Background: an optimization exercise with open tools, aiming at small area and a short achievable clock period. Do not read the settings as production practice.
RTL that was checked went through simulation tests only; none was proved equivalent to the original.
Some runs may be left out. An edit can pass the tests and still lose a function that they never use.
Only the layout flow was run in runs 2 to 5 and 8 to 10; the RTL was not checked for function there.

run_1/met1.png
Supply wires on this layer in gray.
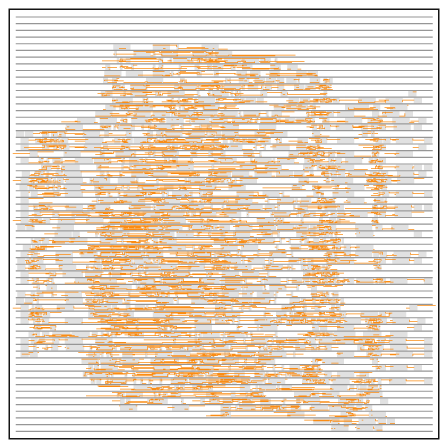
run_1/met2.png
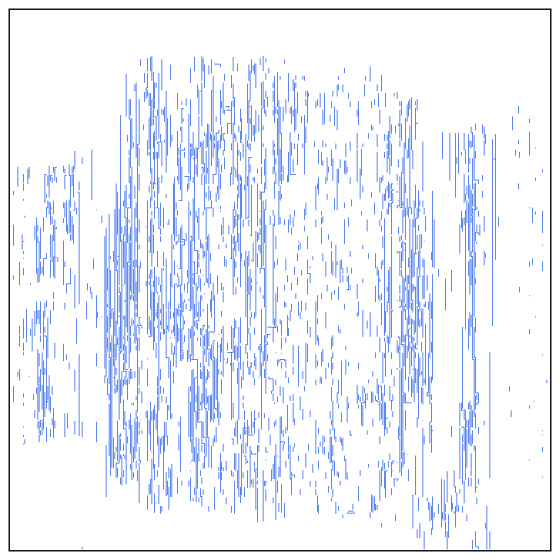
run_1/met3.png
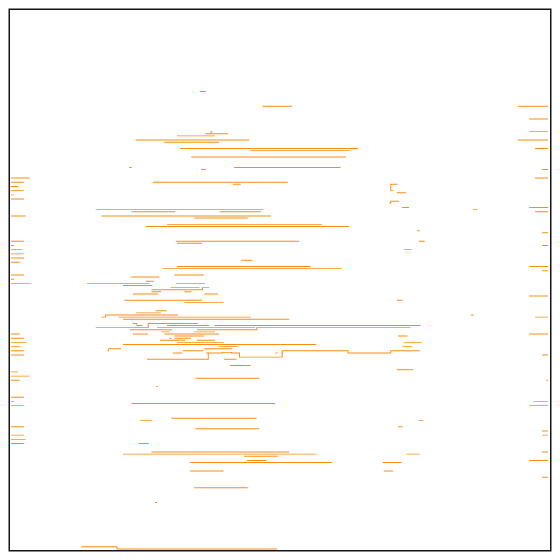
run_1/met4.png
Supply wires on this layer in gray.
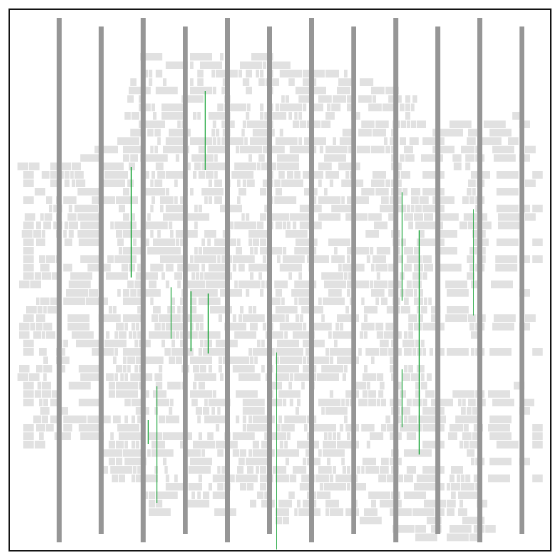
File: design/flow/run.sh
#!/bin/bash
# synth_recipe.tcl (not shown) runs the flow's synth.tcl, then flattens the netlist and writes it again
# the make line also repeats each setting of config.mk as NAME=value (left out here)
make -C /OpenROAD-flow-scripts/flow DESIGN_CONFIG=/design/flow/config.mk WORK_HOME=/design/flow/orfs CLKGATE_MAP_FILE= SYNTH_SCRIPT=/design/flow/synth_recipe.tcl finish
File: design/flow/config.mk
export PLATFORM = sky130hd
export DESIGN_NAME = IntegratedSystem
export DESIGN_NICKNAME = IntegratedSystem
export VERILOG_FILES = /design/flow/design.v
export SDC_FILE = /design/flow/constraint.sdc
export NUM_CORES = 4
export LEC_CHECK = 0
export CAP_MARGIN = 20
export CORE_MARGIN = 2
export CORE_UTILIZATION = 40
export SLEW_MARGIN = 20
File: design/flow/constraint.sdc
create_clock -name core_clock -period 6.5 [get_ports {clk}]
set_input_delay 1.3000 -clock core_clock [delete_from_list [all_inputs] [get_ports {clk}]]
set_output_delay 1.3000 -clock core_clock [all_outputs]
set_load 0.01 [all_outputs]
File: design/flow/design.v
module preprocessing
(A,B,Adash,Bdash,Asign,Bsign, clk);
input [15:0] A;
input [15:0] B;
input clk; 
output [15:0] Adash;
output [15:0] Bdash;
output Asign;
output Bsign;
reg [15:0] Adash,Bdash;
reg Asign,Bsign;
always @(posedge clk) begin
Asign <= A[15];
Bsign <= B[15];
if(A[15])
	 Adash[15:0] <= -A;  
else
	 Adash <= A[15:0];
if(B[15])
	 Bdash[15:0] <= -B;
else
	 Bdash <= B[15:0];
end
endmodule
module multiplier
(A,B,Asign,Bsign,Product,en, clk);
input [15:0] A;
input [15:0] B;
input clk;
input Asign,Bsign;
output [30:0] Product;
output en;
reg [30:0] Product;
reg en;
always @(posedge clk) begin
	 Product <= A * B;
	 en <= Asign ^ Bsign;
end
endmodule
module postprocessing
(Cdash,en,C, clk);
input [30:0] Cdash;
input en;
input clk;
output [30:0] C;
reg [30:0] C;
always @(posedge clk) begin
if(en)
	 C[30:0] <= -Cdash;
else
	 C[30:0] <= Cdash;
end
endmodule
module IntegratedSystem
(A,B,C, clk);
input clk;
input [15:0] A;
input [15:0] B;
output [30:0] C;
wire [15:0]Adash,Bdash;
wire [30:0] Product;
wire Asign,Bsign,en;
preprocessing pre (A,B,Adash,Bdash,Asign,Bsign,clk);
multiplier mul(Adash,Bdash,Asign,Bsign,Product,en,clk);
postprocessing post(Product,en,C,clk);
endmodule
==> metrics.md, run 1 <==
| Metric | Value |
|---|---|
| Clk buf depth | `2` |
| Clock buf count | `10` |
| Cell taking the most area after synthesis | `fa_1` |
| Arr. time, crit path | `6.42 ns` |
| IO Count | `between 60 and 70` |
| Area taken by multi-input logic gates | `8570 um2` |
| Inverters, non-clock | `244` |
| Worst slew pin tran | `roughly 1.0 ns` |
| # setup viols final | `0` |
| Hold buffers post-CTS | `0` |
| Cell with the most instances after synthesis | `inv_1` |
| Final max-slew violation count | `0` |
| Buffer share of cell area | `0.0701` |
| Syn Area/Cell | `approximately 9 um2` |
| Post-Syn Area | `11600 um2` |
| Crit path cell chain | `nand2_1 -> fa_1 -> inv_1 -> fa_1 -> fa_1 -> fa_1 -> fa_1 -> inv_1 -> fa_1 -> inv_1 -> ha_1 -> and4_4 -> and3_1 -> a221o_1 -> o31ai_1 -> buf_4 -> o21ai_0 -> o21ba_2 -> a211o_1` |
| R2R Setup Slk | `0.33 ns` |
| Synth top cells by count | `inv_1 (244), fa_1 (193), nand2_1 (177)` |
| Setup crit end | `mul.Product[30]$_DFF_P_` |
| Cell family with most CP delay | `adder cells` |
| Hold slack | `0.389 ns` |
| Global-route wire length before repair | `42600 um` |
| Die area | `a little over 30000 um2` |
| Layout area overhead | `13.7%` |
| FF-to-FF Start | `pre.Bdash[11]$_DFF_P_` |
| Met3 routed WL | `2140 um` |
| WL/cell | `15.1 um` |
| Seq area share | `0.149` |
| Initial DRC Count | `346` |
| Main combinational cell family by area after synthesis | `adder cells` |
| Tmin final | `about 6.2 ns` |
| Synth Instances | `1251` |
| GRT Max-Usage Layer | `met2` |
| Die Span X | `about 170 um` |
| Top Metal Used | `met4` |
| Status | `timing/DRC/antenna clean` |
| Period utilization | `0.949` |
| Clock network area share | `0.0247` |
| Port bufs | `63` |
| Synth Register Bits | `97` |
| DRC viols | `0` |
| Fin worst setup slack | `~0.33 ns` |
| Reg area | `1960 um2` |
| Most common cell after layout, fill and taps aside | `inv_1` |
| Most frequent cells in the layout | `inv_1 (244), fa_1 (193), nand2_1 (177), and2_1 (119), ha_1 (103)` |
| CTS tree | `built` |
| Synth Area in Adders | `0.445` |
| Top cell type's share of synthesized area | `0.333` |
| Site Rows | `62` |
| Core area | `around 29000 um2` |
## Picture notes: met1.png
nets with wire on the layer: 1512
share of all routed wire: 49%
wire length on this layer: 12700 um

## Picture notes: met2.png
main direction: vertical
wire length on this layer: 10700 um

## Picture notes: met3.png
wire length on this layer: 2140 um
longest straight run: 66.2 um
main direction: horizontal

## Picture notes: met4.png
nets with wire on the layer: 11
main direction: vertical
share of all routed wire: 1.5%
longest straight run: 72.1 um
wire length on this layer: 382 um
vias: 8153
final wirelength: 25900 um

run_1/final_clocks.png
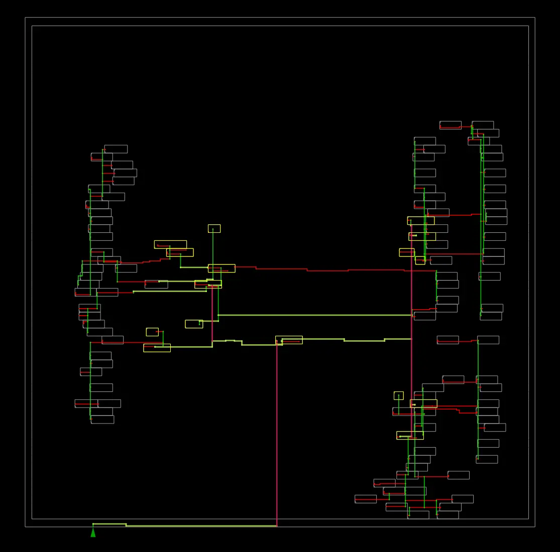

## Run 2: files that changed since run 1, shown whole
==> design/flow/design.v <==
module IntegratedSystem (A, B, C, clk);
input clk;
input [15:0] A;
input [15:0] B;
output [30:0] C;
reg [30:0] C;
reg [15:0] r1_a;
reg [7:0] r1_one, r1_two, r1_neg;
wire [16:0] bx = {B, 1'b0};
wire [7:0] e_one, e_two, e_neg;
genvar g;
generate for (g = 0; g < 8; g = g + 1) begin : enc
  assign e_one[g] = bx[2*g+1] ^ bx[2*g];
  assign e_two[g] = (bx[2*g+2] & ~bx[2*g+1] & ~bx[2*g]) | (~bx[2*g+2] & bx[2*g+1] & bx[2*g]);
  assign e_neg[g] = bx[2*g+2];
end endgenerate
always @(posedge clk) begin
    r1_a <= A;
    r1_one <= e_one;
    r1_two <= e_two;
    r1_neg <= e_neg;
end
reg [86:0] r2;
wire pp_1;
wire pp_2;
wire pp_3;
wire pp_4;
wire pp_5;
wire pp_6;
wire pp_7;
wire pp_8;
wire pp_9;
wire pp_10;
wire pp_11;
wire pp_12;
wire pp_13;
wire pp_14;
wire pp_15;
wire pp_16;
wire pp_17;
wire pp_18;
wire pp_19;
wire pp_20;
wire pp_21;
wire pp_22;
wire pp_23;
wire pp_24;
wire pp_25;
wire pp_26;
wire pp_27;
wire pp_28;
wire pp_29;
wire pp_30;
wire pp_31;
wire pp_32;
wire pp_33;
wire pp_34;
wire pp_35;
wire pp_36;
wire pp_37;
wire pp_38;
wire pp_39;
wire pp_40;
wire pp_41;
wire pp_42;
wire pp_43;
wire pp_44;
wire pp_45;
wire pp_46;
wire pp_47;
wire pp_48;
wire pp_49;
wire pp_50;
wire pp_51;
wire pp_52;
wire pp_53;
wire pp_54;
wire pp_55;
wire pp_56;
wire pp_57;
wire pp_58;
wire pp_59;
wire pp_60;
wire pp_61;
wire pp_62;
wire pp_63;
wire pp_64;
wire pp_65;
wire pp_66;
wire pp_67;
wire pp_68;
wire pp_69;
wire pp_70;
wire pp_71;
wire pp_72;
wire pp_73;
wire pp_74;
wire pp_75;
wire pp_76;
wire pp_77;
wire pp_78;
wire pp_79;
wire pp_80;
wire pp_81;
wire pp_82;
wire pp_83;
wire pp_84;
wire pp_85;
wire pp_86;
wire pp_87;
wire pp_88;
wire pp_89;
wire pp_90;
wire pp_91;
wire pp_92;
wire pp_93;
wire pp_94;
wire pp_95;
wire pp_96;
wire pp_97;
wire pp_98;
wire pp_99;
wire pp_100;
wire pp_101;
wire pp_102;
wire pp_103;
wire pp_104;
wire pp_105;
wire pp_106;
wire pp_107;
wire pp_108;
wire pp_109;
wire pp_110;
wire pp_111;
wire pp_112;
wire pp_113;
wire pp_114;
wire pp_115;
wire pp_116;
wire pp_117;
wire pp_118;
wire pp_119;
wire pp_120;
wire pp_121;
wire pp_122;
wire pp_123;
wire pp_124;
wire pp_125;
wire pp_126;
wire pp_127;
wire pp_128;
wire pp_129;
wire pp_130;
wire pp_131;
wire pp_132;
wire pp_133;
wire pp_134;
wire pp_135;
wire pp_136;
wire s2_137;
wire c2_138;
wire s2_139;
wire c2_140;
wire s2_141;
wire c2_142;
wire s2_143;
wire c2_144;
wire s2_145;
wire c2_146;
wire s2_147;
wire c2_148;
wire s2_149;
wire c2_150;
wire s2_151;
wire c2_152;
wire s2_153;
wire c2_154;
wire s2_155;
wire c2_156;
wire s2_157;
wire c2_158;
wire s2_159;
wire c2_160;
wire s2_161;
wire c2_162;
wire s2_163;
wire c2_164;
wire s2_165;
wire c2_166;
wire s2_167;
wire c2_168;
wire s2_169;
wire c2_170;
wire s2_171;
wire c2_172;
wire s2_173;
wire c2_174;
wire s2_175;
wire c2_176;
wire s2_177;
wire c2_178;
wire s2_179;
wire c2_180;
wire s2_181;
wire c2_182;
wire s2_183;
wire c2_184;
wire s2_185;
wire c2_186;
wire s2_187;
wire c2_188;
wire s2_189;
wire c2_190;
wire s2_191;
wire c2_192;
wire s2_193;
wire c2_194;
wire s2_195;
wire c2_196;
wire s2_197;
wire c2_198;
wire s2_199;
wire c2_200;
wire s2_201;
wire c2_202;
wire s2_203;
wire c2_204;
wire s2_205;
wire c2_206;
wire s2_207;
wire c2_208;
wire s2_209;
wire c2_210;
wire s2_211;
wire c2_212;
wire s2_213;
wire c2_214;
wire s2_215;
wire c2_216;
wire s2_217;
wire c2_218;
wire s2_219;
wire c2_220;
wire s2_221;
wire c2_222;
wire s2_223;
wire c2_224;
wire s2_225;
wire c2_226;
wire s2_227;
wire c2_228;
wire s2_229;
wire c2_230;
wire s2_231;
wire c2_232;
wire s2_233;
wire c2_234;
wire s2_235;
wire c2_236;
wire s2_237;
wire c2_238;
wire s2_239;
wire c2_240;
wire s2_241;
wire c2_242;
wire s2_243;
wire c2_244;
wire s2_245;
wire c2_246;
wire s2_247;
wire c2_248;
wire s2_249;
wire c2_250;
wire s2_251;
wire c2_252;
wire s2_253;
wire c2_254;
wire s2_255;
wire c2_256;
wire s2_257;
wire c2_258;
wire s2_259;
wire c2_260;
wire s2_261;
wire c2_262;
wire s2_263;
wire c2_264;
wire s2_265;
wire c2_266;
wire s2_267;
wire c2_268;
wire s2_269;
wire c2_270;
wire s2_271;
wire c2_272;
wire s2_273;
wire c2_274;
wire s3_275;
wire c3_276;
wire s3_277;
wire c3_278;
wire s3_279;
wire c3_280;
wire s3_281;
wire c3_282;
wire s3_283;
wire c3_284;
wire s3_285;
wire c3_286;
wire s3_287;
wire c3_288;
wire s3_289;
wire c3_290;
wire s3_291;
wire c3_292;
wire s3_293;
wire c3_294;
wire s3_295;
wire c3_296;
wire s3_297;
wire c3_298;
wire s3_299;
wire c3_300;
wire s3_301;
wire c3_302;
wire s3_303;
wire c3_304;
wire s3_305;
wire c3_306;
wire s3_307;
wire c3_308;
wire s3_309;
wire c3_310;
wire s3_311;
wire c3_312;
wire s3_313;
wire c3_314;
wire s3_315;
wire c3_316;
wire s3_317;
wire c3_318;
wire s3_319;
wire c3_320;
wire s3_321;
wire c3_322;
wire s3_323;
wire c3_324;
wire s3_325;
wire c3_326;
wire s3_327;
wire c3_328;
wire s3_329;
wire c3_330;
wire s3_331;
wire c3_332;
wire s3_333;
wire c3_334;
wire s3_335;
wire c3_336;
wire s3_337;
wire c3_338;
wire s3_339;
wire c3_340;
wire s3_341;
wire c3_342;
wire s3_343;
wire c3_344;
wire s3_345;
wire c3_346;
wire s3_347;
wire c3_348;
wire s3_349;
wire c3_350;
wire s3_351;
wire c3_352;
wire s3_353;
wire c3_354;
wire s3_355;
wire c3_356;
wire s3_357;
wire c3_358;
wire s3_359;
wire c3_360;
wire s3_361;
wire c3_362;
wire s3_363;
wire c3_364;
wire s3_365;
wire c3_366;
wire s3_367;
wire c3_368;
assign pp_1 = (r1_one[0] & r1_a[0]) ^ r1_neg[0];
assign pp_2 = ((r1_one[0] & r1_a[1]) | (r1_two[0] & r1_a[0])) ^ r1_neg[0];
assign pp_3 = ((r1_one[0] & r1_a[2]) | (r1_two[0] & r1_a[1])) ^ r1_neg[0];
assign pp_4 = ((r1_one[0] & r1_a[3]) | (r1_two[0] & r1_a[2])) ^ r1_neg[0];
assign pp_5 = ((r1_one[0] & r1_a[4]) | (r1_two[0] & r1_a[3])) ^ r1_neg[0];
assign pp_6 = ((r1_one[0] & r1_a[5]) | (r1_two[0] & r1_a[4])) ^ r1_neg[0];
assign pp_7 = ((r1_one[0] & r1_a[6]) | (r1_two[0] & r1_a[5])) ^ r1_neg[0];
assign pp_8 = ((r1_one[0] & r1_a[7]) | (r1_two[0] & r1_a[6])) ^ r1_neg[0];
assign pp_9 = ((r1_one[0] & r1_a[8]) | (r1_two[0] & r1_a[7])) ^ r1_neg[0];
assign pp_10 = ((r1_one[0] & r1_a[9]) | (r1_two[0] & r1_a[8])) ^ r1_neg[0];
assign pp_11 = ((r1_one[0] & r1_a[10]) | (r1_two[0] & r1_a[9])) ^ r1_neg[0];
assign pp_12 = ((r1_one[0] & r1_a[11]) | (r1_two[0] & r1_a[10])) ^ r1_neg[0];
assign pp_13 = ((r1_one[0] & r1_a[12]) | (r1_two[0] & r1_a[11])) ^ r1_neg[0];
assign pp_14 = ((r1_one[0] & r1_a[13]) | (r1_two[0] & r1_a[12])) ^ r1_neg[0];
assign pp_15 = ((r1_one[0] & r1_a[14]) | (r1_two[0] & r1_a[13])) ^ r1_neg[0];
assign pp_16 = ((r1_one[0] & r1_a[15]) | (r1_two[0] & r1_a[14])) ^ r1_neg[0];
assign pp_17 = ((r1_one[0] & r1_a[15]) | (r1_two[0] & r1_a[15])) ^ r1_neg[0];
assign pp_18 = (r1_one[1] & r1_a[0]) ^ r1_neg[1];
assign pp_19 = ((r1_one[1] & r1_a[1]) | (r1_two[1] & r1_a[0])) ^ r1_neg[1];
assign pp_20 = ((r1_one[1] & r1_a[2]) | (r1_two[1] & r1_a[1])) ^ r1_neg[1];
assign pp_21 = ((r1_one[1] & r1_a[3]) | (r1_two[1] & r1_a[2])) ^ r1_neg[1];
assign pp_22 = ((r1_one[1] & r1_a[4]) | (r1_two[1] & r1_a[3])) ^ r1_neg[1];
assign pp_23 = ((r1_one[1] & r1_a[5]) | (r1_two[1] & r1_a[4])) ^ r1_neg[1];
assign pp_24 = ((r1_one[1] & r1_a[6]) | (r1_two[1] & r1_a[5])) ^ r1_neg[1];
assign pp_25 = ((r1_one[1] & r1_a[7]) | (r1_two[1] & r1_a[6])) ^ r1_neg[1];
assign pp_26 = ((r1_one[1] & r1_a[8]) | (r1_two[1] & r1_a[7])) ^ r1_neg[1];
assign pp_27 = ((r1_one[1] & r1_a[9]) | (r1_two[1] & r1_a[8])) ^ r1_neg[1];
assign pp_28 = ((r1_one[1] & r1_a[10]) | (r1_two[1] & r1_a[9])) ^ r1_neg[1];
assign pp_29 = ((r1_one[1] & r1_a[11]) | (r1_two[1] & r1_a[10])) ^ r1_neg[1];
assign pp_30 = ((r1_one[1] & r1_a[12]) | (r1_two[1] & r1_a[11])) ^ r1_neg[1];
assign pp_31 = ((r1_one[1] & r1_a[13]) | (r1_two[1] & r1_a[12])) ^ r1_neg[1];
assign pp_32 = ((r1_one[1] & r1_a[14]) | (r1_two[1] & r1_a[13])) ^ r1_neg[1];
assign pp_33 = ((r1_one[1] & r1_a[15]) | (r1_two[1] & r1_a[14])) ^ r1_neg[1];
assign pp_34 = ((r1_one[1] & r1_a[15]) | (r1_two[1] & r1_a[15])) ^ r1_neg[1];
assign pp_35 = (r1_one[2] & r1_a[0]) ^ r1_neg[2];
assign pp_36 = ((r1_one[2] & r1_a[1]) | (r1_two[2] & r1_a[0])) ^ r1_neg[2];
assign pp_37 = ((r1_one[2] & r1_a[2]) | (r1_two[2] & r1_a[1])) ^ r1_neg[2];
assign pp_38 = ((r1_one[2] & r1_a[3]) | (r1_two[2] & r1_a[2])) ^ r1_neg[2];
assign pp_39 = ((r1_one[2] & r1_a[4]) | (r1_two[2] & r1_a[3])) ^ r1_neg[2];
assign pp_40 = ((r1_one[2] & r1_a[5]) | (r1_two[2] & r1_a[4])) ^ r1_neg[2];
assign pp_41 = ((r1_one[2] & r1_a[6]) | (r1_two[2] & r1_a[5])) ^ r1_neg[2];
assign pp_42 = ((r1_one[2] & r1_a[7]) | (r1_two[2] & r1_a[6])) ^ r1_neg[2];
assign pp_43 = ((r1_one[2] & r1_a[8]) | (r1_two[2] & r1_a[7])) ^ r1_neg[2];
assign pp_44 = ((r1_one[2] & r1_a[9]) | (r1_two[2] & r1_a[8])) ^ r1_neg[2];
assign pp_45 = ((r1_one[2] & r1_a[10]) | (r1_two[2] & r1_a[9])) ^ r1_neg[2];
assign pp_46 = ((r1_one[2] & r1_a[11]) | (r1_two[2] & r1_a[10])) ^ r1_neg[2];
assign pp_47 = ((r1_one[2] & r1_a[12]) | (r1_two[2] & r1_a[11])) ^ r1_neg[2];
assign pp_48 = ((r1_one[2] & r1_a[13]) | (r1_two[2] & r1_a[12])) ^ r1_neg[2];
assign pp_49 = ((r1_one[2] & r1_a[14]) | (r1_two[2] & r1_a[13])) ^ r1_neg[2];
assign pp_50 = ((r1_one[2] & r1_a[15]) | (r1_two[2] & r1_a[14])) ^ r1_neg[2];
assign pp_51 = ((r1_one[2] & r1_a[15]) | (r1_two[2] & r1_a[15])) ^ r1_neg[2];
assign pp_52 = (r1_one[3] & r1_a[0]) ^ r1_neg[3];
assign pp_53 = ((r1_one[3] & r1_a[1]) | (r1_two[3] & r1_a[0])) ^ r1_neg[3];
assign pp_54 = ((r1_one[3] & r1_a[2]) | (r1_two[3] & r1_a[1])) ^ r1_neg[3];
assign pp_55 = ((r1_one[3] & r1_a[3]) | (r1_two[3] & r1_a[2])) ^ r1_neg[3];
assign pp_56 = ((r1_one[3] & r1_a[4]) | (r1_two[3] & r1_a[3])) ^ r1_neg[3];
assign pp_57 = ((r1_one[3] & r1_a[5]) | (r1_two[3] & r1_a[4])) ^ r1_neg[3];
assign pp_58 = ((r1_one[3] & r1_a[6]) | (r1_two[3] & r1_a[5])) ^ r1_neg[3];
assign pp_59 = ((r1_one[3] & r1_a[7]) | (r1_two[3] & r1_a[6])) ^ r1_neg[3];
assign pp_60 = ((r1_one[3] & r1_a[8]) | (r1_two[3] & r1_a[7])) ^ r1_neg[3];
assign pp_61 = ((r1_one[3] & r1_a[9]) | (r1_two[3] & r1_a[8])) ^ r1_neg[3];
assign pp_62 = ((r1_one[3] & r1_a[10]) | (r1_two[3] & r1_a[9])) ^ r1_neg[3];
assign pp_63 = ((r1_one[3] & r1_a[11]) | (r1_two[3] & r1_a[10])) ^ r1_neg[3];
assign pp_64 = ((r1_one[3] & r1_a[12]) | (r1_two[3] & r1_a[11])) ^ r1_neg[3];
assign pp_65 = ((r1_one[3] & r1_a[13]) | (r1_two[3] & r1_a[12])) ^ r1_neg[3];
assign pp_66 = ((r1_one[3] & r1_a[14]) | (r1_two[3] & r1_a[13])) ^ r1_neg[3];
assign pp_67 = ((r1_one[3] & r1_a[15]) | (r1_two[3] & r1_a[14])) ^ r1_neg[3];
assign pp_68 = ((r1_one[3] & r1_a[15]) | (r1_two[3] & r1_a[15])) ^ r1_neg[3];
assign pp_69 = (r1_one[4] & r1_a[0]) ^ r1_neg[4];
assign pp_70 = ((r1_one[4] & r1_a[1]) | (r1_two[4] & r1_a[0])) ^ r1_neg[4];
assign pp_71 = ((r1_one[4] & r1_a[2]) | (r1_two[4] & r1_a[1])) ^ r1_neg[4];
assign pp_72 = ((r1_one[4] & r1_a[3]) | (r1_two[4] & r1_a[2])) ^ r1_neg[4];
assign pp_73 = ((r1_one[4] & r1_a[4]) | (r1_two[4] & r1_a[3])) ^ r1_neg[4];
assign pp_74 = ((r1_one[4] & r1_a[5]) | (r1_two[4] & r1_a[4])) ^ r1_neg[4];
assign pp_75 = ((r1_one[4] & r1_a[6]) | (r1_two[4] & r1_a[5])) ^ r1_neg[4];
assign pp_76 = ((r1_one[4] & r1_a[7]) | (r1_two[4] & r1_a[6])) ^ r1_neg[4];
assign pp_77 = ((r1_one[4] & r1_a[8]) | (r1_two[4] & r1_a[7])) ^ r1_neg[4];
assign pp_78 = ((r1_one[4] & r1_a[9]) | (r1_two[4] & r1_a[8])) ^ r1_neg[4];
assign pp_79 = ((r1_one[4] & r1_a[10]) | (r1_two[4] & r1_a[9])) ^ r1_neg[4];
assign pp_80 = ((r1_one[4] & r1_a[11]) | (r1_two[4] & r1_a[10])) ^ r1_neg[4];
assign pp_81 = ((r1_one[4] & r1_a[12]) | (r1_two[4] & r1_a[11])) ^ r1_neg[4];
assign pp_82 = ((r1_one[4] & r1_a[13]) | (r1_two[4] & r1_a[12])) ^ r1_neg[4];
assign pp_83 = ((r1_one[4] & r1_a[14]) | (r1_two[4] & r1_a[13])) ^ r1_neg[4];
assign pp_84 = ((r1_one[4] & r1_a[15]) | (r1_two[4] & r1_a[14])) ^ r1_neg[4];
assign pp_85 = ((r1_one[4] & r1_a[15]) | (r1_two[4] & r1_a[15])) ^ r1_neg[4];
assign pp_86 = (r1_one[5] & r1_a[0]) ^ r1_neg[5];
assign pp_87 = ((r1_one[5] & r1_a[1]) | (r1_two[5] & r1_a[0])) ^ r1_neg[5];
assign pp_88 = ((r1_one[5] & r1_a[2]) | (r1_two[5] & r1_a[1])) ^ r1_neg[5];
assign pp_89 = ((r1_one[5] & r1_a[3]) | (r1_two[5] & r1_a[2])) ^ r1_neg[5];
assign pp_90 = ((r1_one[5] & r1_a[4]) | (r1_two[5] & r1_a[3])) ^ r1_neg[5];
assign pp_91 = ((r1_one[5] & r1_a[5]) | (r1_two[5] & r1_a[4])) ^ r1_neg[5];
assign pp_92 = ((r1_one[5] & r1_a[6]) | (r1_two[5] & r1_a[5])) ^ r1_neg[5];
assign pp_93 = ((r1_one[5] & r1_a[7]) | (r1_two[5] & r1_a[6])) ^ r1_neg[5];
assign pp_94 = ((r1_one[5] & r1_a[8]) | (r1_two[5] & r1_a[7])) ^ r1_neg[5];
assign pp_95 = ((r1_one[5] & r1_a[9]) | (r1_two[5] & r1_a[8])) ^ r1_neg[5];
assign pp_96 = ((r1_one[5] & r1_a[10]) | (r1_two[5] & r1_a[9])) ^ r1_neg[5];
assign pp_97 = ((r1_one[5] & r1_a[11]) | (r1_two[5] & r1_a[10])) ^ r1_neg[5];
assign pp_98 = ((r1_one[5] & r1_a[12]) | (r1_two[5] & r1_a[11])) ^ r1_neg[5];
assign pp_99 = ((r1_one[5] & r1_a[13]) | (r1_two[5] & r1_a[12])) ^ r1_neg[5];
assign pp_100 = ((r1_one[5] & r1_a[14]) | (r1_two[5] & r1_a[13])) ^ r1_neg[5];
assign pp_101 = ((r1_one[5] & r1_a[15]) | (r1_two[5] & r1_a[14])) ^ r1_neg[5];
assign pp_102 = ((r1_one[5] & r1_a[15]) | (r1_two[5] & r1_a[15])) ^ r1_neg[5];
assign pp_103 = (r1_one[6] & r1_a[0]) ^ r1_neg[6];
assign pp_104 = ((r1_one[6] & r1_a[1]) | (r1_two[6] & r1_a[0])) ^ r1_neg[6];
assign pp_105 = ((r1_one[6] & r1_a[2]) | (r1_two[6] & r1_a[1])) ^ r1_neg[6];
assign pp_106 = ((r1_one[6] & r1_a[3]) | (r1_two[6] & r1_a[2])) ^ r1_neg[6];
assign pp_107 = ((r1_one[6] & r1_a[4]) | (r1_two[6] & r1_a[3])) ^ r1_neg[6];
assign pp_108 = ((r1_one[6] & r1_a[5]) | (r1_two[6] & r1_a[4])) ^ r1_neg[6];
assign pp_109 = ((r1_one[6] & r1_a[6]) | (r1_two[6] & r1_a[5])) ^ r1_neg[6];
assign pp_110 = ((r1_one[6] & r1_a[7]) | (r1_two[6] & r1_a[6])) ^ r1_neg[6];
assign pp_111 = ((r1_one[6] & r1_a[8]) | (r1_two[6] & r1_a[7])) ^ r1_neg[6];
assign pp_112 = ((r1_one[6] & r1_a[9]) | (r1_two[6] & r1_a[8])) ^ r1_neg[6];
assign pp_113 = ((r1_one[6] & r1_a[10]) | (r1_two[6] & r1_a[9])) ^ r1_neg[6];
assign pp_114 = ((r1_one[6] & r1_a[11]) | (r1_two[6] & r1_a[10])) ^ r1_neg[6];
assign pp_115 = ((r1_one[6] & r1_a[12]) | (r1_two[6] & r1_a[11])) ^ r1_neg[6];
assign pp_116 = ((r1_one[6] & r1_a[13]) | (r1_two[6] & r1_a[12])) ^ r1_neg[6];
assign pp_117 = ((r1_one[6] & r1_a[14]) | (r1_two[6] & r1_a[13])) ^ r1_neg[6];
assign pp_118 = ((r1_one[6] & r1_a[15]) | (r1_two[6] & r1_a[14])) ^ r1_neg[6];
assign pp_119 = ((r1_one[6] & r1_a[15]) | (r1_two[6] & r1_a[15])) ^ r1_neg[6];
assign pp_120 = (r1_one[7] & r1_a[0]) ^ r1_neg[7];
assign pp_121 = ((r1_one[7] & r1_a[1]) | (r1_two[7] & r1_a[0])) ^ r1_neg[7];
assign pp_122 = ((r1_one[7] & r1_a[2]) | (r1_two[7] & r1_a[1])) ^ r1_neg[7];
assign pp_123 = ((r1_one[7] & r1_a[3]) | (r1_two[7] & r1_a[2])) ^ r1_neg[7];
assign pp_124 = ((r1_one[7] & r1_a[4]) | (r1_two[7] & r1_a[3])) ^ r1_neg[7];
assign pp_125 = ((r1_one[7] & r1_a[5]) | (r1_two[7] & r1_a[4])) ^ r1_neg[7];
assign pp_126 = ((r1_one[7] & r1_a[6]) | (r1_two[7] & r1_a[5])) ^ r1_neg[7];
assign pp_127 = ((r1_one[7] & r1_a[7]) | (r1_two[7] & r1_a[6])) ^ r1_neg[7];
assign pp_128 = ((r1_one[7] & r1_a[8]) | (r1_two[7] & r1_a[7])) ^ r1_neg[7];
assign pp_129 = ((r1_one[7] & r1_a[9]) | (r1_two[7] & r1_a[8])) ^ r1_neg[7];
assign pp_130 = ((r1_one[7] & r1_a[10]) | (r1_two[7] & r1_a[9])) ^ r1_neg[7];
assign pp_131 = ((r1_one[7] & r1_a[11]) | (r1_two[7] & r1_a[10])) ^ r1_neg[7];
assign pp_132 = ((r1_one[7] & r1_a[12]) | (r1_two[7] & r1_a[11])) ^ r1_neg[7];
assign pp_133 = ((r1_one[7] & r1_a[13]) | (r1_two[7] & r1_a[12])) ^ r1_neg[7];
assign pp_134 = ((r1_one[7] & r1_a[14]) | (r1_two[7] & r1_a[13])) ^ r1_neg[7];
assign pp_135 = ((r1_one[7] & r1_a[15]) | (r1_two[7] & r1_a[14])) ^ r1_neg[7];
assign pp_136 = ((r1_one[7] & r1_a[15]) | (r1_two[7] & r1_a[15])) ^ r1_neg[7];
assign s2_137 = r1_neg[0] ^ pp_1;
assign c2_138 = r1_neg[0] & pp_1;
assign s2_139 = pp_2 ^ c2_138;
assign c2_140 = pp_2 & c2_138;
assign s2_141 = r1_neg[1] ^ pp_3 ^ pp_18;
assign c2_142 = (r1_neg[1] & pp_3) | (r1_neg[1] & pp_18) | (pp_3 & pp_18);
assign s2_143 = s2_141 ^ c2_140;
assign c2_144 = s2_141 & c2_140;
assign s2_145 = pp_4 ^ pp_19 ^ c2_142;
assign c2_146 = (pp_4 & pp_19) | (pp_4 & c2_142) | (pp_19 & c2_142);
assign s2_147 = c2_144 ^ s2_145;
assign c2_148 = c2_144 & s2_145;
assign s2_149 = r1_neg[2] ^ pp_5 ^ pp_20;
assign c2_150 = (r1_neg[2] & pp_5) | (r1_neg[2] & pp_20) | (pp_5 & pp_20);
assign s2_151 = pp_6 ^ pp_21 ^ pp_36;
assign c2_152 = (pp_6 & pp_21) | (pp_6 & pp_36) | (pp_21 & pp_36);
assign s2_153 = r1_neg[3] ^ pp_7 ^ pp_22;
assign c2_154 = (r1_neg[3] & pp_7) | (r1_neg[3] & pp_22) | (pp_7 & pp_22);
assign s2_155 = pp_37 ^ pp_52 ^ c2_152;
assign c2_156 = (pp_37 & pp_52) | (pp_37 & c2_152) | (pp_52 & c2_152);
assign s2_157 = pp_8 ^ pp_23 ^ pp_38;
assign c2_158 = (pp_8 & pp_23) | (pp_8 & pp_38) | (pp_23 & pp_38);
assign s2_159 = pp_53 ^ c2_154 ^ s2_157;
assign c2_160 = (pp_53 & c2_154) | (pp_53 & s2_157) | (c2_154 & s2_157);
assign s2_161 = r1_neg[4] ^ pp_9 ^ pp_24;
assign c2_162 = (r1_neg[4] & pp_9) | (r1_neg[4] & pp_24) | (pp_9 & pp_24);
assign s2_163 = pp_39 ^ pp_54 ^ pp_69;
assign c2_164 = (pp_39 & pp_54) | (pp_39 & pp_69) | (pp_54 & pp_69);
assign s2_165 = c2_158 ^ s2_161 ^ s2_163;
assign c2_166 = (c2_158 & s2_161) | (c2_158 & s2_163) | (s2_161 & s2_163);
assign s2_167 = pp_10 ^ pp_25 ^ pp_40;
assign c2_168 = (pp_10 & pp_25) | (pp_10 & pp_40) | (pp_25 & pp_40);
assign s2_169 = pp_55 ^ pp_70 ^ c2_162;
assign c2_170 = (pp_55 & pp_70) | (pp_55 & c2_162) | (pp_70 & c2_162);
assign s2_171 = r1_neg[5] ^ pp_11 ^ pp_26;
assign c2_172 = (r1_neg[5] & pp_11) | (r1_neg[5] & pp_26) | (pp_11 & pp_26);
assign s2_173 = pp_41 ^ pp_56 ^ pp_71;
assign c2_174 = (pp_41 & pp_56) | (pp_41 & pp_71) | (pp_56 & pp_71);
assign s2_175 = pp_86 ^ c2_168 ^ s2_171;
assign c2_176 = (pp_86 & c2_168) | (pp_86 & s2_171) | (c2_168 & s2_171);
assign s2_177 = pp_12 ^ pp_27 ^ pp_42;
assign c2_178 = (pp_12 & pp_27) | (pp_12 & pp_42) | (pp_27 & pp_42);
assign s2_179 = pp_57 ^ pp_72 ^ pp_87;
assign c2_180 = (pp_57 & pp_72) | (pp_57 & pp_87) | (pp_72 & pp_87);
assign s2_181 = c2_172 ^ c2_174 ^ s2_177;
assign c2_182 = (c2_172 & c2_174) | (c2_172 & s2_177) | (c2_174 & s2_177);
assign s2_183 = r1_neg[6] ^ pp_13 ^ pp_28;
assign c2_184 = (r1_neg[6] & pp_13) | (r1_neg[6] & pp_28) | (pp_13 & pp_28);
assign s2_185 = pp_43 ^ pp_58 ^ pp_73;
assign c2_186 = (pp_43 & pp_58) | (pp_43 & pp_73) | (pp_58 & pp_73);
assign s2_187 = pp_88 ^ pp_103 ^ c2_178;
assign c2_188 = (pp_88 & pp_103) | (pp_88 & c2_178) | (pp_103 & c2_178);
assign s2_189 = c2_180 ^ s2_183 ^ s2_185;
assign c2_190 = (c2_180 & s2_183) | (c2_180 & s2_185) | (s2_183 & s2_185);
assign s2_191 = pp_14 ^ pp_29 ^ pp_44;
assign c2_192 = (pp_14 & pp_29) | (pp_14 & pp_44) | (pp_29 & pp_44);
assign s2_193 = pp_59 ^ pp_74 ^ pp_89;
assign c2_194 = (pp_59 & pp_74) | (pp_59 & pp_89) | (pp_74 & pp_89);
assign s2_195 = pp_104 ^ c2_184 ^ c2_186;
assign c2_196 = (pp_104 & c2_184) | (pp_104 & c2_186) | (c2_184 & c2_186);
assign s2_197 = r1_neg[7] ^ pp_15 ^ pp_30;
assign c2_198 = (r1_neg[7] & pp_15) | (r1_neg[7] & pp_30) | (pp_15 & pp_30);
assign s2_199 = pp_45 ^ pp_60 ^ pp_75;
assign c2_200 = (pp_45 & pp_60) | (pp_45 & pp_75) | (pp_60 & pp_75);
assign s2_201 = pp_90 ^ pp_105 ^ pp_120;
assign c2_202 = (pp_90 & pp_105) | (pp_90 & pp_120) | (pp_105 & pp_120);
assign s2_203 = c2_192 ^ c2_194 ^ s2_197;
assign c2_204 = (c2_192 & c2_194) | (c2_192 & s2_197) | (c2_194 & s2_197);
assign s2_205 = pp_16 ^ pp_31 ^ pp_46;
assign c2_206 = (pp_16 & pp_31) | (pp_16 & pp_46) | (pp_31 & pp_46);
assign s2_207 = pp_61 ^ pp_76 ^ pp_91;
assign c2_208 = (pp_61 & pp_76) | (pp_61 & pp_91) | (pp_76 & pp_91);
assign s2_209 = pp_106 ^ pp_121 ^ c2_198;
assign c2_210 = (pp_106 & pp_121) | (pp_106 & c2_198) | (pp_121 & c2_198);
assign s2_211 = c2_200 ^ c2_202 ^ s2_205;
assign c2_212 = (c2_200 & c2_202) | (c2_200 & s2_205) | (c2_202 & s2_205);
assign s2_213 = 1'b1 ^ ~pp_17 ^ pp_32;
assign c2_214 = (1'b1 & ~pp_17) | (1'b1 & pp_32) | (~pp_17 & pp_32);
assign s2_215 = pp_47 ^ pp_62 ^ pp_77;
assign c2_216 = (pp_47 & pp_62) | (pp_47 & pp_77) | (pp_62 & pp_77);
assign s2_217 = pp_92 ^ pp_107 ^ pp_122;
assign c2_218 = (pp_92 & pp_107) | (pp_92 & pp_122) | (pp_107 & pp_122);
assign s2_219 = c2_206 ^ c2_208 ^ s2_213;
assign c2_220 = (c2_206 & c2_208) | (c2_206 & s2_213) | (c2_208 & s2_213);
assign s2_221 = 1'b1 ^ pp_33 ^ pp_48;
assign c2_222 = (1'b1 & pp_33) | (1'b1 & pp_48) | (pp_33 & pp_48);
assign s2_223 = pp_63 ^ pp_78 ^ pp_93;
assign c2_224 = (pp_63 & pp_78) | (pp_63 & pp_93) | (pp_78 & pp_93);
assign s2_225 = pp_108 ^ pp_123 ^ c2_214;
assign c2_226 = (pp_108 & pp_123) | (pp_108 & c2_214) | (pp_123 & c2_214);
assign s2_227 = c2_216 ^ c2_218 ^ s2_221;
assign c2_228 = (c2_216 & c2_218) | (c2_216 & s2_221) | (c2_218 & s2_221);
assign s2_229 = ~pp_34 ^ pp_49 ^ pp_64;
assign c2_230 = (~pp_34 & pp_49) | (~pp_34 & pp_64) | (pp_49 & pp_64);
assign s2_231 = pp_79 ^ pp_94 ^ pp_109;
assign c2_232 = (pp_79 & pp_94) | (pp_79 & pp_109) | (pp_94 & pp_109);
assign s2_233 = pp_124 ^ c2_222 ^ c2_224;
assign c2_234 = (pp_124 & c2_222) | (pp_124 & c2_224) | (c2_222 & c2_224);
assign s2_235 = 1'b1 ^ pp_50 ^ pp_65;
assign c2_236 = (1'b1 & pp_50) | (1'b1 & pp_65) | (pp_50 & pp_65);
assign s2_237 = pp_80 ^ pp_95 ^ pp_110;
assign c2_238 = (pp_80 & pp_95) | (pp_80 & pp_110) | (pp_95 & pp_110);
assign s2_239 = pp_125 ^ c2_230 ^ c2_232;
assign c2_240 = (pp_125 & c2_230) | (pp_125 & c2_232) | (c2_230 & c2_232);
assign s2_241 = ~pp_51 ^ pp_66 ^ pp_81;
assign c2_242 = (~pp_51 & pp_66) | (~pp_51 & pp_81) | (pp_66 & pp_81);
assign s2_243 = pp_96 ^ pp_111 ^ pp_126;
assign c2_244 = (pp_96 & pp_111) | (pp_96 & pp_126) | (pp_111 & pp_126);
assign s2_245 = c2_236 ^ c2_238 ^ s2_241;
assign c2_246 = (c2_236 & c2_238) | (c2_236 & s2_241) | (c2_238 & s2_241);
assign s2_247 = 1'b1 ^ pp_67 ^ pp_82;
assign c2_248 = (1'b1 & pp_67) | (1'b1 & pp_82) | (pp_67 & pp_82);
assign s2_249 = pp_97 ^ pp_112 ^ pp_127;
assign c2_250 = (pp_97 & pp_112) | (pp_97 & pp_127) | (pp_112 & pp_127);
assign s2_251 = c2_242 ^ c2_244 ^ s2_247;
assign c2_252 = (c2_242 & c2_244) | (c2_242 & s2_247) | (c2_244 & s2_247);
assign s2_253 = ~pp_68 ^ pp_83 ^ pp_98;
assign c2_254 = (~pp_68 & pp_83) | (~pp_68 & pp_98) | (pp_83 & pp_98);
assign s2_255 = pp_113 ^ pp_128 ^ c2_248;
assign c2_256 = (pp_113 & pp_128) | (pp_113 & c2_248) | (pp_128 & c2_248);
assign s2_257 = 1'b1 ^ pp_84 ^ pp_99;
assign c2_258 = (1'b1 & pp_84) | (1'b1 & pp_99) | (pp_84 & pp_99);
assign s2_259 = pp_114 ^ pp_129 ^ c2_254;
assign c2_260 = (pp_114 & pp_129) | (pp_114 & c2_254) | (pp_129 & c2_254);
assign s2_261 = ~pp_85 ^ pp_100 ^ pp_115;
assign c2_262 = (~pp_85 & pp_100) | (~pp_85 & pp_115) | (pp_100 & pp_115);
assign s2_263 = pp_130 ^ c2_258 ^ s2_261;
assign c2_264 = (pp_130 & c2_258) | (pp_130 & s2_261) | (c2_258 & s2_261);
assign s2_265 = 1'b1 ^ pp_101 ^ pp_116;
assign c2_266 = (1'b1 & pp_101) | (1'b1 & pp_116) | (pp_101 & pp_116);
assign s2_267 = pp_131 ^ c2_262 ^ s2_265;
assign c2_268 = (pp_131 & c2_262) | (pp_131 & s2_265) | (c2_262 & s2_265);
assign s2_269 = ~pp_102 ^ pp_117 ^ pp_132;
assign c2_270 = (~pp_102 & pp_117) | (~pp_102 & pp_132) | (pp_117 & pp_132);
assign s2_271 = 1'b1 ^ pp_118 ^ pp_133;
assign c2_272 = (1'b1 & pp_118) | (1'b1 & pp_133) | (pp_118 & pp_133);
assign s2_273 = ~pp_119 ^ pp_134 ^ c2_272;
assign c2_274 = (~pp_119 & pp_134) | (~pp_119 & c2_272) | (pp_134 & c2_272);
assign s3_275 = r2[4] ^ r2[5] ^ r2[6];
assign c3_276 = (r2[4] & r2[5]) | (r2[4] & r2[6]) | (r2[5] & r2[6]);
assign s3_277 = r2[8] ^ r2[9] ^ c3_276;
assign c3_278 = (r2[8] & r2[9]) | (r2[8] & c3_276) | (r2[9] & c3_276);
assign s3_279 = r2[10] ^ r2[11] ^ c3_278;
assign c3_280 = (r2[10] & r2[11]) | (r2[10] & c3_278) | (r2[11] & c3_278);
assign s3_281 = r2[12] ^ r2[13] ^ c3_280;
assign c3_282 = (r2[12] & r2[13]) | (r2[12] & c3_280) | (r2[13] & c3_280);
assign s3_283 = r2[14] ^ r2[15] ^ c3_282;
assign c3_284 = (r2[14] & r2[15]) | (r2[14] & c3_282) | (r2[15] & c3_282);
assign s3_285 = r2[16] ^ r2[17] ^ r2[18];
assign c3_286 = (r2[16] & r2[17]) | (r2[16] & r2[18]) | (r2[17] & r2[18]);
assign s3_287 = r2[19] ^ s3_285 ^ c3_284;
assign c3_288 = (r2[19] & s3_285) | (r2[19] & c3_284) | (s3_285 & c3_284);
assign s3_289 = r2[20] ^ r2[21] ^ r2[22];
assign c3_290 = (r2[20] & r2[21]) | (r2[20] & r2[22]) | (r2[21] & r2[22]);
assign s3_291 = c3_286 ^ s3_289 ^ c3_288;
assign c3_292 = (c3_286 & s3_289) | (c3_286 & c3_288) | (s3_289 & c3_288);
assign s3_293 = r2[23] ^ r2[24] ^ r2[25];
assign c3_294 = (r2[23] & r2[24]) | (r2[23] & r2[25]) | (r2[24] & r2[25]);
assign s3_295 = c3_290 ^ s3_293 ^ c3_292;
assign c3_296 = (c3_290 & s3_293) | (c3_290 & c3_292) | (s3_293 & c3_292);
assign s3_297 = r2[26] ^ r2[27] ^ r2[28];
assign c3_298 = (r2[26] & r2[27]) | (r2[26] & r2[28]) | (r2[27] & r2[28]);
assign s3_299 = c3_294 ^ s3_297 ^ c3_296;
assign c3_300 = (c3_294 & s3_297) | (c3_294 & c3_296) | (s3_297 & c3_296);
assign s3_301 = r2[29] ^ r2[30] ^ r2[31];
assign c3_302 = (r2[29] & r2[30]) | (r2[29] & r2[31]) | (r2[30] & r2[31]);
assign s3_303 = r2[32] ^ r2[33] ^ c3_298;
assign c3_304 = (r2[32] & r2[33]) | (r2[32] & c3_298) | (r2[33] & c3_298);
assign s3_305 = s3_301 ^ s3_303 ^ c3_300;
assign c3_306 = (s3_301 & s3_303) | (s3_301 & c3_300) | (s3_303 & c3_300);
assign s3_307 = r2[34] ^ r2[35] ^ r2[36];
assign c3_308 = (r2[34] & r2[35]) | (r2[34] & r2[36]) | (r2[35] & r2[36]);
assign s3_309 = r2[37] ^ c3_302 ^ s3_307;
assign c3_310 = (r2[37] & c3_302) | (r2[37] & s3_307) | (c3_302 & s3_307);
assign s3_311 = c3_304 ^ s3_309 ^ c3_306;
assign c3_312 = (c3_304 & s3_309) | (c3_304 & c3_306) | (s3_309 & c3_306);
assign s3_313 = r2[38] ^ r2[39] ^ r2[40];
assign c3_314 = (r2[38] & r2[39]) | (r2[38] & r2[40]) | (r2[39] & r2[40]);
assign s3_315 = r2[41] ^ c3_308 ^ s3_313;
assign c3_316 = (r2[41] & c3_308) | (r2[41] & s3_313) | (c3_308 & s3_313);
assign s3_317 = c3_310 ^ s3_315 ^ c3_312;
assign c3_318 = (c3_310 & s3_315) | (c3_310 & c3_312) | (s3_315 & c3_312);
assign s3_319 = r2[42] ^ r2[43] ^ r2[44];
assign c3_320 = (r2[42] & r2[43]) | (r2[42] & r2[44]) | (r2[43] & r2[44]);
assign s3_321 = r2[45] ^ r2[46] ^ c3_314;
assign c3_322 = (r2[45] & r2[46]) | (r2[45] & c3_314) | (r2[46] & c3_314);
assign s3_323 = s3_319 ^ c3_316 ^ s3_321;
assign c3_324 = (s3_319 & c3_316) | (s3_319 & s3_321) | (c3_316 & s3_321);
assign s3_325 = r2[47] ^ r2[48] ^ r2[49];
assign c3_326 = (r2[47] & r2[48]) | (r2[47] & r2[49]) | (r2[48] & r2[49]);
assign s3_327 = r2[50] ^ c3_320 ^ s3_325;
assign c3_328 = (r2[50] & c3_320) | (r2[50] & s3_325) | (c3_320 & s3_325);
assign s3_329 = c3_322 ^ s3_327 ^ c3_324;
assign c3_330 = (c3_322 & s3_327) | (c3_322 & c3_324) | (s3_327 & c3_324);
assign s3_331 = r2[51] ^ r2[52] ^ r2[53];
assign c3_332 = (r2[51] & r2[52]) | (r2[51] & r2[53]) | (r2[52] & r2[53]);
assign s3_333 = r2[54] ^ r2[55] ^ c3_326;
assign c3_334 = (r2[54] & r2[55]) | (r2[54] & c3_326) | (r2[55] & c3_326);
assign s3_335 = s3_331 ^ c3_328 ^ s3_333;
assign c3_336 = (s3_331 & c3_328) | (s3_331 & s3_333) | (c3_328 & s3_333);
assign s3_337 = r2[56] ^ r2[57] ^ r2[58];
assign c3_338 = (r2[56] & r2[57]) | (r2[56] & r2[58]) | (r2[57] & r2[58]);
assign s3_339 = r2[59] ^ c3_332 ^ s3_337;
assign c3_340 = (r2[59] & c3_332) | (r2[59] & s3_337) | (c3_332 & s3_337);
assign s3_341 = c3_334 ^ s3_339 ^ c3_336;
assign c3_342 = (c3_334 & s3_339) | (c3_334 & c3_336) | (s3_339 & c3_336);
assign s3_343 = r2[60] ^ r2[61] ^ r2[62];
assign c3_344 = (r2[60] & r2[61]) | (r2[60] & r2[62]) | (r2[61] & r2[62]);
assign s3_345 = c3_338 ^ s3_343 ^ c3_340;
assign c3_346 = (c3_338 & s3_343) | (c3_338 & c3_340) | (s3_343 & c3_340);
assign s3_347 = r2[63] ^ r2[64] ^ r2[65];
assign c3_348 = (r2[63] & r2[64]) | (r2[63] & r2[65]) | (r2[64] & r2[65]);
assign s3_349 = c3_344 ^ s3_347 ^ c3_346;
assign c3_350 = (c3_344 & s3_347) | (c3_344 & c3_346) | (s3_347 & c3_346);
assign s3_351 = r2[66] ^ r2[67] ^ r2[68];
assign c3_352 = (r2[66] & r2[67]) | (r2[66] & r2[68]) | (r2[67] & r2[68]);
assign s3_353 = r2[69] ^ c3_348 ^ s3_351;
assign c3_354 = (r2[69] & c3_348) | (r2[69] & s3_351) | (c3_348 & s3_351);
assign s3_355 = r2[70] ^ r2[71] ^ r2[72];
assign c3_356 = (r2[70] & r2[71]) | (r2[70] & r2[72]) | (r2[71] & r2[72]);
assign s3_357 = c3_352 ^ s3_355 ^ c3_354;
assign c3_358 = (c3_352 & s3_355) | (c3_352 & c3_354) | (s3_355 & c3_354);
assign s3_359 = r2[73] ^ r2[74] ^ c3_356;
assign c3_360 = (r2[73] & r2[74]) | (r2[73] & c3_356) | (r2[74] & c3_356);
assign s3_361 = r2[75] ^ r2[76] ^ c3_360;
assign c3_362 = (r2[75] & r2[76]) | (r2[75] & c3_360) | (r2[76] & c3_360);
assign s3_363 = r2[77] ^ r2[78] ^ r2[79];
assign c3_364 = (r2[77] & r2[78]) | (r2[77] & r2[79]) | (r2[78] & r2[79]);
assign s3_365 = r2[80] ^ r2[81] ^ c3_364;
assign c3_366 = (r2[80] & r2[81]) | (r2[80] & c3_364) | (r2[81] & c3_364);
assign s3_367 = 1'b1 ^ r2[84] ^ r2[85];
assign c3_368 = (1'b1 & r2[84]) | (1'b1 & r2[85]) | (r2[84] & r2[85]);
wire [30:0] fx = {r2[86], s3_367, r2[82], s3_365, s3_363, s3_361, s3_359, s3_357, s3_353, s3_349, s3_345, s3_341, s3_335, s3_329, s3_323, s3_317, s3_311, s3_305, s3_299, s3_295, s3_291, s3_287, s3_283, s3_281, s3_279, s3_277, r2[7], r2[3], r2[2], r2[1], r2[0]};
wire [30:0] fy = {c3_368, 1'b0, c3_366, 1'b0, c3_362, 1'b0, c3_358, 1'b0, c3_350, 1'b0, c3_342, 1'b0, c3_330, 1'b0, c3_318, 1'b0, 1'b0, 1'b0, 1'b0, 1'b0, 1'b0, 1'b0, 1'b0, 1'b0, 1'b0, 1'b0, s3_275, 1'b0, 1'b0, 1'b0, 1'b0};
always @(posedge clk) begin
    r2[0] <= s2_137;
    r2[1] <= s2_139;
    r2[2] <= s2_143;
    r2[3] <= s2_147;
    r2[4] <= pp_35;
    r2[5] <= s2_149;
    r2[6] <= c2_146;
    r2[7] <= c2_148;
    r2[8] <= c2_150;
    r2[9] <= s2_151;
    r2[10] <= s2_153;
    r2[11] <= s2_155;
    r2[12] <= c2_156;
    r2[13] <= s2_159;
    r2[14] <= c2_160;
    r2[15] <= s2_165;
    r2[16] <= c2_164;
    r2[17] <= s2_167;
    r2[18] <= s2_169;
    r2[19] <= c2_166;
    r2[20] <= s2_173;
    r2[21] <= c2_170;
    r2[22] <= s2_175;
    r2[23] <= s2_179;
    r2[24] <= c2_176;
    r2[25] <= s2_181;
    r2[26] <= s2_187;
    r2[27] <= c2_182;
    r2[28] <= s2_189;
    r2[29] <= s2_191;
    r2[30] <= s2_193;
    r2[31] <= c2_188;
    r2[32] <= s2_195;
    r2[33] <= c2_190;
    r2[34] <= s2_199;
    r2[35] <= s2_201;
    r2[36] <= c2_196;
    r2[37] <= s2_203;
    r2[38] <= s2_207;
    r2[39] <= s2_209;
    r2[40] <= c2_204;
    r2[41] <= s2_211;
    r2[42] <= s2_215;
    r2[43] <= s2_217;
    r2[44] <= c2_210;
    r2[45] <= c2_212;
    r2[46] <= s2_219;
    r2[47] <= s2_223;
    r2[48] <= s2_225;
    r2[49] <= c2_220;
    r2[50] <= s2_227;
    r2[51] <= s2_229;
    r2[52] <= s2_231;
    r2[53] <= c2_226;
    r2[54] <= s2_233;
    r2[55] <= c2_228;
    r2[56] <= s2_235;
    r2[57] <= s2_237;
    r2[58] <= c2_234;
    r2[59] <= s2_239;
    r2[60] <= s2_243;
    r2[61] <= c2_240;
    r2[62] <= s2_245;
    r2[63] <= s2_249;
    r2[64] <= c2_246;
    r2[65] <= s2_251;
    r2[66] <= c2_250;
    r2[67] <= s2_253;
    r2[68] <= s2_255;
    r2[69] <= c2_252;
    r2[70] <= s2_257;
    r2[71] <= c2_256;
    r2[72] <= s2_259;
    r2[73] <= c2_260;
    r2[74] <= s2_263;
    r2[75] <= c2_264;
    r2[76] <= s2_267;
    r2[77] <= c2_266;
    r2[78] <= s2_269;
    r2[79] <= c2_268;
    r2[80] <= c2_270;
    r2[81] <= s2_271;
    r2[82] <= s2_273;
    r2[84] <= pp_135;
    r2[85] <= c2_274;
    r2[86] <= ~pp_136;
    C <= fx + fy;
end
endmodule
run_2/final_clocks.png
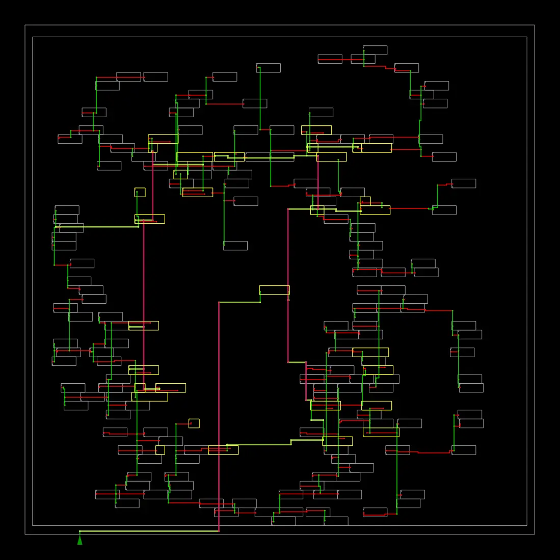
TritonCTS Buffers: 17
CTS Sinks: 157
Clock Skews: 0.00914 ns
Clk Latency, worst-skew pair: 0.43 ns

==> metrics.md, run 2 <==
| Metric | Value |
|---|---|
| Status | `timing/DRC/antenna clean (unchanged)` |
| Period utilization | `0.945 (was 0.949)` |
| R2R Setup Slk | `0.36 ns (was 0.33 ns)` |
| Seq area share | `0.295 (was 0.149)` |
| FF-to-FF Start | `r2[4]$_DFF_P_ (was pre.Bdash[11]$_DFF_P_)` |
| Main combinational cell family by area after synthesis | `adder cells (unchanged)` |
| Layout area overhead | `15.3% (was 13.7%)` |
| Hold slack | `0.324 ns (was 0.389 ns)` |
| Top Metal Used | `met4 (unchanged)` |
| Final max-slew violation count | `0 (unchanged)` |
| Worst slew pin tran | `0.991 ns (was 1.02 ns)` |
| # setup viols final | `0 (unchanged)` |
| Synth Register Bits | `157 (was 97)` |
| Area taken by multi-input logic gates | `5460 um2 (was 8570 um2)` |
| Global-route wire length before repair | `33700 um (was 42600 um)` |
| Tmin final | `6.14 ns (was 6.17 ns)` |
| Max FO, Critical Path | `5 (was 13)` |
| Die Span X | `156 um (was 174 um)` |
| Synth Instances | `858 (was 1251)` |
| WL met2 | `9070 um (was 10700 um)` |
| Top cell type's share of synthesized area | `0.340 (was 0.333)` |
| Synth Area in Adders | `0.250 (was 0.445)` |
| Met3 routed WL | `1210 um (was 2140 um)` |
| CTS tree | `built (unchanged)` |
| Core area | `22600 um2 (was 28600 um2)` |
| IO Count | `64 (unchanged)` |
| Buffer share of cell area | `0.0634 (was 0.0701)` |
| Most frequent cells in the layout | `dfxtp_1 (156), xnor2_1 (122), a22oi_1 (120), inv_1 (99), fa_1 (99) (was inv_1 (244), fa_1 (193), nand2_1 (177), and2_1 (119), ha_1 (103))` |
| Initial DRC Count | `467 (was 346)` |
| Clk buf depth | `2 (unchanged)` |
| Cell family with most CP delay | `adder cells (unchanged)` |
| GRT Max-Usage Layer | `met2 (unchanged)` |
| Arr. time, crit path | `6.46 ns (was 6.42 ns)` |
| WL/cell | `17.4 um (was 15.1 um)` |
| Clock buf count | `17 (was 10)` |
| Fin worst setup slack | `0.355 ns (was 0.329 ns)` |
| Site Rows | `55 (was 62)` |
| Clock network area share | `0.0596 (was 0.0247)` |
run_2/met1.png
Supply wires on this layer in gray.
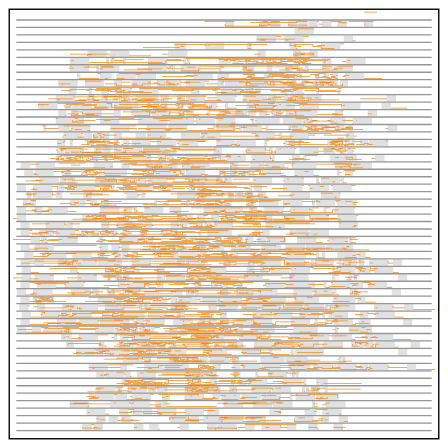
longest straight run: 60.3 um
wire length on this layer: 9790 um
share of all routed wire: 48%
main direction: horizontal
nets with wire on the layer: 920
vias: 5983
final wirelength: 20400 um
GR Layer Usage met1: 0.258

run_2/met3.png
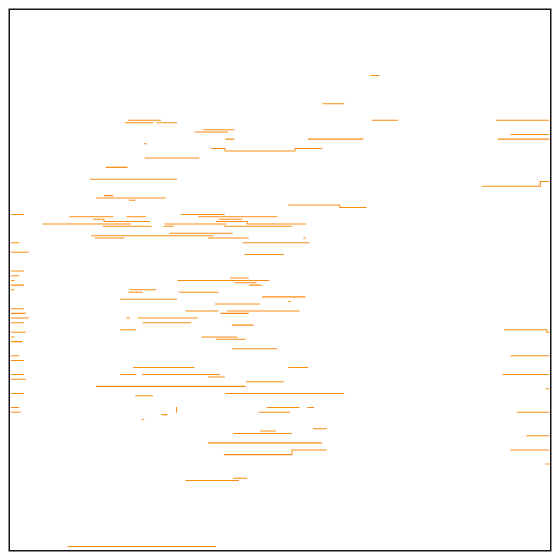

--- run 3 (diff from run 2) ---
--- a/design/flow/config.mk
+++ b/design/flow/config.mk
@@ -9,3 +9,4 @@
 export CORE_MARGIN = 2
 export CORE_UTILIZATION = 40
+export SETUP_SLACK_MARGIN = 4.3
 export SLEW_MARGIN = 20
run_3/met3.png
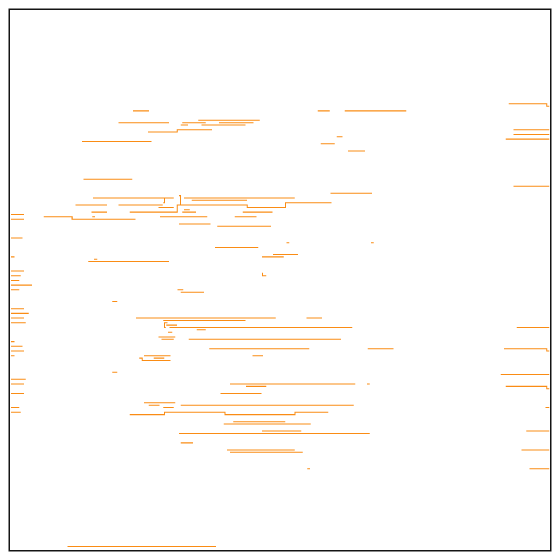
share of all routed wire: 6.2%
main direction: horizontal
wire length on this layer: 1270 um
longest straight run: 54.7 um
GR Layer Usage met3: 0.0389
vias: 6062
final wirelength: 20600 um

run_3/final_ir_drop.png
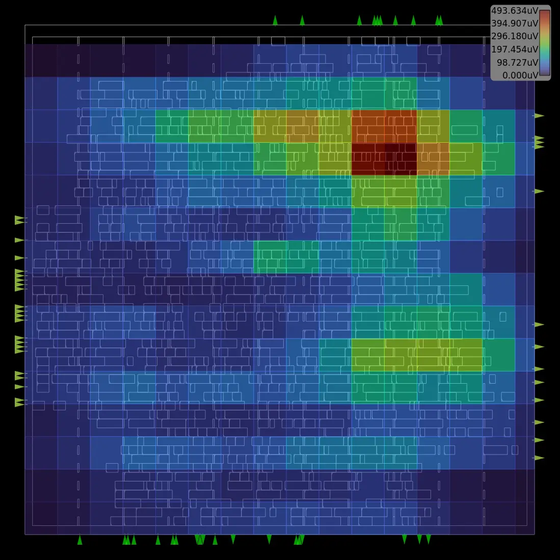

==> metrics.md, run 3 <==
| Metric | Value |
|---|---|
| Cell with the most instances after synthesis | `dfxtp_1 (unchanged)` |
| FF-to-FF Start | `r2[4]$_DFF_P_ (unchanged)` |
| R2R Setup Slk | `0.92 ns (was 0.36 ns)` |
| Die Span X | `156 um (unchanged)` |
| Post-Syn Area | `9240 um2 (unchanged)` |
| WL/cell | `17.4 um (about the same)` |
| Hold buffers post-CTS | `0 (unchanged)` |
| Met3 routed WL | `1270 um (was 1210 um)` |
| Synth top cells by count | `dfxtp_1 (157), xnor2_1 (122), a22oi_1 (120) (unchanged)` |
| Inverters, non-clock | `101 (unchanged)` |
| Die area | `24300 um2 (unchanged)` |
| Max FO, Critical Path | `3 (was 5)` |
| Clock network area share | `0.0618 (was 0.0596)` |
| CTS Sinks | `157 (unchanged)` |
| Clk Latency, worst-skew pair | `0.42 ns (was 0.43 ns)` |
| Cell family with most CP delay | `adder cells (unchanged)` |
| DRC viols | `0 (unchanged)` |
| Clock buf count | `18 (was 17)` |
| Synth Register Bits | `157 (unchanged)` |
| # setup viols final | `0 (unchanged)` |
| Most frequent cells in the layout | `xnor2_1 (120), a22oi_1 (120), dfxtp_1 (102), inv_1 (96), fa_1 (93) (was dfxtp_1 (156), xnor2_1 (122), a22oi_1 (120), inv_1 (99), fa_1 (99))` |
| Clock Skews | `0.00972 ns (was 0.00914 ns)` |
| Site Rows | `55 (unchanged)` |
| Status | `timing/DRC/antenna clean (unchanged)` |
| Worst slew pin tran | `0.628 ns (was 0.991 ns)` |
| Buffer share of cell area | `0.0633 (was 0.0634)` |
| IO Count | `64 (unchanged)` |
| Main combinational cell family by area after synthesis | `adder cells (unchanged)` |
| TritonCTS Buffers | `17 (unchanged)` |
| GR Layer Usage met1 | `0.255 (was 0.258)` |
| Synth Instances | `858 (unchanged)` |
| CTS tree | `built (unchanged)` |
| WL met2 | `9280 um (was 9070 um)` |
| Core area | `22600 um2 (unchanged)` |
| GRT Max-Usage Layer | `met2 (unchanged)` |
| Initial DRC Count | `369 (was 467)` |
| Cell taking the most area after synthesis | `dfxtp_1 (unchanged)` |
| Port bufs | `63 (unchanged)` |
| Seq area share | `0.298 (was 0.295)` |
| Arr. time, crit path | `5.90 ns (was 6.46 ns)` |
| Setup crit end | `C[24]$_DFF_P_ (was C[29]$_DFF_P_)` |
| Syn Area/Cell | `10.8 um2 (unchanged)` |
run_3/met2.png
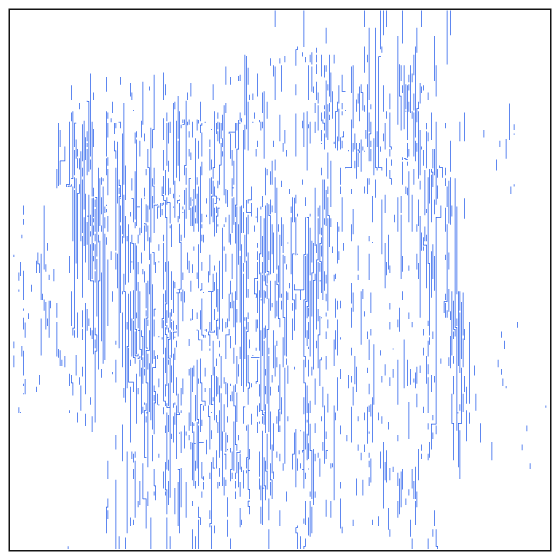

--- run 4 (diff from run 3) ---
--- a/design/flow/design.v
+++ b/design/flow/design.v
@@ -390,4 +390,204 @@
 wire s3_367;
 wire c3_368;
+wire g_369;
+wire p_370;
+wire g_371;
+wire p_372;
+wire g_373;
+wire p_374;
+wire g_375;
+wire p_376;
+wire g_377;
+wire p_378;
+wire g_379;
+wire p_380;
+wire g_381;
+wire p_382;
+wire g_383;
+wire p_384;
+wire g_385;
+wire p_386;
+wire g_387;
+wire p_388;
+wire g_389;
+wire p_390;
+wire g_391;
+wire p_392;
+wire g_393;
+wire p_394;
+wire g_395;
+wire p_396;
+wire g_397;
+wire p_398;
+wire g_399;
+wire p_400;
+wire g_401;
+wire p_402;
+wire g_403;
+wire p_404;
+wire g_405;
+wire p_406;
+wire g_407;
+wire p_408;
+wire g_409;
+wire p_410;
+wire g_411;
+wire p_412;
+wire g_413;
+wire p_414;
+wire g_415;
+wire p_416;
+wire g_417;
+wire p_418;
+wire g_419;
+wire p_420;
+wire g_421;
+wire p_422;
+wire G_423;
+wire P_424;
+wire G_425;
+wire P_426;
+wire G_427;
+wire P_428;
+wire G_429;
+wire P_430;
+wire G_431;
+wire P_432;
+wire G_433;
+wire P_434;
+wire G_435;
+wire P_436;
+wire G_437;
+wire P_438;
+wire G_439;
+wire P_440;
+wire G_441;
+wire P_442;
+wire G_443;
+wire P_444;
+wire G_445;
+wire P_446;
+wire G_447;
+wire P_448;
+wire G_449;
+wire P_450;
+wire G_451;
+wire P_452;
+wire G_453;
+wire P_454;
+wire G_455;
+wire P_456;
+wire G_457;
+wire P_458;
+wire G_459;
+wire P_460;
+wire G_461;
+wire P_462;
+wire G_463;
+wire P_464;
+wire G_465;
+wire P_466;
+wire G_467;
+wire P_468;
+wire G_469;
+wire P_470;
+wire G_471;
+wire P_472;
+wire G_473;
+wire P_474;
+wire G_475;
+wire P_476;
+wire G_477;
+wire P_478;
+wire G_479;
+wire P_480;
+wire G_481;
+wire P_482;
+wire G_483;
+wire P_484;
+wire G_485;
+wire P_486;
+wire G_487;
+wire P_488;
+wire G_489;
+wire P_490;
+wire G_491;
+wire P_492;
+wire G_493;
+wire P_494;
+wire G_495;
+wire P_496;
+wire G_497;
+wire P_498;
+wire G_499;
+wire P_500;
+wire G_501;
+wire P_502;
+wire G_503;
+wire P_504;
+wire G_505;
+wire P_506;
+wire G_507;
+wire P_508;
+wire G_509;
+wire P_510;
+wire G_511;
+wire P_512;
+wire G_513;
+wire P_514;
+wire G_515;
+wire P_516;
+wire G_517;
+wire P_518;
+wire G_519;
+wire P_520;
+wire G_521;
+wire P_522;
+wire G_523;
+wire P_524;
+wire G_525;
+wire P_526;
+wire G_527;
+wire P_528;
+wire G_529;
+wire P_530;
+wire G_531;
+wire P_532;
+wire G_533;
+wire P_534;
+wire G_535;
+wire P_536;
+wire G_537;
+wire P_538;
+wire G_539;
+wire P_540;
+wire G_541;
+wire P_542;
+wire sum_543;
+wire sum_544;
+wire sum_545;
+wire sum_546;
+wire sum_547;
+wire sum_548;
+wire sum_549;
+wire sum_550;
+wire sum_551;
+wire sum_552;
+wire sum_553;
+wire sum_554;
+wire sum_555;
+wire sum_556;
+wire sum_557;
+wire sum_558;
+wire sum_559;
+wire sum_560;
+wire sum_561;
+wire sum_562;
+wire sum_563;
+wire sum_564;
+wire sum_565;
+wire sum_566;
+wire sum_567;
+wire sum_568;
 assign pp_1 = (r1_one[0] & r1_a[0]) ^ r1_neg[0];
 assign pp_2 = ((r1_one[0] & r1_a[1]) | (r1_two[0] & r1_a[0])) ^ r1_neg[0];
@@ -758,6 +958,205 @@
 assign s3_367 = 1'b1 ^ r2[84] ^ r2[85];
 assign c3_368 = (1'b1 & r2[84]) | (1'b1 & r2[85]) | (r2[84] & r2[85]);
-wire [30:0] fx = {r2[86], s3_367, r2[82], s3_365, s3_363, s3_361, s3_359, s3_357, s3_353, s3_349, s3_345, s3_341, s3_335, s3_329, s3_323, s3_317, s3_311, s3_305, s3_299, s3_295, s3_291, s3_287, s3_283, s3_281, s3_279, s3_277, r2[7], r2[3], r2[2], r2[1], r2[0]};
-wire [30:0] fy = {c3_368, 1'b0, c3_366, 1'b0, c3_362, 1'b0, c3_358, 1'b0, c3_350, 1'b0, c3_342, 1'b0, c3_330, 1'b0, c3_318, 1'b0, 1'b0, 1'b0, 1'b0, 1'b0, 1'b0, 1'b0, 1'b0, 1'b0, 1'b0, 1'b0, s3_275, 1'b0, 1'b0, 1'b0, 1'b0};
+assign g_369 = r2[7] & s3_275;
+assign p_370 = r2[7] ^ s3_275;
+assign g_371 = s3_277 & 1'b0;
+assign p_372 = s3_277 ^ 1'b0;
+assign g_373 = s3_279 & 1'b0;
+assign p_374 = s3_279 ^ 1'b0;
+assign g_375 = s3_281 & 1'b0;
+assign p_376 = s3_281 ^ 1'b0;
+assign g_377 = s3_283 & 1'b0;
+assign p_378 = s3_283 ^ 1'b0;
+assign g_379 = s3_287 & 1'b0;
+assign p_380 = s3_287 ^ 1'b0;
+assign g_381 = s3_291 & 1'b0;
+assign p_382 = s3_291 ^ 1'b0;
+assign g_383 = s3_295 & 1'b0;
+assign p_384 = s3_295 ^ 1'b0;
+assign g_385 = s3_299 & 1'b0;
+assign p_386 = s3_299 ^ 1'b0;
+assign g_387 = s3_305 & 1'b0;
+assign p_388 = s3_305 ^ 1'b0;
+assign g_389 = s3_311 & 1'b0;
+assign p_390 = s3_311 ^ 1'b0;
+assign g_391 = s3_317 & 1'b0;
+assign p_392 = s3_317 ^ 1'b0;
+assign g_393 = s3_323 & c3_318;
+assign p_394 = s3_323 ^ c3_318;
+assign g_395 = s3_329 & 1'b0;
+assign p_396 = s3_329 ^ 1'b0;
+assign g_397 = s3_335 & c3_330;
+assign p_398 = s3_335 ^ c3_330;
+assign g_399 = s3_341 & 1'b0;
+assign p_400 = s3_341 ^ 1'b0;
+assign g_401 = s3_345 & c3_342;
+assign p_402 = s3_345 ^ c3_342;
+assign g_403 = s3_349 & 1'b0;
+assign p_404 = s3_349 ^ 1'b0;
+assign g_405 = s3_353 & c3_350;
+assign p_406 = s3_353 ^ c3_350;
+assign g_407 = s3_357 & 1'b0;
+assign p_408 = s3_357 ^ 1'b0;
+assign g_409 = s3_359 & c3_358;
+assign p_410 = s3_359 ^ c3_358;
+assign g_411 = s3_361 & 1'b0;
+assign p_412 = s3_361 ^ 1'b0;
+assign g_413 = s3_363 & c3_362;
+assign p_414 = s3_363 ^ c3_362;
+assign g_415 = s3_365 & 1'b0;
+assign p_416 = s3_365 ^ 1'b0;
+assign g_417 = r2[82] & c3_366;
+assign p_418 = r2[82] ^ c3_366;
+assign g_419 = s3_367 & 1'b0;
+assign p_420 = s3_367 ^ 1'b0;
+assign g_421 = r2[86] & c3_368;
+assign p_422 = r2[86] ^ c3_368;
+assign G_423 = g_371 | (p_372 & g_369);
+assign P_424 = p_372 & p_370;
+assign G_425 = g_375 | (p_376 & g_373);
+assign P_426 = p_376 & p_374;
+assign G_427 = g_379 | (p_380 & g_377);
+assign P_428 = p_380 & p_378;
+assign G_429 = g_383 | (p_384 & g_381);
+assign P_430 = p_384 & p_382;
+assign G_431 = g_387 | (p_388 & g_385);
+assign P_432 = p_388 & p_386;
+assign G_433 = g_391 | (p_392 & g_389);
+assign P_434 = p_392 & p_390;
+assign G_435 = g_395 | (p_396 & g_393);
+assign P_436 = p_396 & p_394;
+assign G_437 = g_399 | (p_400 & g_397);
+assign P_438 = p_400 & p_398;
+assign G_439 = g_403 | (p_404 & g_401);
+assign P_440 = p_404 & p_402;
+assign G_441 = g_407 | (p_408 & g_405);
+assign P_442 = p_408 & p_406;
+assign G_443 = g_411 | (p_412 & g_409);
+assign P_444 = p_412 & p_410;
+assign G_445 = g_415 | (p_416 & g_413);
+assign P_446 = p_416 & p_414;
+assign G_447 = g_419 | (p_420 & g_417);
+assign P_448 = p_420 & p_418;
+assign G_449 = g_373 | (p_374 & G_423);
+assign P_450 = p_374 & P_424;
+assign G_451 = G_425 | (P_426 & G_423);
+assign P_452 = P_426 & P_424;
+assign G_453 = g_381 | (p_382 & G_427);
+assign P_454 = p_382 & P_428;
+assign G_455 = G_429 | (P_430 & G_427);
+assign P_456 = P_430 & P_428;
+assign G_457 = g_389 | (p_390 & G_431);
+assign P_458 = p_390 & P_432;
+assign G_459 = G_433 | (P_434 & G_431);
+assign P_460 = P_434 & P_432;
+assign G_461 = g_397 | (p_398 & G_435);
+assign P_462 = p_398 & P_436;
+assign G_463 = G_437 | (P_438 & G_435);
+assign P_464 = P_438 & P_436;
+assign G_465 = g_405 | (p_406 & G_439);
+assign P_466 = p_406 & P_440;
+assign G_467 = G_441 | (P_442 & G_439);
+assign P_468 = P_442 & P_440;
+assign G_469 = g_413 | (p_414 & G_443);
+assign P_470 = p_414 & P_444;
+assign G_471 = G_445 | (P_446 & G_443);
+assign P_472 = P_446 & P_444;
+assign G_473 = g_421 | (p_422 & G_447);
+assign P_474 = p_422 & P_448;
+assign G_475 = g_377 | (p_378 & G_451);
+assign P_476 = p_378 & P_452;
+assign G_477 = G_427 | (P_428 & G_451);
+assign P_478 = P_428 & P_452;
+assign G_479 = G_453 | (P_454 & G_451);
+assign P_480 = P_454 & P_452;
+assign G_481 = G_455 | (P_456 & G_451);
+assign P_482 = P_456 & P_452;
+assign G_483 = g_393 | (p_394 & G_459);
+assign P_484 = p_394 & P_460;
+assign G_485 = G_435 | (P_436 & G_459);
+assign P_486 = P_436 & P_460;
+assign G_487 = G_461 | (P_462 & G_459);
+assign P_488 = P_462 & P_460;
+assign G_489 = G_463 | (P_464 & G_459);
+assign P_490 = P_464 & P_460;
+assign G_491 = g_409 | (p_410 & G_467);
+assign P_492 = p_410 & P_468;
+assign G_493 = G_443 | (P_444 & G_467);
+assign P_494 = P_444 & P_468;
+assign G_495 = G_469 | (P_470 & G_467);
+assign P_496 = P_470 & P_468;
+assign G_497 = G_471 | (P_472 & G_467);
+assign P_498 = P_472 & P_468;
+assign G_499 = g_385 | (p_386 & G_481);
+assign P_500 = p_386 & P_482;
+assign G_501 = G_431 | (P_432 & G_481);
+assign P_502 = P_432 & P_482;
+assign G_503 = G_457 | (P_458 & G_481);
+assign P_504 = P_458 & P_482;
+assign G_505 = G_459 | (P_460 & G_481);
+assign P_506 = P_460 & P_482;
+assign G_507 = G_483 | (P_484 & G_481);
+assign P_508 = P_484 & P_482;
+assign G_509 = G_485 | (P_486 & G_481);
+assign P_510 = P_486 & P_482;
+assign G_511 = G_487 | (P_488 & G_481);
+assign P_512 = P_488 & P_482;
+assign G_513 = G_489 | (P_490 & G_481);
+assign P_514 = P_490 & P_482;
+assign G_515 = g_417 | (p_418 & G_497);
+assign P_516 = p_418 & P_498;
+assign G_517 = G_447 | (P_448 & G_497);
+assign P_518 = P_448 & P_498;
+assign G_519 = G_473 | (P_474 & G_497);
+assign P_520 = P_474 & P_498;
+assign G_521 = g_401 | (p_402 & G_513);
+assign P_522 = p_402 & P_514;
+assign G_523 = G_439 | (P_440 & G_513);
+assign P_524 = P_440 & P_514;
+assign G_525 = G_465 | (P_466 & G_513);
+assign P_526 = P_466 & P_514;
+assign G_527 = G_467 | (P_468 & G_513);
+assign P_528 = P_468 & P_514;
+assign G_529 = G_491 | (P_492 & G_513);
+assign P_530 = P_492 & P_514;
+assign G_531 = G_493 | (P_494 & G_513);
+assign P_532 = P_494 & P_514;
+assign G_533 = G_495 | (P_496 & G_513);
+assign P_534 = P_496 & P_514;
+assign G_535 = G_497 | (P_498 & G_513);
+assign P_536 = P_498 & P_514;
+assign G_537 = G_515 | (P_516 & G_513);
+assign P_538 = P_516 & P_514;
+assign G_539 = G_517 | (P_518 & G_513);
+assign P_540 = P_518 & P_514;
+assign G_541 = G_519 | (P_520 & G_513);
+assign P_542 = P_520 & P_514;
+assign sum_543 = p_372 ^ g_369;
+assign sum_544 = p_374 ^ G_423;
+assign sum_545 = p_376 ^ G_449;
+assign sum_546 = p_378 ^ G_451;
+assign sum_547 = p_380 ^ G_475;
+assign sum_548 = p_382 ^ G_477;
+assign sum_549 = p_384 ^ G_479;
+assign sum_550 = p_386 ^ G_481;
+assign sum_551 = p_388 ^ G_499;
+assign sum_552 = p_390 ^ G_501;
+assign sum_553 = p_392 ^ G_503;
+assign sum_554 = p_394 ^ G_505;
+assign sum_555 = p_396 ^ G_507;
+assign sum_556 = p_398 ^ G_509;
+assign sum_557 = p_400 ^ G_511;
+assign sum_558 = p_402 ^ G_513;
+assign sum_559 = p_404 ^ G_521;
+assign sum_560 = p_406 ^ G_523;
+assign sum_561 = p_408 ^ G_525;
+assign sum_562 = p_410 ^ G_527;
+assign sum_563 = p_412 ^ G_529;
+assign sum_564 = p_414 ^ G_531;
+assign sum_565 = p_416 ^ G_533;
+assign sum_566 = p_418 ^ G_535;
+assign sum_567 = p_420 ^ G_537;
+assign sum_568 = p_422 ^ G_539;
+wire [30:0] fsum = {sum_568, sum_567, sum_566, sum_565, sum_564, sum_563, sum_562, sum_561, sum_560, sum_559, sum_558, sum_557, sum_556, sum_555, sum_554, sum_553, sum_552, sum_551, sum_550, sum_549, sum_548, sum_547, sum_546, sum_545, sum_544, sum_543, p_370, r2[3], r2[2], r2[1], r2[0]};
 always @(posedge clk) begin
     r2[0] <= s2_137;
@@ -847,5 +1246,5 @@
     r2[85] <= c2_274;
     r2[86] <= ~pp_136;
-    C <= fx + fy;
+    C <= fsum;
 end
 endmodule
--- a/design/flow/config.mk
+++ b/design/flow/config.mk
@@ -9,4 +9,4 @@
 export CORE_MARGIN = 2
 export CORE_UTILIZATION = 40
-export SETUP_SLACK_MARGIN = 4.3
+export SETUP_SLACK_MARGIN = 4.0
 export SLEW_MARGIN = 20
run_4/met2.png
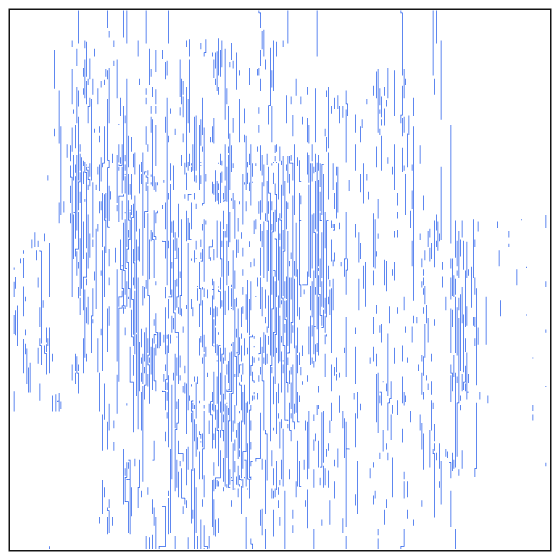
nets with wire on the layer: 785
longest straight run: 53.4 um

run_4/met1.png
Supply wires on this layer in gray.
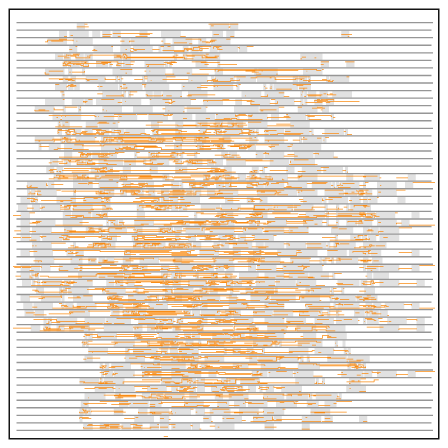
nets with wire on the layer: 919
main direction: horizontal

==> metrics.md, run 4 <==
| Metric | Value |
|---|---|
| Status | `timing/DRC/antenna clean (unchanged)` |
| WL/cell | `16.5 um (was 17.4 um)` |
| Clk buf depth | `2 (unchanged)` |
| GRT Max-Usage Layer | `met2 (unchanged)` |
| Hold slack | `0.327 ns (was 0.329 ns)` |
| Hold buffers post-CTS | `0 (unchanged)` |
| Initial DRC Count | `313 (was 369)` |
| Core area | `22000 um2 (was 22600 um2)` |
| Synth top cells by count | `dfxtp_1 (157), a22oi_1 (120), xnor2_1 (119) (was dfxtp_1 (157), xnor2_1 (122), a22oi_1 (120))` |
| TritonCTS Buffers | `17 (unchanged)` |
| Inverters, non-clock | `104 (was 101)` |
| Synth Register Bits | `157 (unchanged)` |
| CTS Sinks | `157 (unchanged)` |
| Reg area | `3160 um2 (was 3230 um2)` |
| R2R Setup Slk | `0.51 ns (was 0.92 ns)` |
| Die area | `23800 um2 (was 24300 um2)` |
| GR Layer Usage met1 | `0.233 (was 0.255)` |
| Main combinational cell family by area after synthesis | `adder cells (unchanged)` |
| Clock buf count | `19 (was 18)` |
| Met3 routed WL | `944 um (was 1270 um)` |
| GR Layer Usage met3 | `0.0372 (was 0.0389)` |
| Most common cell after layout, fill and taps aside | `dfxtp_1` |
| Setup crit end | `C[20]$_DFF_P_ (was C[24]$_DFF_P_)` |
| Top cell type's share of synthesized area | `0.349 (was 0.340)` |
| IO Count | `64 (unchanged)` |
| Top Metal Used | `met4 (unchanged)` |
| FF-to-FF Start | `r2[4]$_DFF_P_ (unchanged)` |
| Final wirelength | `19000 um (was 20600 um)` |
| CTS tree | `built (unchanged)` |
| Cell with the most instances after synthesis | `dfxtp_1 (unchanged)` |
| Port bufs | `63 (unchanged)` |
| Arr. time, crit path | `6.31 ns (was 5.90 ns)` |
| Area taken by multi-input logic gates | `5340 um2 (was 5510 um2)` |
| Clock network area share | `0.0574 (was 0.0618)` |
| Final max-slew violation count | `0 (unchanged)` |
| Global-route wire length before repair | `31800 um (was 34100 um)` |
| Buffer share of cell area | `0.0684 (was 0.0633)` |
| Tmin final | `5.99 ns (was 5.58 ns)` |
| Die Span X | `154 um (was 156 um)` |
| Clk Latency, worst-skew pair | `0.43 ns (was 0.42 ns)` |
run_4/final_clocks.png
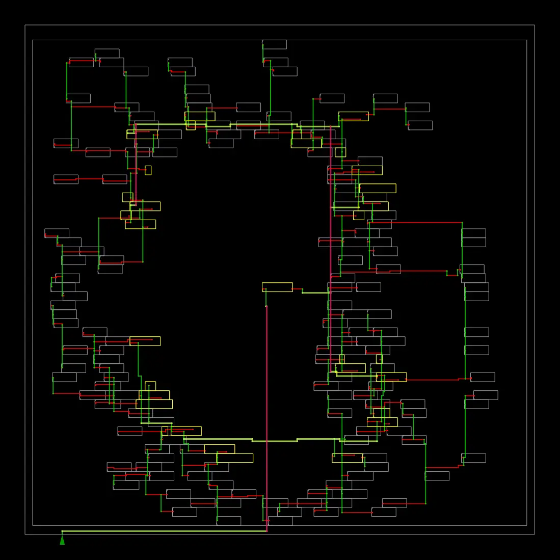

--- run 5 (diff from run 4) ---
--- a/design/flow/config.mk
+++ b/design/flow/config.mk
@@ -9,4 +9,4 @@
 export CORE_MARGIN = 2
 export CORE_UTILIZATION = 40
-export SETUP_SLACK_MARGIN = 4.0
+export SETUP_SLACK_MARGIN = 4.3
 export SLEW_MARGIN = 20
run_5/final_clocks.png
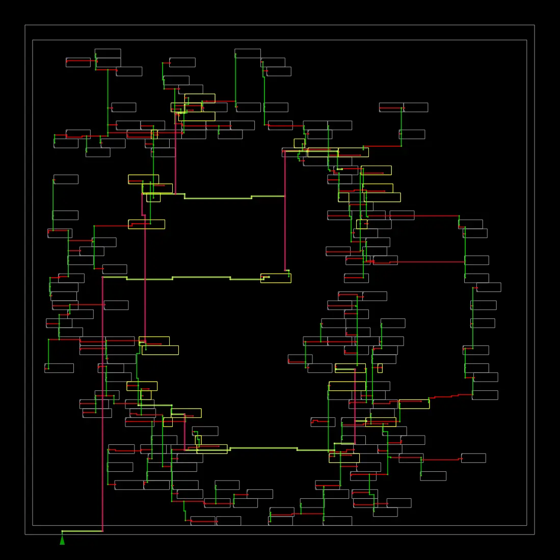
clock buf count: 18
number of sequential cells: 157

==> metrics.md, run 5 <==
| Metric | Value |
|---|---|
| Synth Register Bits | `157 (unchanged)` |
| Crit path cell chain | `fa_2 -> inv_2 -> fa_2 -> fa_2 -> fa_2 -> fa_2 -> inv_2 -> fa_2 -> inv_2 -> fa_2 -> fa_2 -> fa_2 -> fa_2 -> fa_2 -> fa_2 -> nor4b_2 -> nand4_1 -> and2_4 -> or2_4 -> fa_2 -> inv_1 (unchanged)` |
| Cell taking the most area after synthesis | `dfxtp_1 (unchanged)` |
| Most common cell after layout, fill and taps aside | `a22oi_1 (was dfxtp_1)` |
| Layout area overhead | `17.6% (was 17.3%)` |
| Top Metal Used | `met4 (unchanged)` |
| Inverters, non-clock | `104 (unchanged)` |
| FF-to-FF Start | `r2[4]$_DFF_P_ (unchanged)` |
| Hold buffers post-CTS | `0 (unchanged)` |
| Synth top cells by count | `dfxtp_1 (157), a22oi_1 (120), xnor2_1 (119) (unchanged)` |
| # setup viols final | `0 (unchanged)` |
| Synth Instances | `834 (unchanged)` |
| Clock network area share | `0.0606 (was 0.0574)` |
| GR Layer Usage met1 | `0.229 (was 0.233)` |
| R2R Setup Slk | `0.46 ns (was 0.51 ns)` |
| Area taken by multi-input logic gates | `5360 um2 (was 5340 um2)` |
| Period utilization | `0.929 (was 0.922)` |
| Status | `timing/DRC/antenna clean (unchanged)` |
| Worst slew pin tran | `0.599 ns (was 0.976 ns)` |
| CTS Sinks | `157 (unchanged)` |
| Clk buf depth | `2 (unchanged)` |
| Initial DRC Count | `404 (was 313)` |
| Clock Skews | `0.0118 ns (was 0.0106 ns)` |
| Die Span X | `154 um (unchanged)` |
| Buffer share of cell area | `0.0595 (was 0.0684)` |
| Cell with the most instances after synthesis | `dfxtp_1 (unchanged)` |
| WL/cell | `16.5 um (about the same)` |
| Core area | `22000 um2 (unchanged)` |
| Seq area share | `0.305 (was 0.299)` |
| DRC viols | `0 (unchanged)` |
| Top cell type's share of synthesized area | `0.349 (unchanged)` |
| CTS tree | `built (unchanged)` |
| Main combinational cell family by area after synthesis | `adder cells (unchanged)` |
| Synth Area in Adders | `0.263 (unchanged)` |
| Syn Area/Cell | `10.8 um2 (unchanged)` |
| Tmin final | `6.04 ns (was 5.99 ns)` |
| Post-Syn Area | `9020 um2 (unchanged)` |
| Reg area | `3230 um2 (was 3160 um2)` |
run_5/met4.png
Supply wires on this layer in gray.
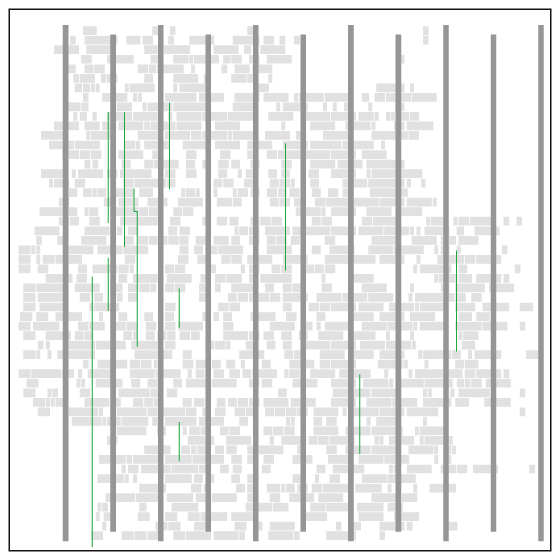
wire length on this layer: 340 um
nets with wire on the layer: 7
share of all routed wire: 1.8%
final wirelength: 19000 um
vias: 5765

run_5/met1.png
Supply wires on this layer in gray.
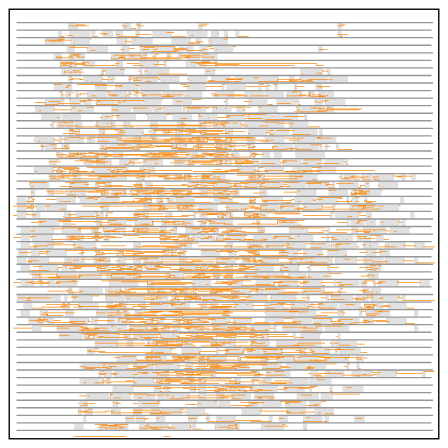

## Run 6: large edit since run 5, in outline
design/flow/design.v: 1250 -> 1507 lines; modules unchanged: 0
  IntegratedSystem: edited, 1250 -> 1507 lines
==> design/flow/flow/run.sh (new file) <==
#!/bin/bash
export BUFFER_PORTS_ARGS="-buffer_cell sky130_fd_sc_hd__buf_2"
bash standard.sh > standard.log 2>&1
==> design/flow/standard.sh (new file) <==
#!/bin/bash
# synth_recipe.tcl (not shown) runs the flow's synth.tcl, then flattens the netlist and writes it again
# the make line also repeats each setting of config.mk as NAME=value (left out here)
make -C /OpenROAD-flow-scripts/flow DESIGN_CONFIG=/design/flow/config.mk WORK_HOME=/design/flow/orfs CLKGATE_MAP_FILE= SYNTH_SCRIPT=/design/flow/synth_recipe.tcl "${@:-finish}"
--- a/design/flow/config.mk
+++ b/design/flow/config.mk
@@ -9,4 +9,6 @@
 export CORE_MARGIN = 2
 export CORE_UTILIZATION = 40
-export SETUP_SLACK_MARGIN = 4.3
+export CTS_BUF_LIST = sky130_fd_sc_hd__clkbuf_8
+export CTS_CLUSTER_SIZE = 30
+export SETUP_SLACK_MARGIN = 3.9
 export SLEW_MARGIN = 20
removed: design/flow/run.sh
run_6/met1.png
Supply wires on this layer in gray.
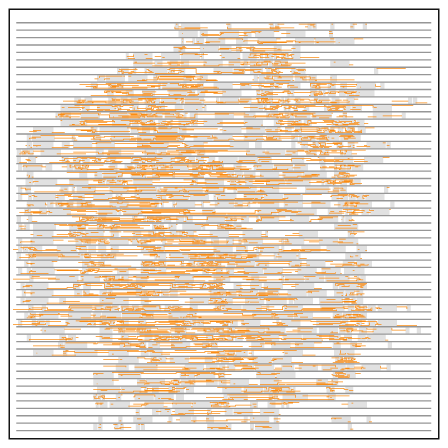
share of all routed wire: 47%
main direction: horizontal
nets with wire on the layer: 977

==> metrics.md, run 6 <==
| Metric | Value |
|---|---|
| WL met2 | `9950 um (was 8980 um)` |
| Clk buf depth | `2 (unchanged)` |
| Clock network area share | `0.0355 (was 0.0606)` |
| Max FO, Critical Path | `4 (was 2)` |
| FF-to-FF Start | `r2[25]$_DFF_P_ (was r2[4]$_DFF_P_)` |
| IO Count | `64 (unchanged)` |
| # setup viols final | `0 (unchanged)` |
| Reg area | `3110 um2 (was 3230 um2)` |
| Synth Area in Adders | `0.251 (was 0.263)` |
| Initial DRC Count | `590 (was 404)` |
| Synth top cells by count | `dfxtp_1 (150), xnor2_1 (132), a22oi_1 (120) (was dfxtp_1 (157), a22oi_1 (120), xnor2_1 (119))` |
| Setup crit end | `C[29]$_DFF_P_ (was C[20]$_DFF_P_)` |
| Buffer share of cell area | `0.0451 (was 0.0595)` |
| Seq area share | `0.287 (was 0.305)` |
| Met3 routed WL | `1580 um (was 842 um)` |
| GRT Max-Usage Layer | `met2 (unchanged)` |
| Crit path cell chain | `fa_1 -> ha_4 -> a21o_1 -> a221o_1 -> buf_6 -> inv_4 -> a31oi_4 -> a31o_4 -> a221oi_2 -> xnor2_1 (was fa_2 -> inv_2 -> fa_2 -> fa_2 -> fa_2 -> fa_2 -> inv_2 -> fa_2 -> inv_2 -> fa_2 -> fa_2 -> fa_2 -> fa_2 -> fa_2 -> fa_2 -> nor4b_2 -> nand4_1 -> and2_4 -> or2_4 -> fa_2 -> inv_1)` |
| GR Layer Usage met1 | `0.277 (was 0.229)` |
| Fin worst setup slack | `3.72 ns (was 0.460 ns)` |
| Cell family with most CP delay | `compound AO/OA/AOI/OAI gates (was adder cells)` |
| Status | `timing/DRC/antenna clean (unchanged)` |
| TritonCTS Buffers | `17 (unchanged)` |
| Top cell type's share of synthesized area | `0.321 (was 0.349)` |
| Synth Instances | `895 (was 834)` |
| DRC viols | `0 (unchanged)` |
| Arr. time, crit path | `3.13 ns (was 6.37 ns)` |
| Synth Register Bits | `150 (was 157)` |
| Worst slew pin tran | `0.541 ns (was 0.599 ns)` |
| Port bufs | `63 (unchanged)` |
| Vias | `6594 (was 5765)` |
| GR Layer Usage met3 | `0.0427 (was 0.0358)` |
| Die area | `24700 um2 (was 23800 um2)` |
| Hold slack | `0.463 ns (was 0.327 ns)` |
| Final wirelength | `22700 um (was 19000 um)` |
| Main combinational cell family by area after synthesis | `adder cells (unchanged)` |
| Layout area overhead | `15.6% (was 17.6%)` |
| Post-Syn Area | `9360 um2 (was 9020 um2)` |
| Period utilization | `0.427 (was 0.929)` |
run_6/final_clocks.png
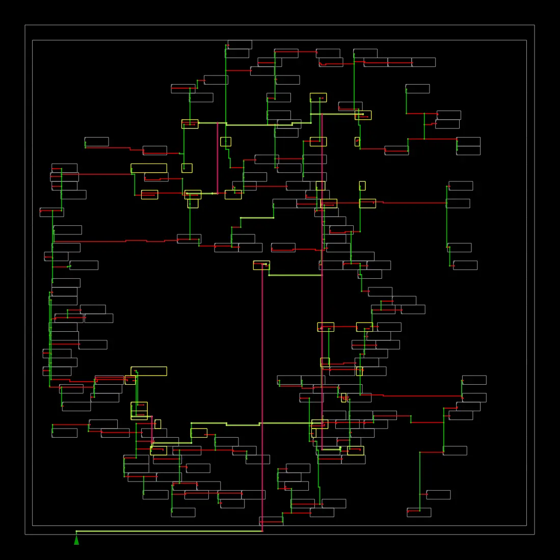
number of sequential cells: 150
CTS Sinks: 150
Clock Skews: 0.0171 ns

run_6/met4.png
Supply wires on this layer in gray.
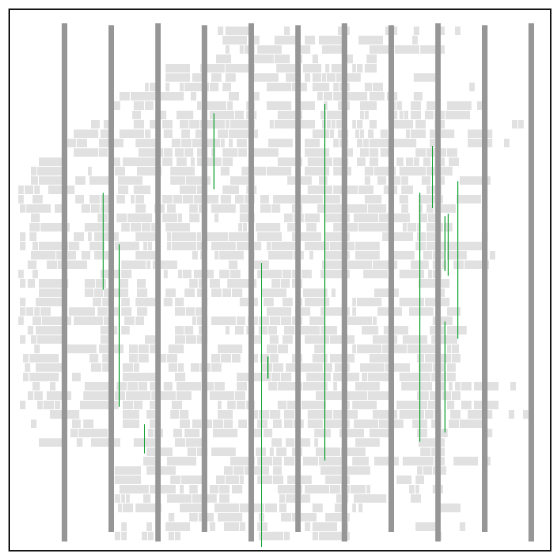

--- run 7 (diff from run 6) ---
==> design/flow/run.sh (new file) <==
#!/bin/bash
# synth_recipe.tcl (not shown) runs the flow's synth.tcl, then flattens the netlist and writes it again
# the make line also repeats each setting of config.mk as NAME=value (left out here)
make -C /OpenROAD-flow-scripts/flow DESIGN_CONFIG=/design/flow/config.mk WORK_HOME=/design/flow/orfs CLKGATE_MAP_FILE= SYNTH_SCRIPT=/design/flow/synth_recipe.tcl finish
--- a/design/flow/config.mk
+++ b/design/flow/config.mk
@@ -9,6 +9,4 @@
 export CORE_MARGIN = 2
 export CORE_UTILIZATION = 40
-export CTS_BUF_LIST = sky130_fd_sc_hd__clkbuf_8
-export CTS_CLUSTER_SIZE = 30
 export SETUP_SLACK_MARGIN = 3.9
 export SLEW_MARGIN = 20
removed: design/flow/flow/run.sh
removed: design/flow/standard.sh
run_7/met4.png
Supply wires on this layer in gray.
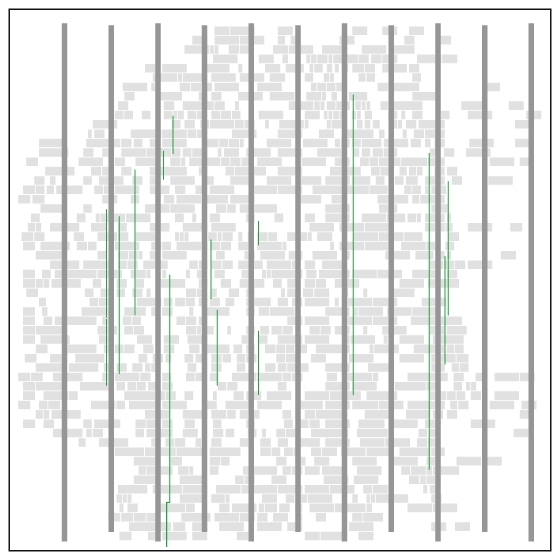
nets with wire on the layer: 15
main direction: vertical
wire length on this layer: 550 um
longest straight run: 91.8 um
share of all routed wire: 2.4%

==> metrics.md, run 7 <==
| Metric | Value |
|---|---|
| Status | `timing/DRC/antenna clean (unchanged)` |
| Synth top cells by count | `dfxtp_1 (150), xnor2_1 (132), a22oi_1 (120) (unchanged)` |
| Fin worst setup slack | `3.72 ns (about the same)` |
| Site Rows | `55 (unchanged)` |
| Final wirelength | `22800 um (was 22700 um)` |
| Hold buffers post-CTS | `0 (unchanged)` |
| GRT Max-Usage Layer | `met2 (unchanged)` |
| Tmin final | `2.78 ns (about the same)` |
| Global-route wire length before repair | `36700 um (was 37100 um)` |
| Period utilization | `0.428 (was 0.427)` |
| Die area | `24700 um2 (unchanged)` |
| Cell with the most instances after synthesis | `dfxtp_1 (unchanged)` |
| Seq area share | `0.276 (was 0.287)` |
| Clock network area share | `0.0520 (was 0.0355)` |
| WL met2 | `9940 um (was 9950 um)` |
| Arr. time, crit path | `3.14 ns (was 3.13 ns)` |
| GR Layer Usage met1 | `0.277 (about the same)` |
| CTS tree | `built (unchanged)` |
| Layout area overhead | `21.0% (was 15.6%)` |
| IO Count | `64 (unchanged)` |
| Synth Area in Adders | `0.251 (unchanged)` |
| Post-Syn Area | `9360 um2 (unchanged)` |
| Synth Register Bits | `150 (unchanged)` |
| Clk buf depth | `2 (unchanged)` |
| Cell taking the most area after synthesis | `dfxtp_1 (unchanged)` |
| FF-to-FF Start | `r2[25]$_DFF_P_ (unchanged)` |
| Clock buf count | `18 (unchanged)` |
| Crit path cell chain | `fa_1 -> ha_4 -> a21o_1 -> a221o_1 -> or3_1 -> o221a_4 -> a221oi_2 -> xnor2_1 (was fa_1 -> ha_4 -> a21o_1 -> a221o_1 -> buf_6 -> inv_4 -> a31oi_4 -> a31o_4 -> a221oi_2 -> xnor2_1)` |
| Cell family with most CP delay | `compound AO/OA/AOI/OAI gates (unchanged)` |
| Die Span X | `157 um (unchanged)` |
| Port bufs | `63 (unchanged)` |
| Core area | `22800 um2 (unchanged)` |
run_7/met1.png
Supply wires on this layer in gray.
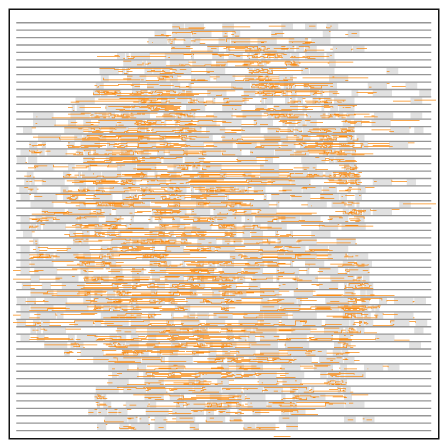
wire length on this layer: 10800 um
share of all routed wire: 47%
nets with wire on the layer: 981
main direction: horizontal

run_7/met3.png
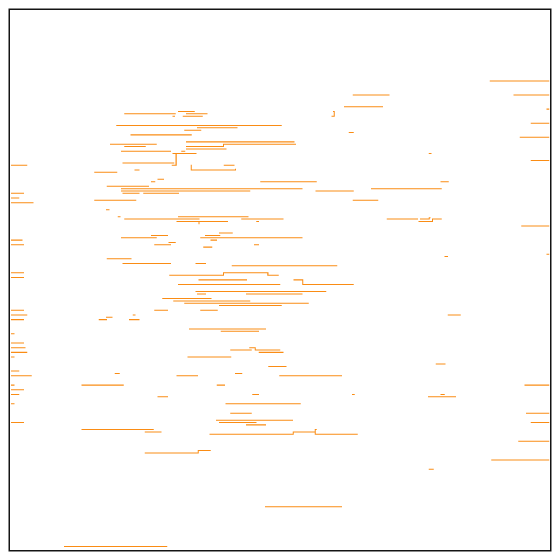

--- run 8: outline of the changes from run 7 ---
design/flow/design.v: 1507 -> 1289 lines; modules unchanged: 0
  IntegratedSystem: edited, 1507 -> 1289 lines
--- a/design/flow/config.mk
+++ b/design/flow/config.mk
@@ -9,4 +9,4 @@
 export CORE_MARGIN = 2
 export CORE_UTILIZATION = 40
-export SETUP_SLACK_MARGIN = 3.9
+export SETUP_SLACK_MARGIN = 4.2
 export SLEW_MARGIN = 20
run_8/met3.png
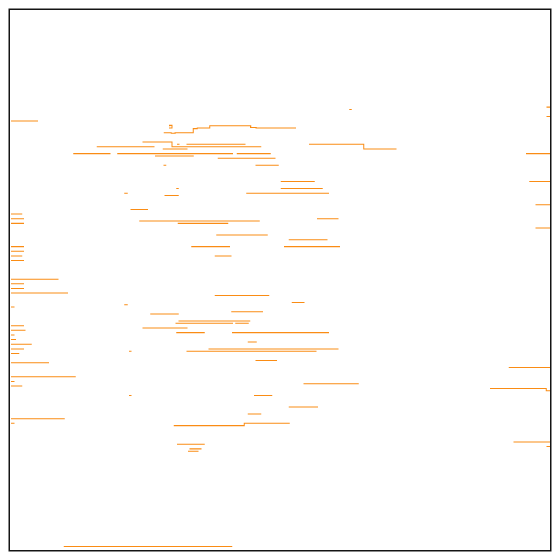
nets with wire on the layer: 72
longest straight run: 49.0 um
share of all routed wire: 4.7%
main direction: horizontal

==> metrics.md, run 8 <==
| Metric | Value |
|---|---|
| Final max-slew violation count | `0 (unchanged)` |
| Clock Skews | `0.0253 ns (was 0.0117 ns)` |
| Main combinational cell family by area after synthesis | `adder cells (unchanged)` |
| FF-to-FF Start | `r2[12]$_DFF_P_ (was r2[25]$_DFF_P_)` |
| Final wirelength | `20300 um (was 22800 um)` |
| Synth top cells by count | `dfxtp_1 (174), xnor2_1 (121), a22oi_1 (120) (was dfxtp_1 (150), xnor2_1 (132), a22oi_1 (120))` |
| Site Rows | `56 (was 55)` |
| Max FO, Critical Path | `4 (was 6)` |
| Clock network area share | `0.0556 (was 0.0520)` |
| R2R Setup Slk | `3.29 ns (was 3.72 ns)` |
| CTS Sinks | `174 (was 150)` |
| Met3 routed WL | `944 um (was 1460 um)` |
| Area taken by multi-input logic gates | `5770 um2 (was 6210 um2)` |
| Vias | `6084 (was 6581)` |
| Port bufs | `63 (unchanged)` |
| WL met2 | `8960 um (was 9940 um)` |
| Period utilization | `0.494 (was 0.428)` |
| Seq area share | `0.311 (was 0.276)` |
| Most frequent cells in the layout | `dfxtp_1 (141), a22oi_1 (120), xnor2_1 (120), fa_1 (91), inv_1 (64) (was xnor2_1 (131), a22oi_1 (120), dfxtp_1 (111), fa_1 (87), inv_1 (55))` |
| GR Layer Usage met3 | `0.0279 (was 0.0460)` |
| Fin worst setup slack | `3.29 ns (was 3.72 ns)` |
| Clk buf depth | `2 (unchanged)` |
| CTS tree | `built (unchanged)` |
| Hold buffers post-CTS | `0 (unchanged)` |
| Hold slack | `0.329 ns (was 0.465 ns)` |
| Worst slew pin tran | `0.599 ns (was 0.544 ns)` |
| DRC viols | `0 (unchanged)` |
| Crit path cell chain | `fa_1 -> fa_1 -> ha_4 -> a211o_1 -> a211o_1 -> a21oi_4 -> o21a_4 -> o21ai_4 -> a2111oi_4 -> nand3b_1 (was fa_1 -> ha_4 -> a21o_1 -> a221o_1 -> or3_1 -> o221a_4 -> a221oi_2 -> xnor2_1)` |
| GR Layer Usage met1 | `0.259 (was 0.277)` |
| Top Metal Used | `met4 (unchanged)` |
| IO Count | `64 (unchanged)` |
| Cell family with most CP delay | `compound AO/OA/AOI/OAI gates (unchanged)` |
| Clk Latency, worst-skew pair | `0.44 ns (was 0.43 ns)` |
| Most common cell after layout, fill and taps aside | `dfxtp_1 (was xnor2_1)` |
| Status | `timing/DRC/antenna clean (unchanged)` |
| Die Span X | `158 um (was 157 um)` |
| Clock buf count | `17 (was 18)` |
| Inverters, non-clock | `65 (was 57)` |
| Cell taking the most area after synthesis | `dfxtp_1 (unchanged)` |
| Post-Syn Area | `9480 um2 (was 9360 um2)` |
run_8/final_ir_drop.png
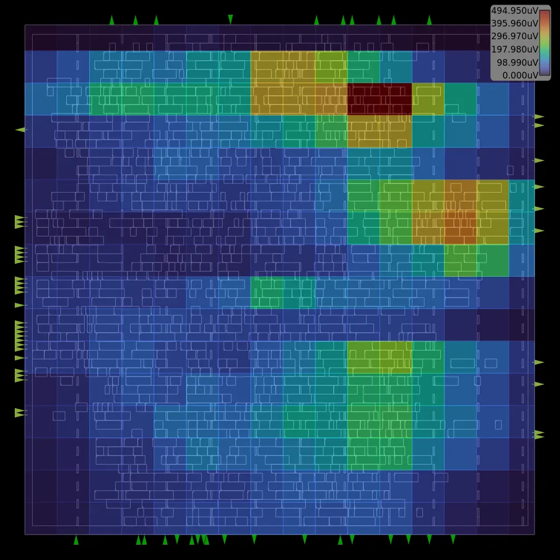

run_8/met2.png
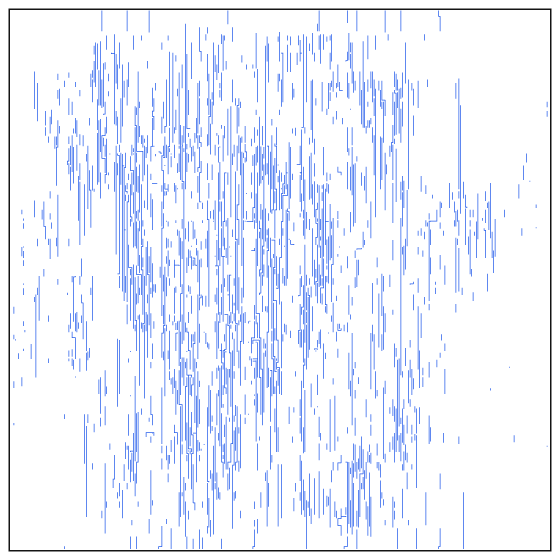

==> run 9: too many edits to list; what changed since run 8 <==
design/flow/design.v: 1289 -> 1346 lines; modules unchanged: 0
  IntegratedSystem: edited, 1289 -> 1346 lines
run_9/met2.png
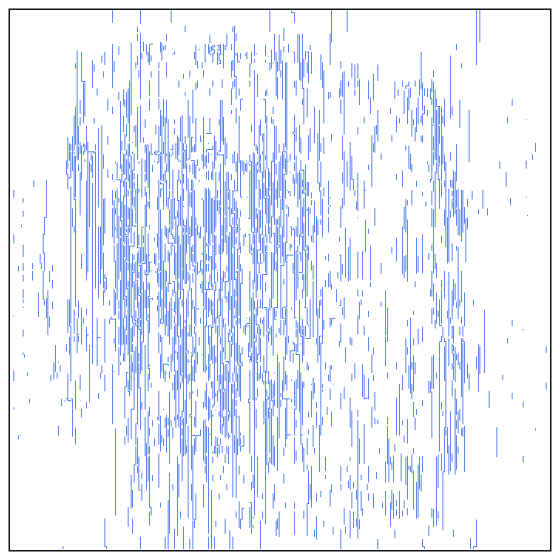
longest straight run: 53.7 um
wire length on this layer: 11300 um
main direction: vertical
nets with wire on the layer: 1113
share of all routed wire: 45%
vias: 7358
global-route met2 utilization: 0.283
final wirelength: 24800 um

==> metrics.md, run 9 <==
| Metric | Value |
|---|---|
| Clock network area share | `0.0431 (was 0.0556)` |
| Number of sequential cells | `153 (was 174)` |
| Main combinational cell family by area after synthesis | `adder cells (unchanged)` |
| Clk Latency, worst-skew pair | `0.43 ns (was 0.44 ns)` |
| Clock buf count | `20 (was 17)` |
| CTS Sinks | `153 (was 174)` |
| Arr. time, crit path | `3.32 ns (was 3.59 ns)` |
| Initial DRC Count | `486 (was 526)` |
| Status | `timing/DRC/antenna clean (unchanged)` |
| Synth Register Bits | `153 (was 174)` |
| Top cell type's share of synthesized area | `0.311 (was 0.367)` |
| Top Metal Used | `met4 (unchanged)` |
| Clock Skews | `0.0117 ns (was 0.0253 ns)` |
| WL/cell | `16.8 um (was 16.5 um)` |
| # setup viols final | `0 (unchanged)` |
| Port bufs | `63 (unchanged)` |
| CTS tree | `built (unchanged)` |
| Crit path cell chain | `ha_4 -> inv_2 -> fa_1 -> inv_2 -> ha_4 -> a21o_1 -> a211o_4 -> o21a_1 -> o21a_1 -> nor2_2 -> fa_1 -> inv_1 (was fa_1 -> fa_1 -> ha_4 -> a211o_1 -> a211o_1 -> a21oi_4 -> o21a_4 -> o21ai_4 -> a2111oi_4 -> nand3b_1)` |
| Synth Area in Adders | `0.282 (was 0.260)` |
| Seq area share | `0.241 (was 0.311)` |
| Core area | `24200 um2 (was 23400 um2)` |
| Hold slack | `0.328 ns (was 0.329 ns)` |
| Inverters, non-clock | `168 (was 65)` |
| Tmin final | `2.94 ns (was 3.21 ns)` |
| Area taken by multi-input logic gates | `6770 um2 (was 5770 um2)` |
| GR Layer Usage met3 | `0.0303 (was 0.0279)` |
| Setup crit end | `C[20]$_DFF_P_ (was C[24]$_DFF_P_)` |
| DRC viols | `0 (unchanged)` |
| Synth top cells by count | `inv_1 (167), dfxtp_1 (153), xnor2_1 (122) (was dfxtp_1 (174), xnor2_1 (121), a22oi_1 (120))` |
| Worst slew pin tran | `0.472 ns (was 0.599 ns)` |
| Period utilization | `0.453 (was 0.494)` |
| Fin worst setup slack | `3.56 ns (was 3.29 ns)` |
| Site Rows | `57 (was 56)` |
| Die Span X | `161 um (was 158 um)` |
| Max FO, Critical Path | `3 (was 4)` |
| Final max-slew violation count | `0 (unchanged)` |
| Global-route wire length before repair | `37600 um (was 33200 um)` |
| Reg area | `3210 um2 (was 3520 um2)` |
| Most frequent cells in the layout | `inv_1 (146), buf_4 (113), xnor2_1 (110), dfxtp_1 (109), a22oi_1 (77) (was dfxtp_1 (141), a22oi_1 (120), xnor2_1 (120), fa_1 (91), inv_1 (64))` |
run_9/final_ir_drop.png
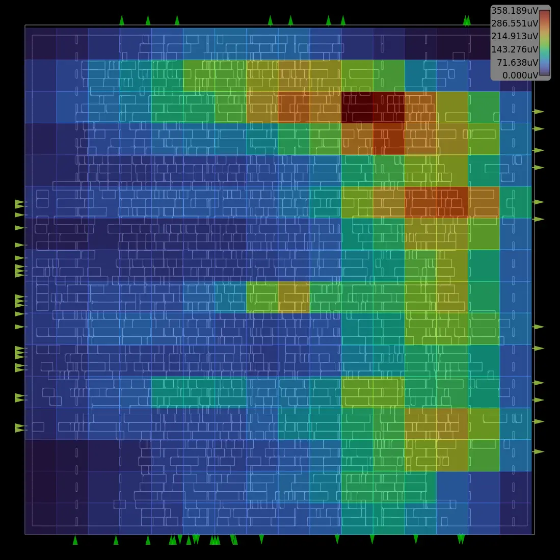

run_9/met4.png
Supply wires on this layer in gray.
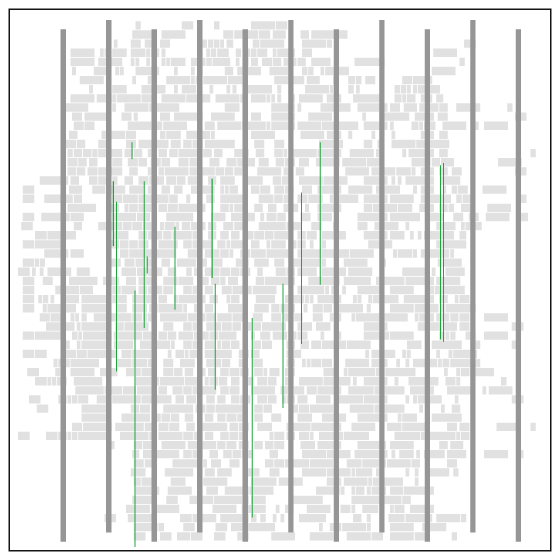

## Run 10: large edit since run 9, in outline
design/flow/design.v: 1346 -> 1299 lines; modules unchanged: 0
  IntegratedSystem: edited, 1346 -> 1299 lines
--- a/design/flow/config.mk
+++ b/design/flow/config.mk
@@ -6,4 +6,5 @@
 export NUM_CORES = 4
 export LEC_CHECK = 0
+export ABC_CLOCK_PERIOD_IN_PS = 2000
 export CAP_MARGIN = 20
 export CORE_MARGIN = 2
run_10/met4.png
Supply wires on this layer in gray.
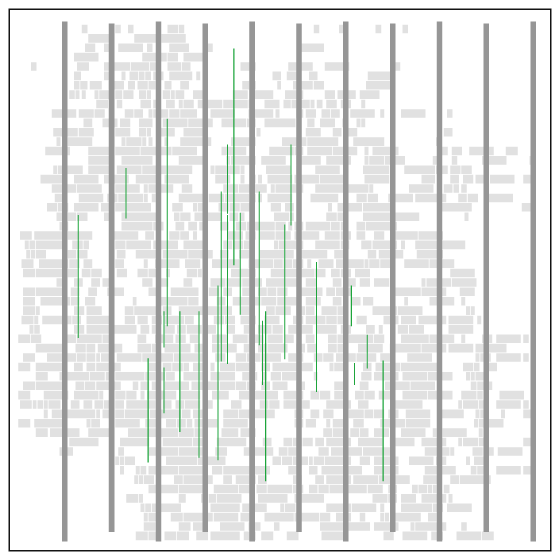
nets with wire on the layer: 19
share of all routed wire: 3.4%

run_10/met2.png
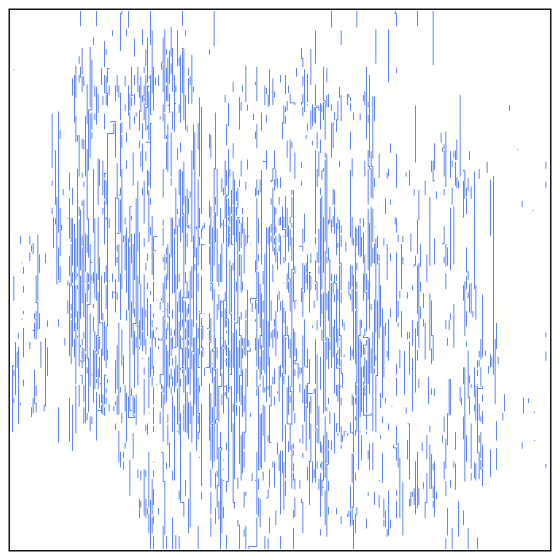
main direction: vertical
longest straight run: 57.5 um
vias: 6553
global-route met2 utilization: 0.337

==> metrics.md, run 10 <==
| Metric | Value |
|---|---|
| Cell family with most CP delay | `compound AO/OA/AOI/OAI gates (was adder cells)` |
| TritonCTS Buffers | `17 (unchanged)` |
| Buffer share of cell area | `0.103 (was 0.130)` |
| Final wirelength | `22500 um (was 24800 um)` |
| Die Span X | `156 um (was 161 um)` |
| Main combinational cell family by area after synthesis | `adder cells (unchanged)` |
| Synth Area in Adders | `0.264 (was 0.282)` |
| Fin worst setup slack | `3.77 ns (was 3.56 ns)` |
| DRC viols | `0 (unchanged)` |
| Clk buf depth | `2 (unchanged)` |
| Global-route wire length before repair | `36700 um (was 37600 um)` |
| Post-Syn Area | `9300 um2 (was 9860 um2)` |
| Area taken by multi-input logic gates | `6160 um2 (was 6770 um2)` |
| Reg area | `3270 um2 (was 3210 um2)` |
| Clock buf count | `21 (was 20)` |
| Clock network area share | `0.0515 (was 0.0431)` |
| Status | `timing/DRC/antenna clean (unchanged)` |
| Cell taking the most area after synthesis | `dfxtp_1 (unchanged)` |
| Top Metal Used | `met4 (unchanged)` |
| Max FO, Critical Path | `4 (was 3)` |
| GR Layer Usage met1 | `0.244 (was 0.274)` |
| Synth Instances | `882 (was 987)` |
| Tmin final | `2.73 ns (was 2.94 ns)` |
| GR Layer Usage met3 | `0.0354 (was 0.0303)` |
| Inverters, non-clock | `89 (was 168)` |
| FF-to-FF Start | `r2[14]$_DFF_P_ (was r2[27]$_DFF_P_)` |
| Die area | `24500 um2 (was 25900 um2)` |
| WL met2 | `11100 um (was 11300 um)` |
| Site Rows | `55 (was 57)` |
| Synth Register Bits | `156 (was 153)` |
| Clock Skews | `0.0130 ns (was 0.0117 ns)` |
| IO Count | `64 (unchanged)` |
| Most common cell after layout, fill and taps aside | `xnor2_1 (was inv_1)` |
| Core area | `22700 um2 (was 24200 um2)` |
| Cell with the most instances after synthesis | `dfxtp_1 (was inv_1)` |
| GRT Max-Usage Layer | `met2 (unchanged)` |
| Met3 routed WL | `827 um (was 1830 um)` |
| Clk Latency, worst-skew pair | `0.43 ns (about the same)` |
| Final max-slew violation count | `0 (unchanged)` |
| Seq area share | `0.273 (was 0.241)` |
| Crit path cell chain | `fa_1 -> ha_4 -> o211ai_1 -> o211ai_1 -> a21oi_2 -> buf_6 -> or2_4 -> a21oi_4 -> nor3_2 -> a311o_1 (was ha_4 -> inv_2 -> fa_1 -> inv_2 -> ha_4 -> a21o_1 -> a211o_4 -> o21a_1 -> o21a_1 -> nor2_2 -> fa_1 -> inv_1)` |
| Initial DRC Count | `478 (was 486)` |
| Hold slack | `0.331 ns (was 0.328 ns)` |
| Port bufs | `63 (unchanged)` |
| Layout area overhead | `28.8% (was 35.0%)` |
| Number of sequential cells | `156 (was 153)` |
| CTS Sinks | `156 (was 153)` |
| Hold buffers post-CTS | `0 (unchanged)` |
| Most frequent cells in the layout | `xnor2_1 (118), dfxtp_1 (112), a22oi_1 (84), inv_1 (79), fa_1 (71) (was inv_1 (146), buf_4 (113), xnor2_1 (110), dfxtp_1 (109), a22oi_1 (77))` |
| Period utilization | `0.420 (was 0.453)` |

==> layout pictures side by side <==
The metal 1 layer.
Supply wires on this layer in gray.
panel A
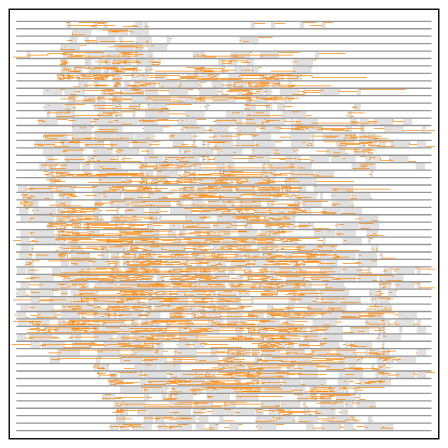
panel B
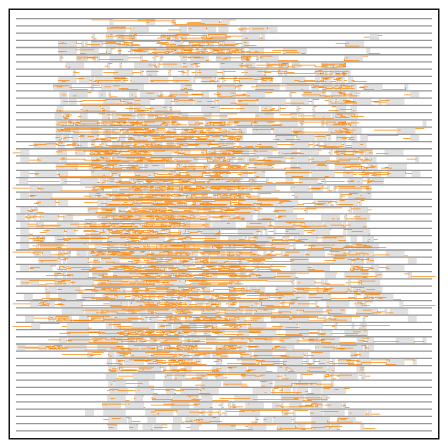
panel C
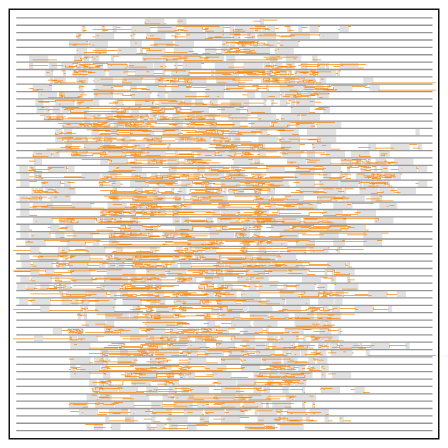
panel D
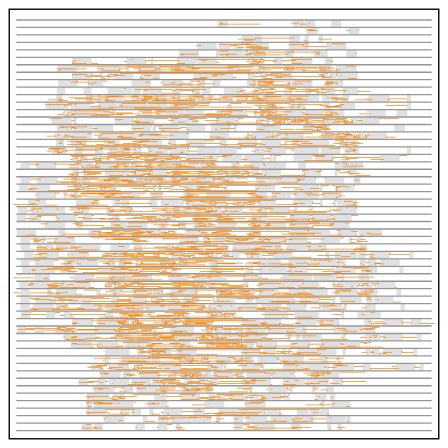
- run 8 = panel C
- run 3 = panel D
- run 9 = panel B
- run 10 = panel A

Key to panel C:
longest straight run: 48.3 um
share of all routed wire: 50%
main direction: horizontal

[static timing again, ports no longer ideal]
In the flow no input, the clock included, has a driving cell. The finished layouts below were timed again as built, in two steps.
Step 1, drivers: a clkbuf_16 drives clk and a buf_2 each remaining input, both assumed.
Step 2 adds t to the input delays and takes it off the output delays; t is the mean of the earliest and latest rising clock arrival at the registers after step 1. Input paths then give back, and output paths get back, about the clock's delay inside the block.
a / b / c = ideal / step 1 / step 2; a / b = the first two.
| run | t (ns) | setup WS [ns] | worst data-port slew with drivers (ns) |
|---|---|---|---|
| run 1 | 0.397 | 0.329 / 0.329 / 0.329 | 0.03 |
| run 2 | 0.469 | 0.355 / 0.355 / 0.355 | 0.03 |
| run 3 | 0.466 | 0.916 / 0.916 / 0.916 | 0.04 |
| run 4 | 0.466 | 0.510 / 0.510 / 0.510 | 0.04 |
| run 5 | 0.473 | 0.460 / 0.460 / 0.460 | 0.04 |
| run 6 | 0.492 | 3.722 / 3.722 / 3.722 | 0.03 |
| run 7 | 0.468 | 3.718 / 3.718 / 3.718 | 0.04 |
| run 8 | 0.470 | 3.287 / 3.287 / 3.287 | 0.03 |
| run 9 | 0.466 | 3.556 / 3.556 / 3.556 | 0.03 |
| run 10 | 0.474 | 3.770 / 3.770 / 3.770 | 0.04 |
After both steps setup and hold are still met in every run listed.
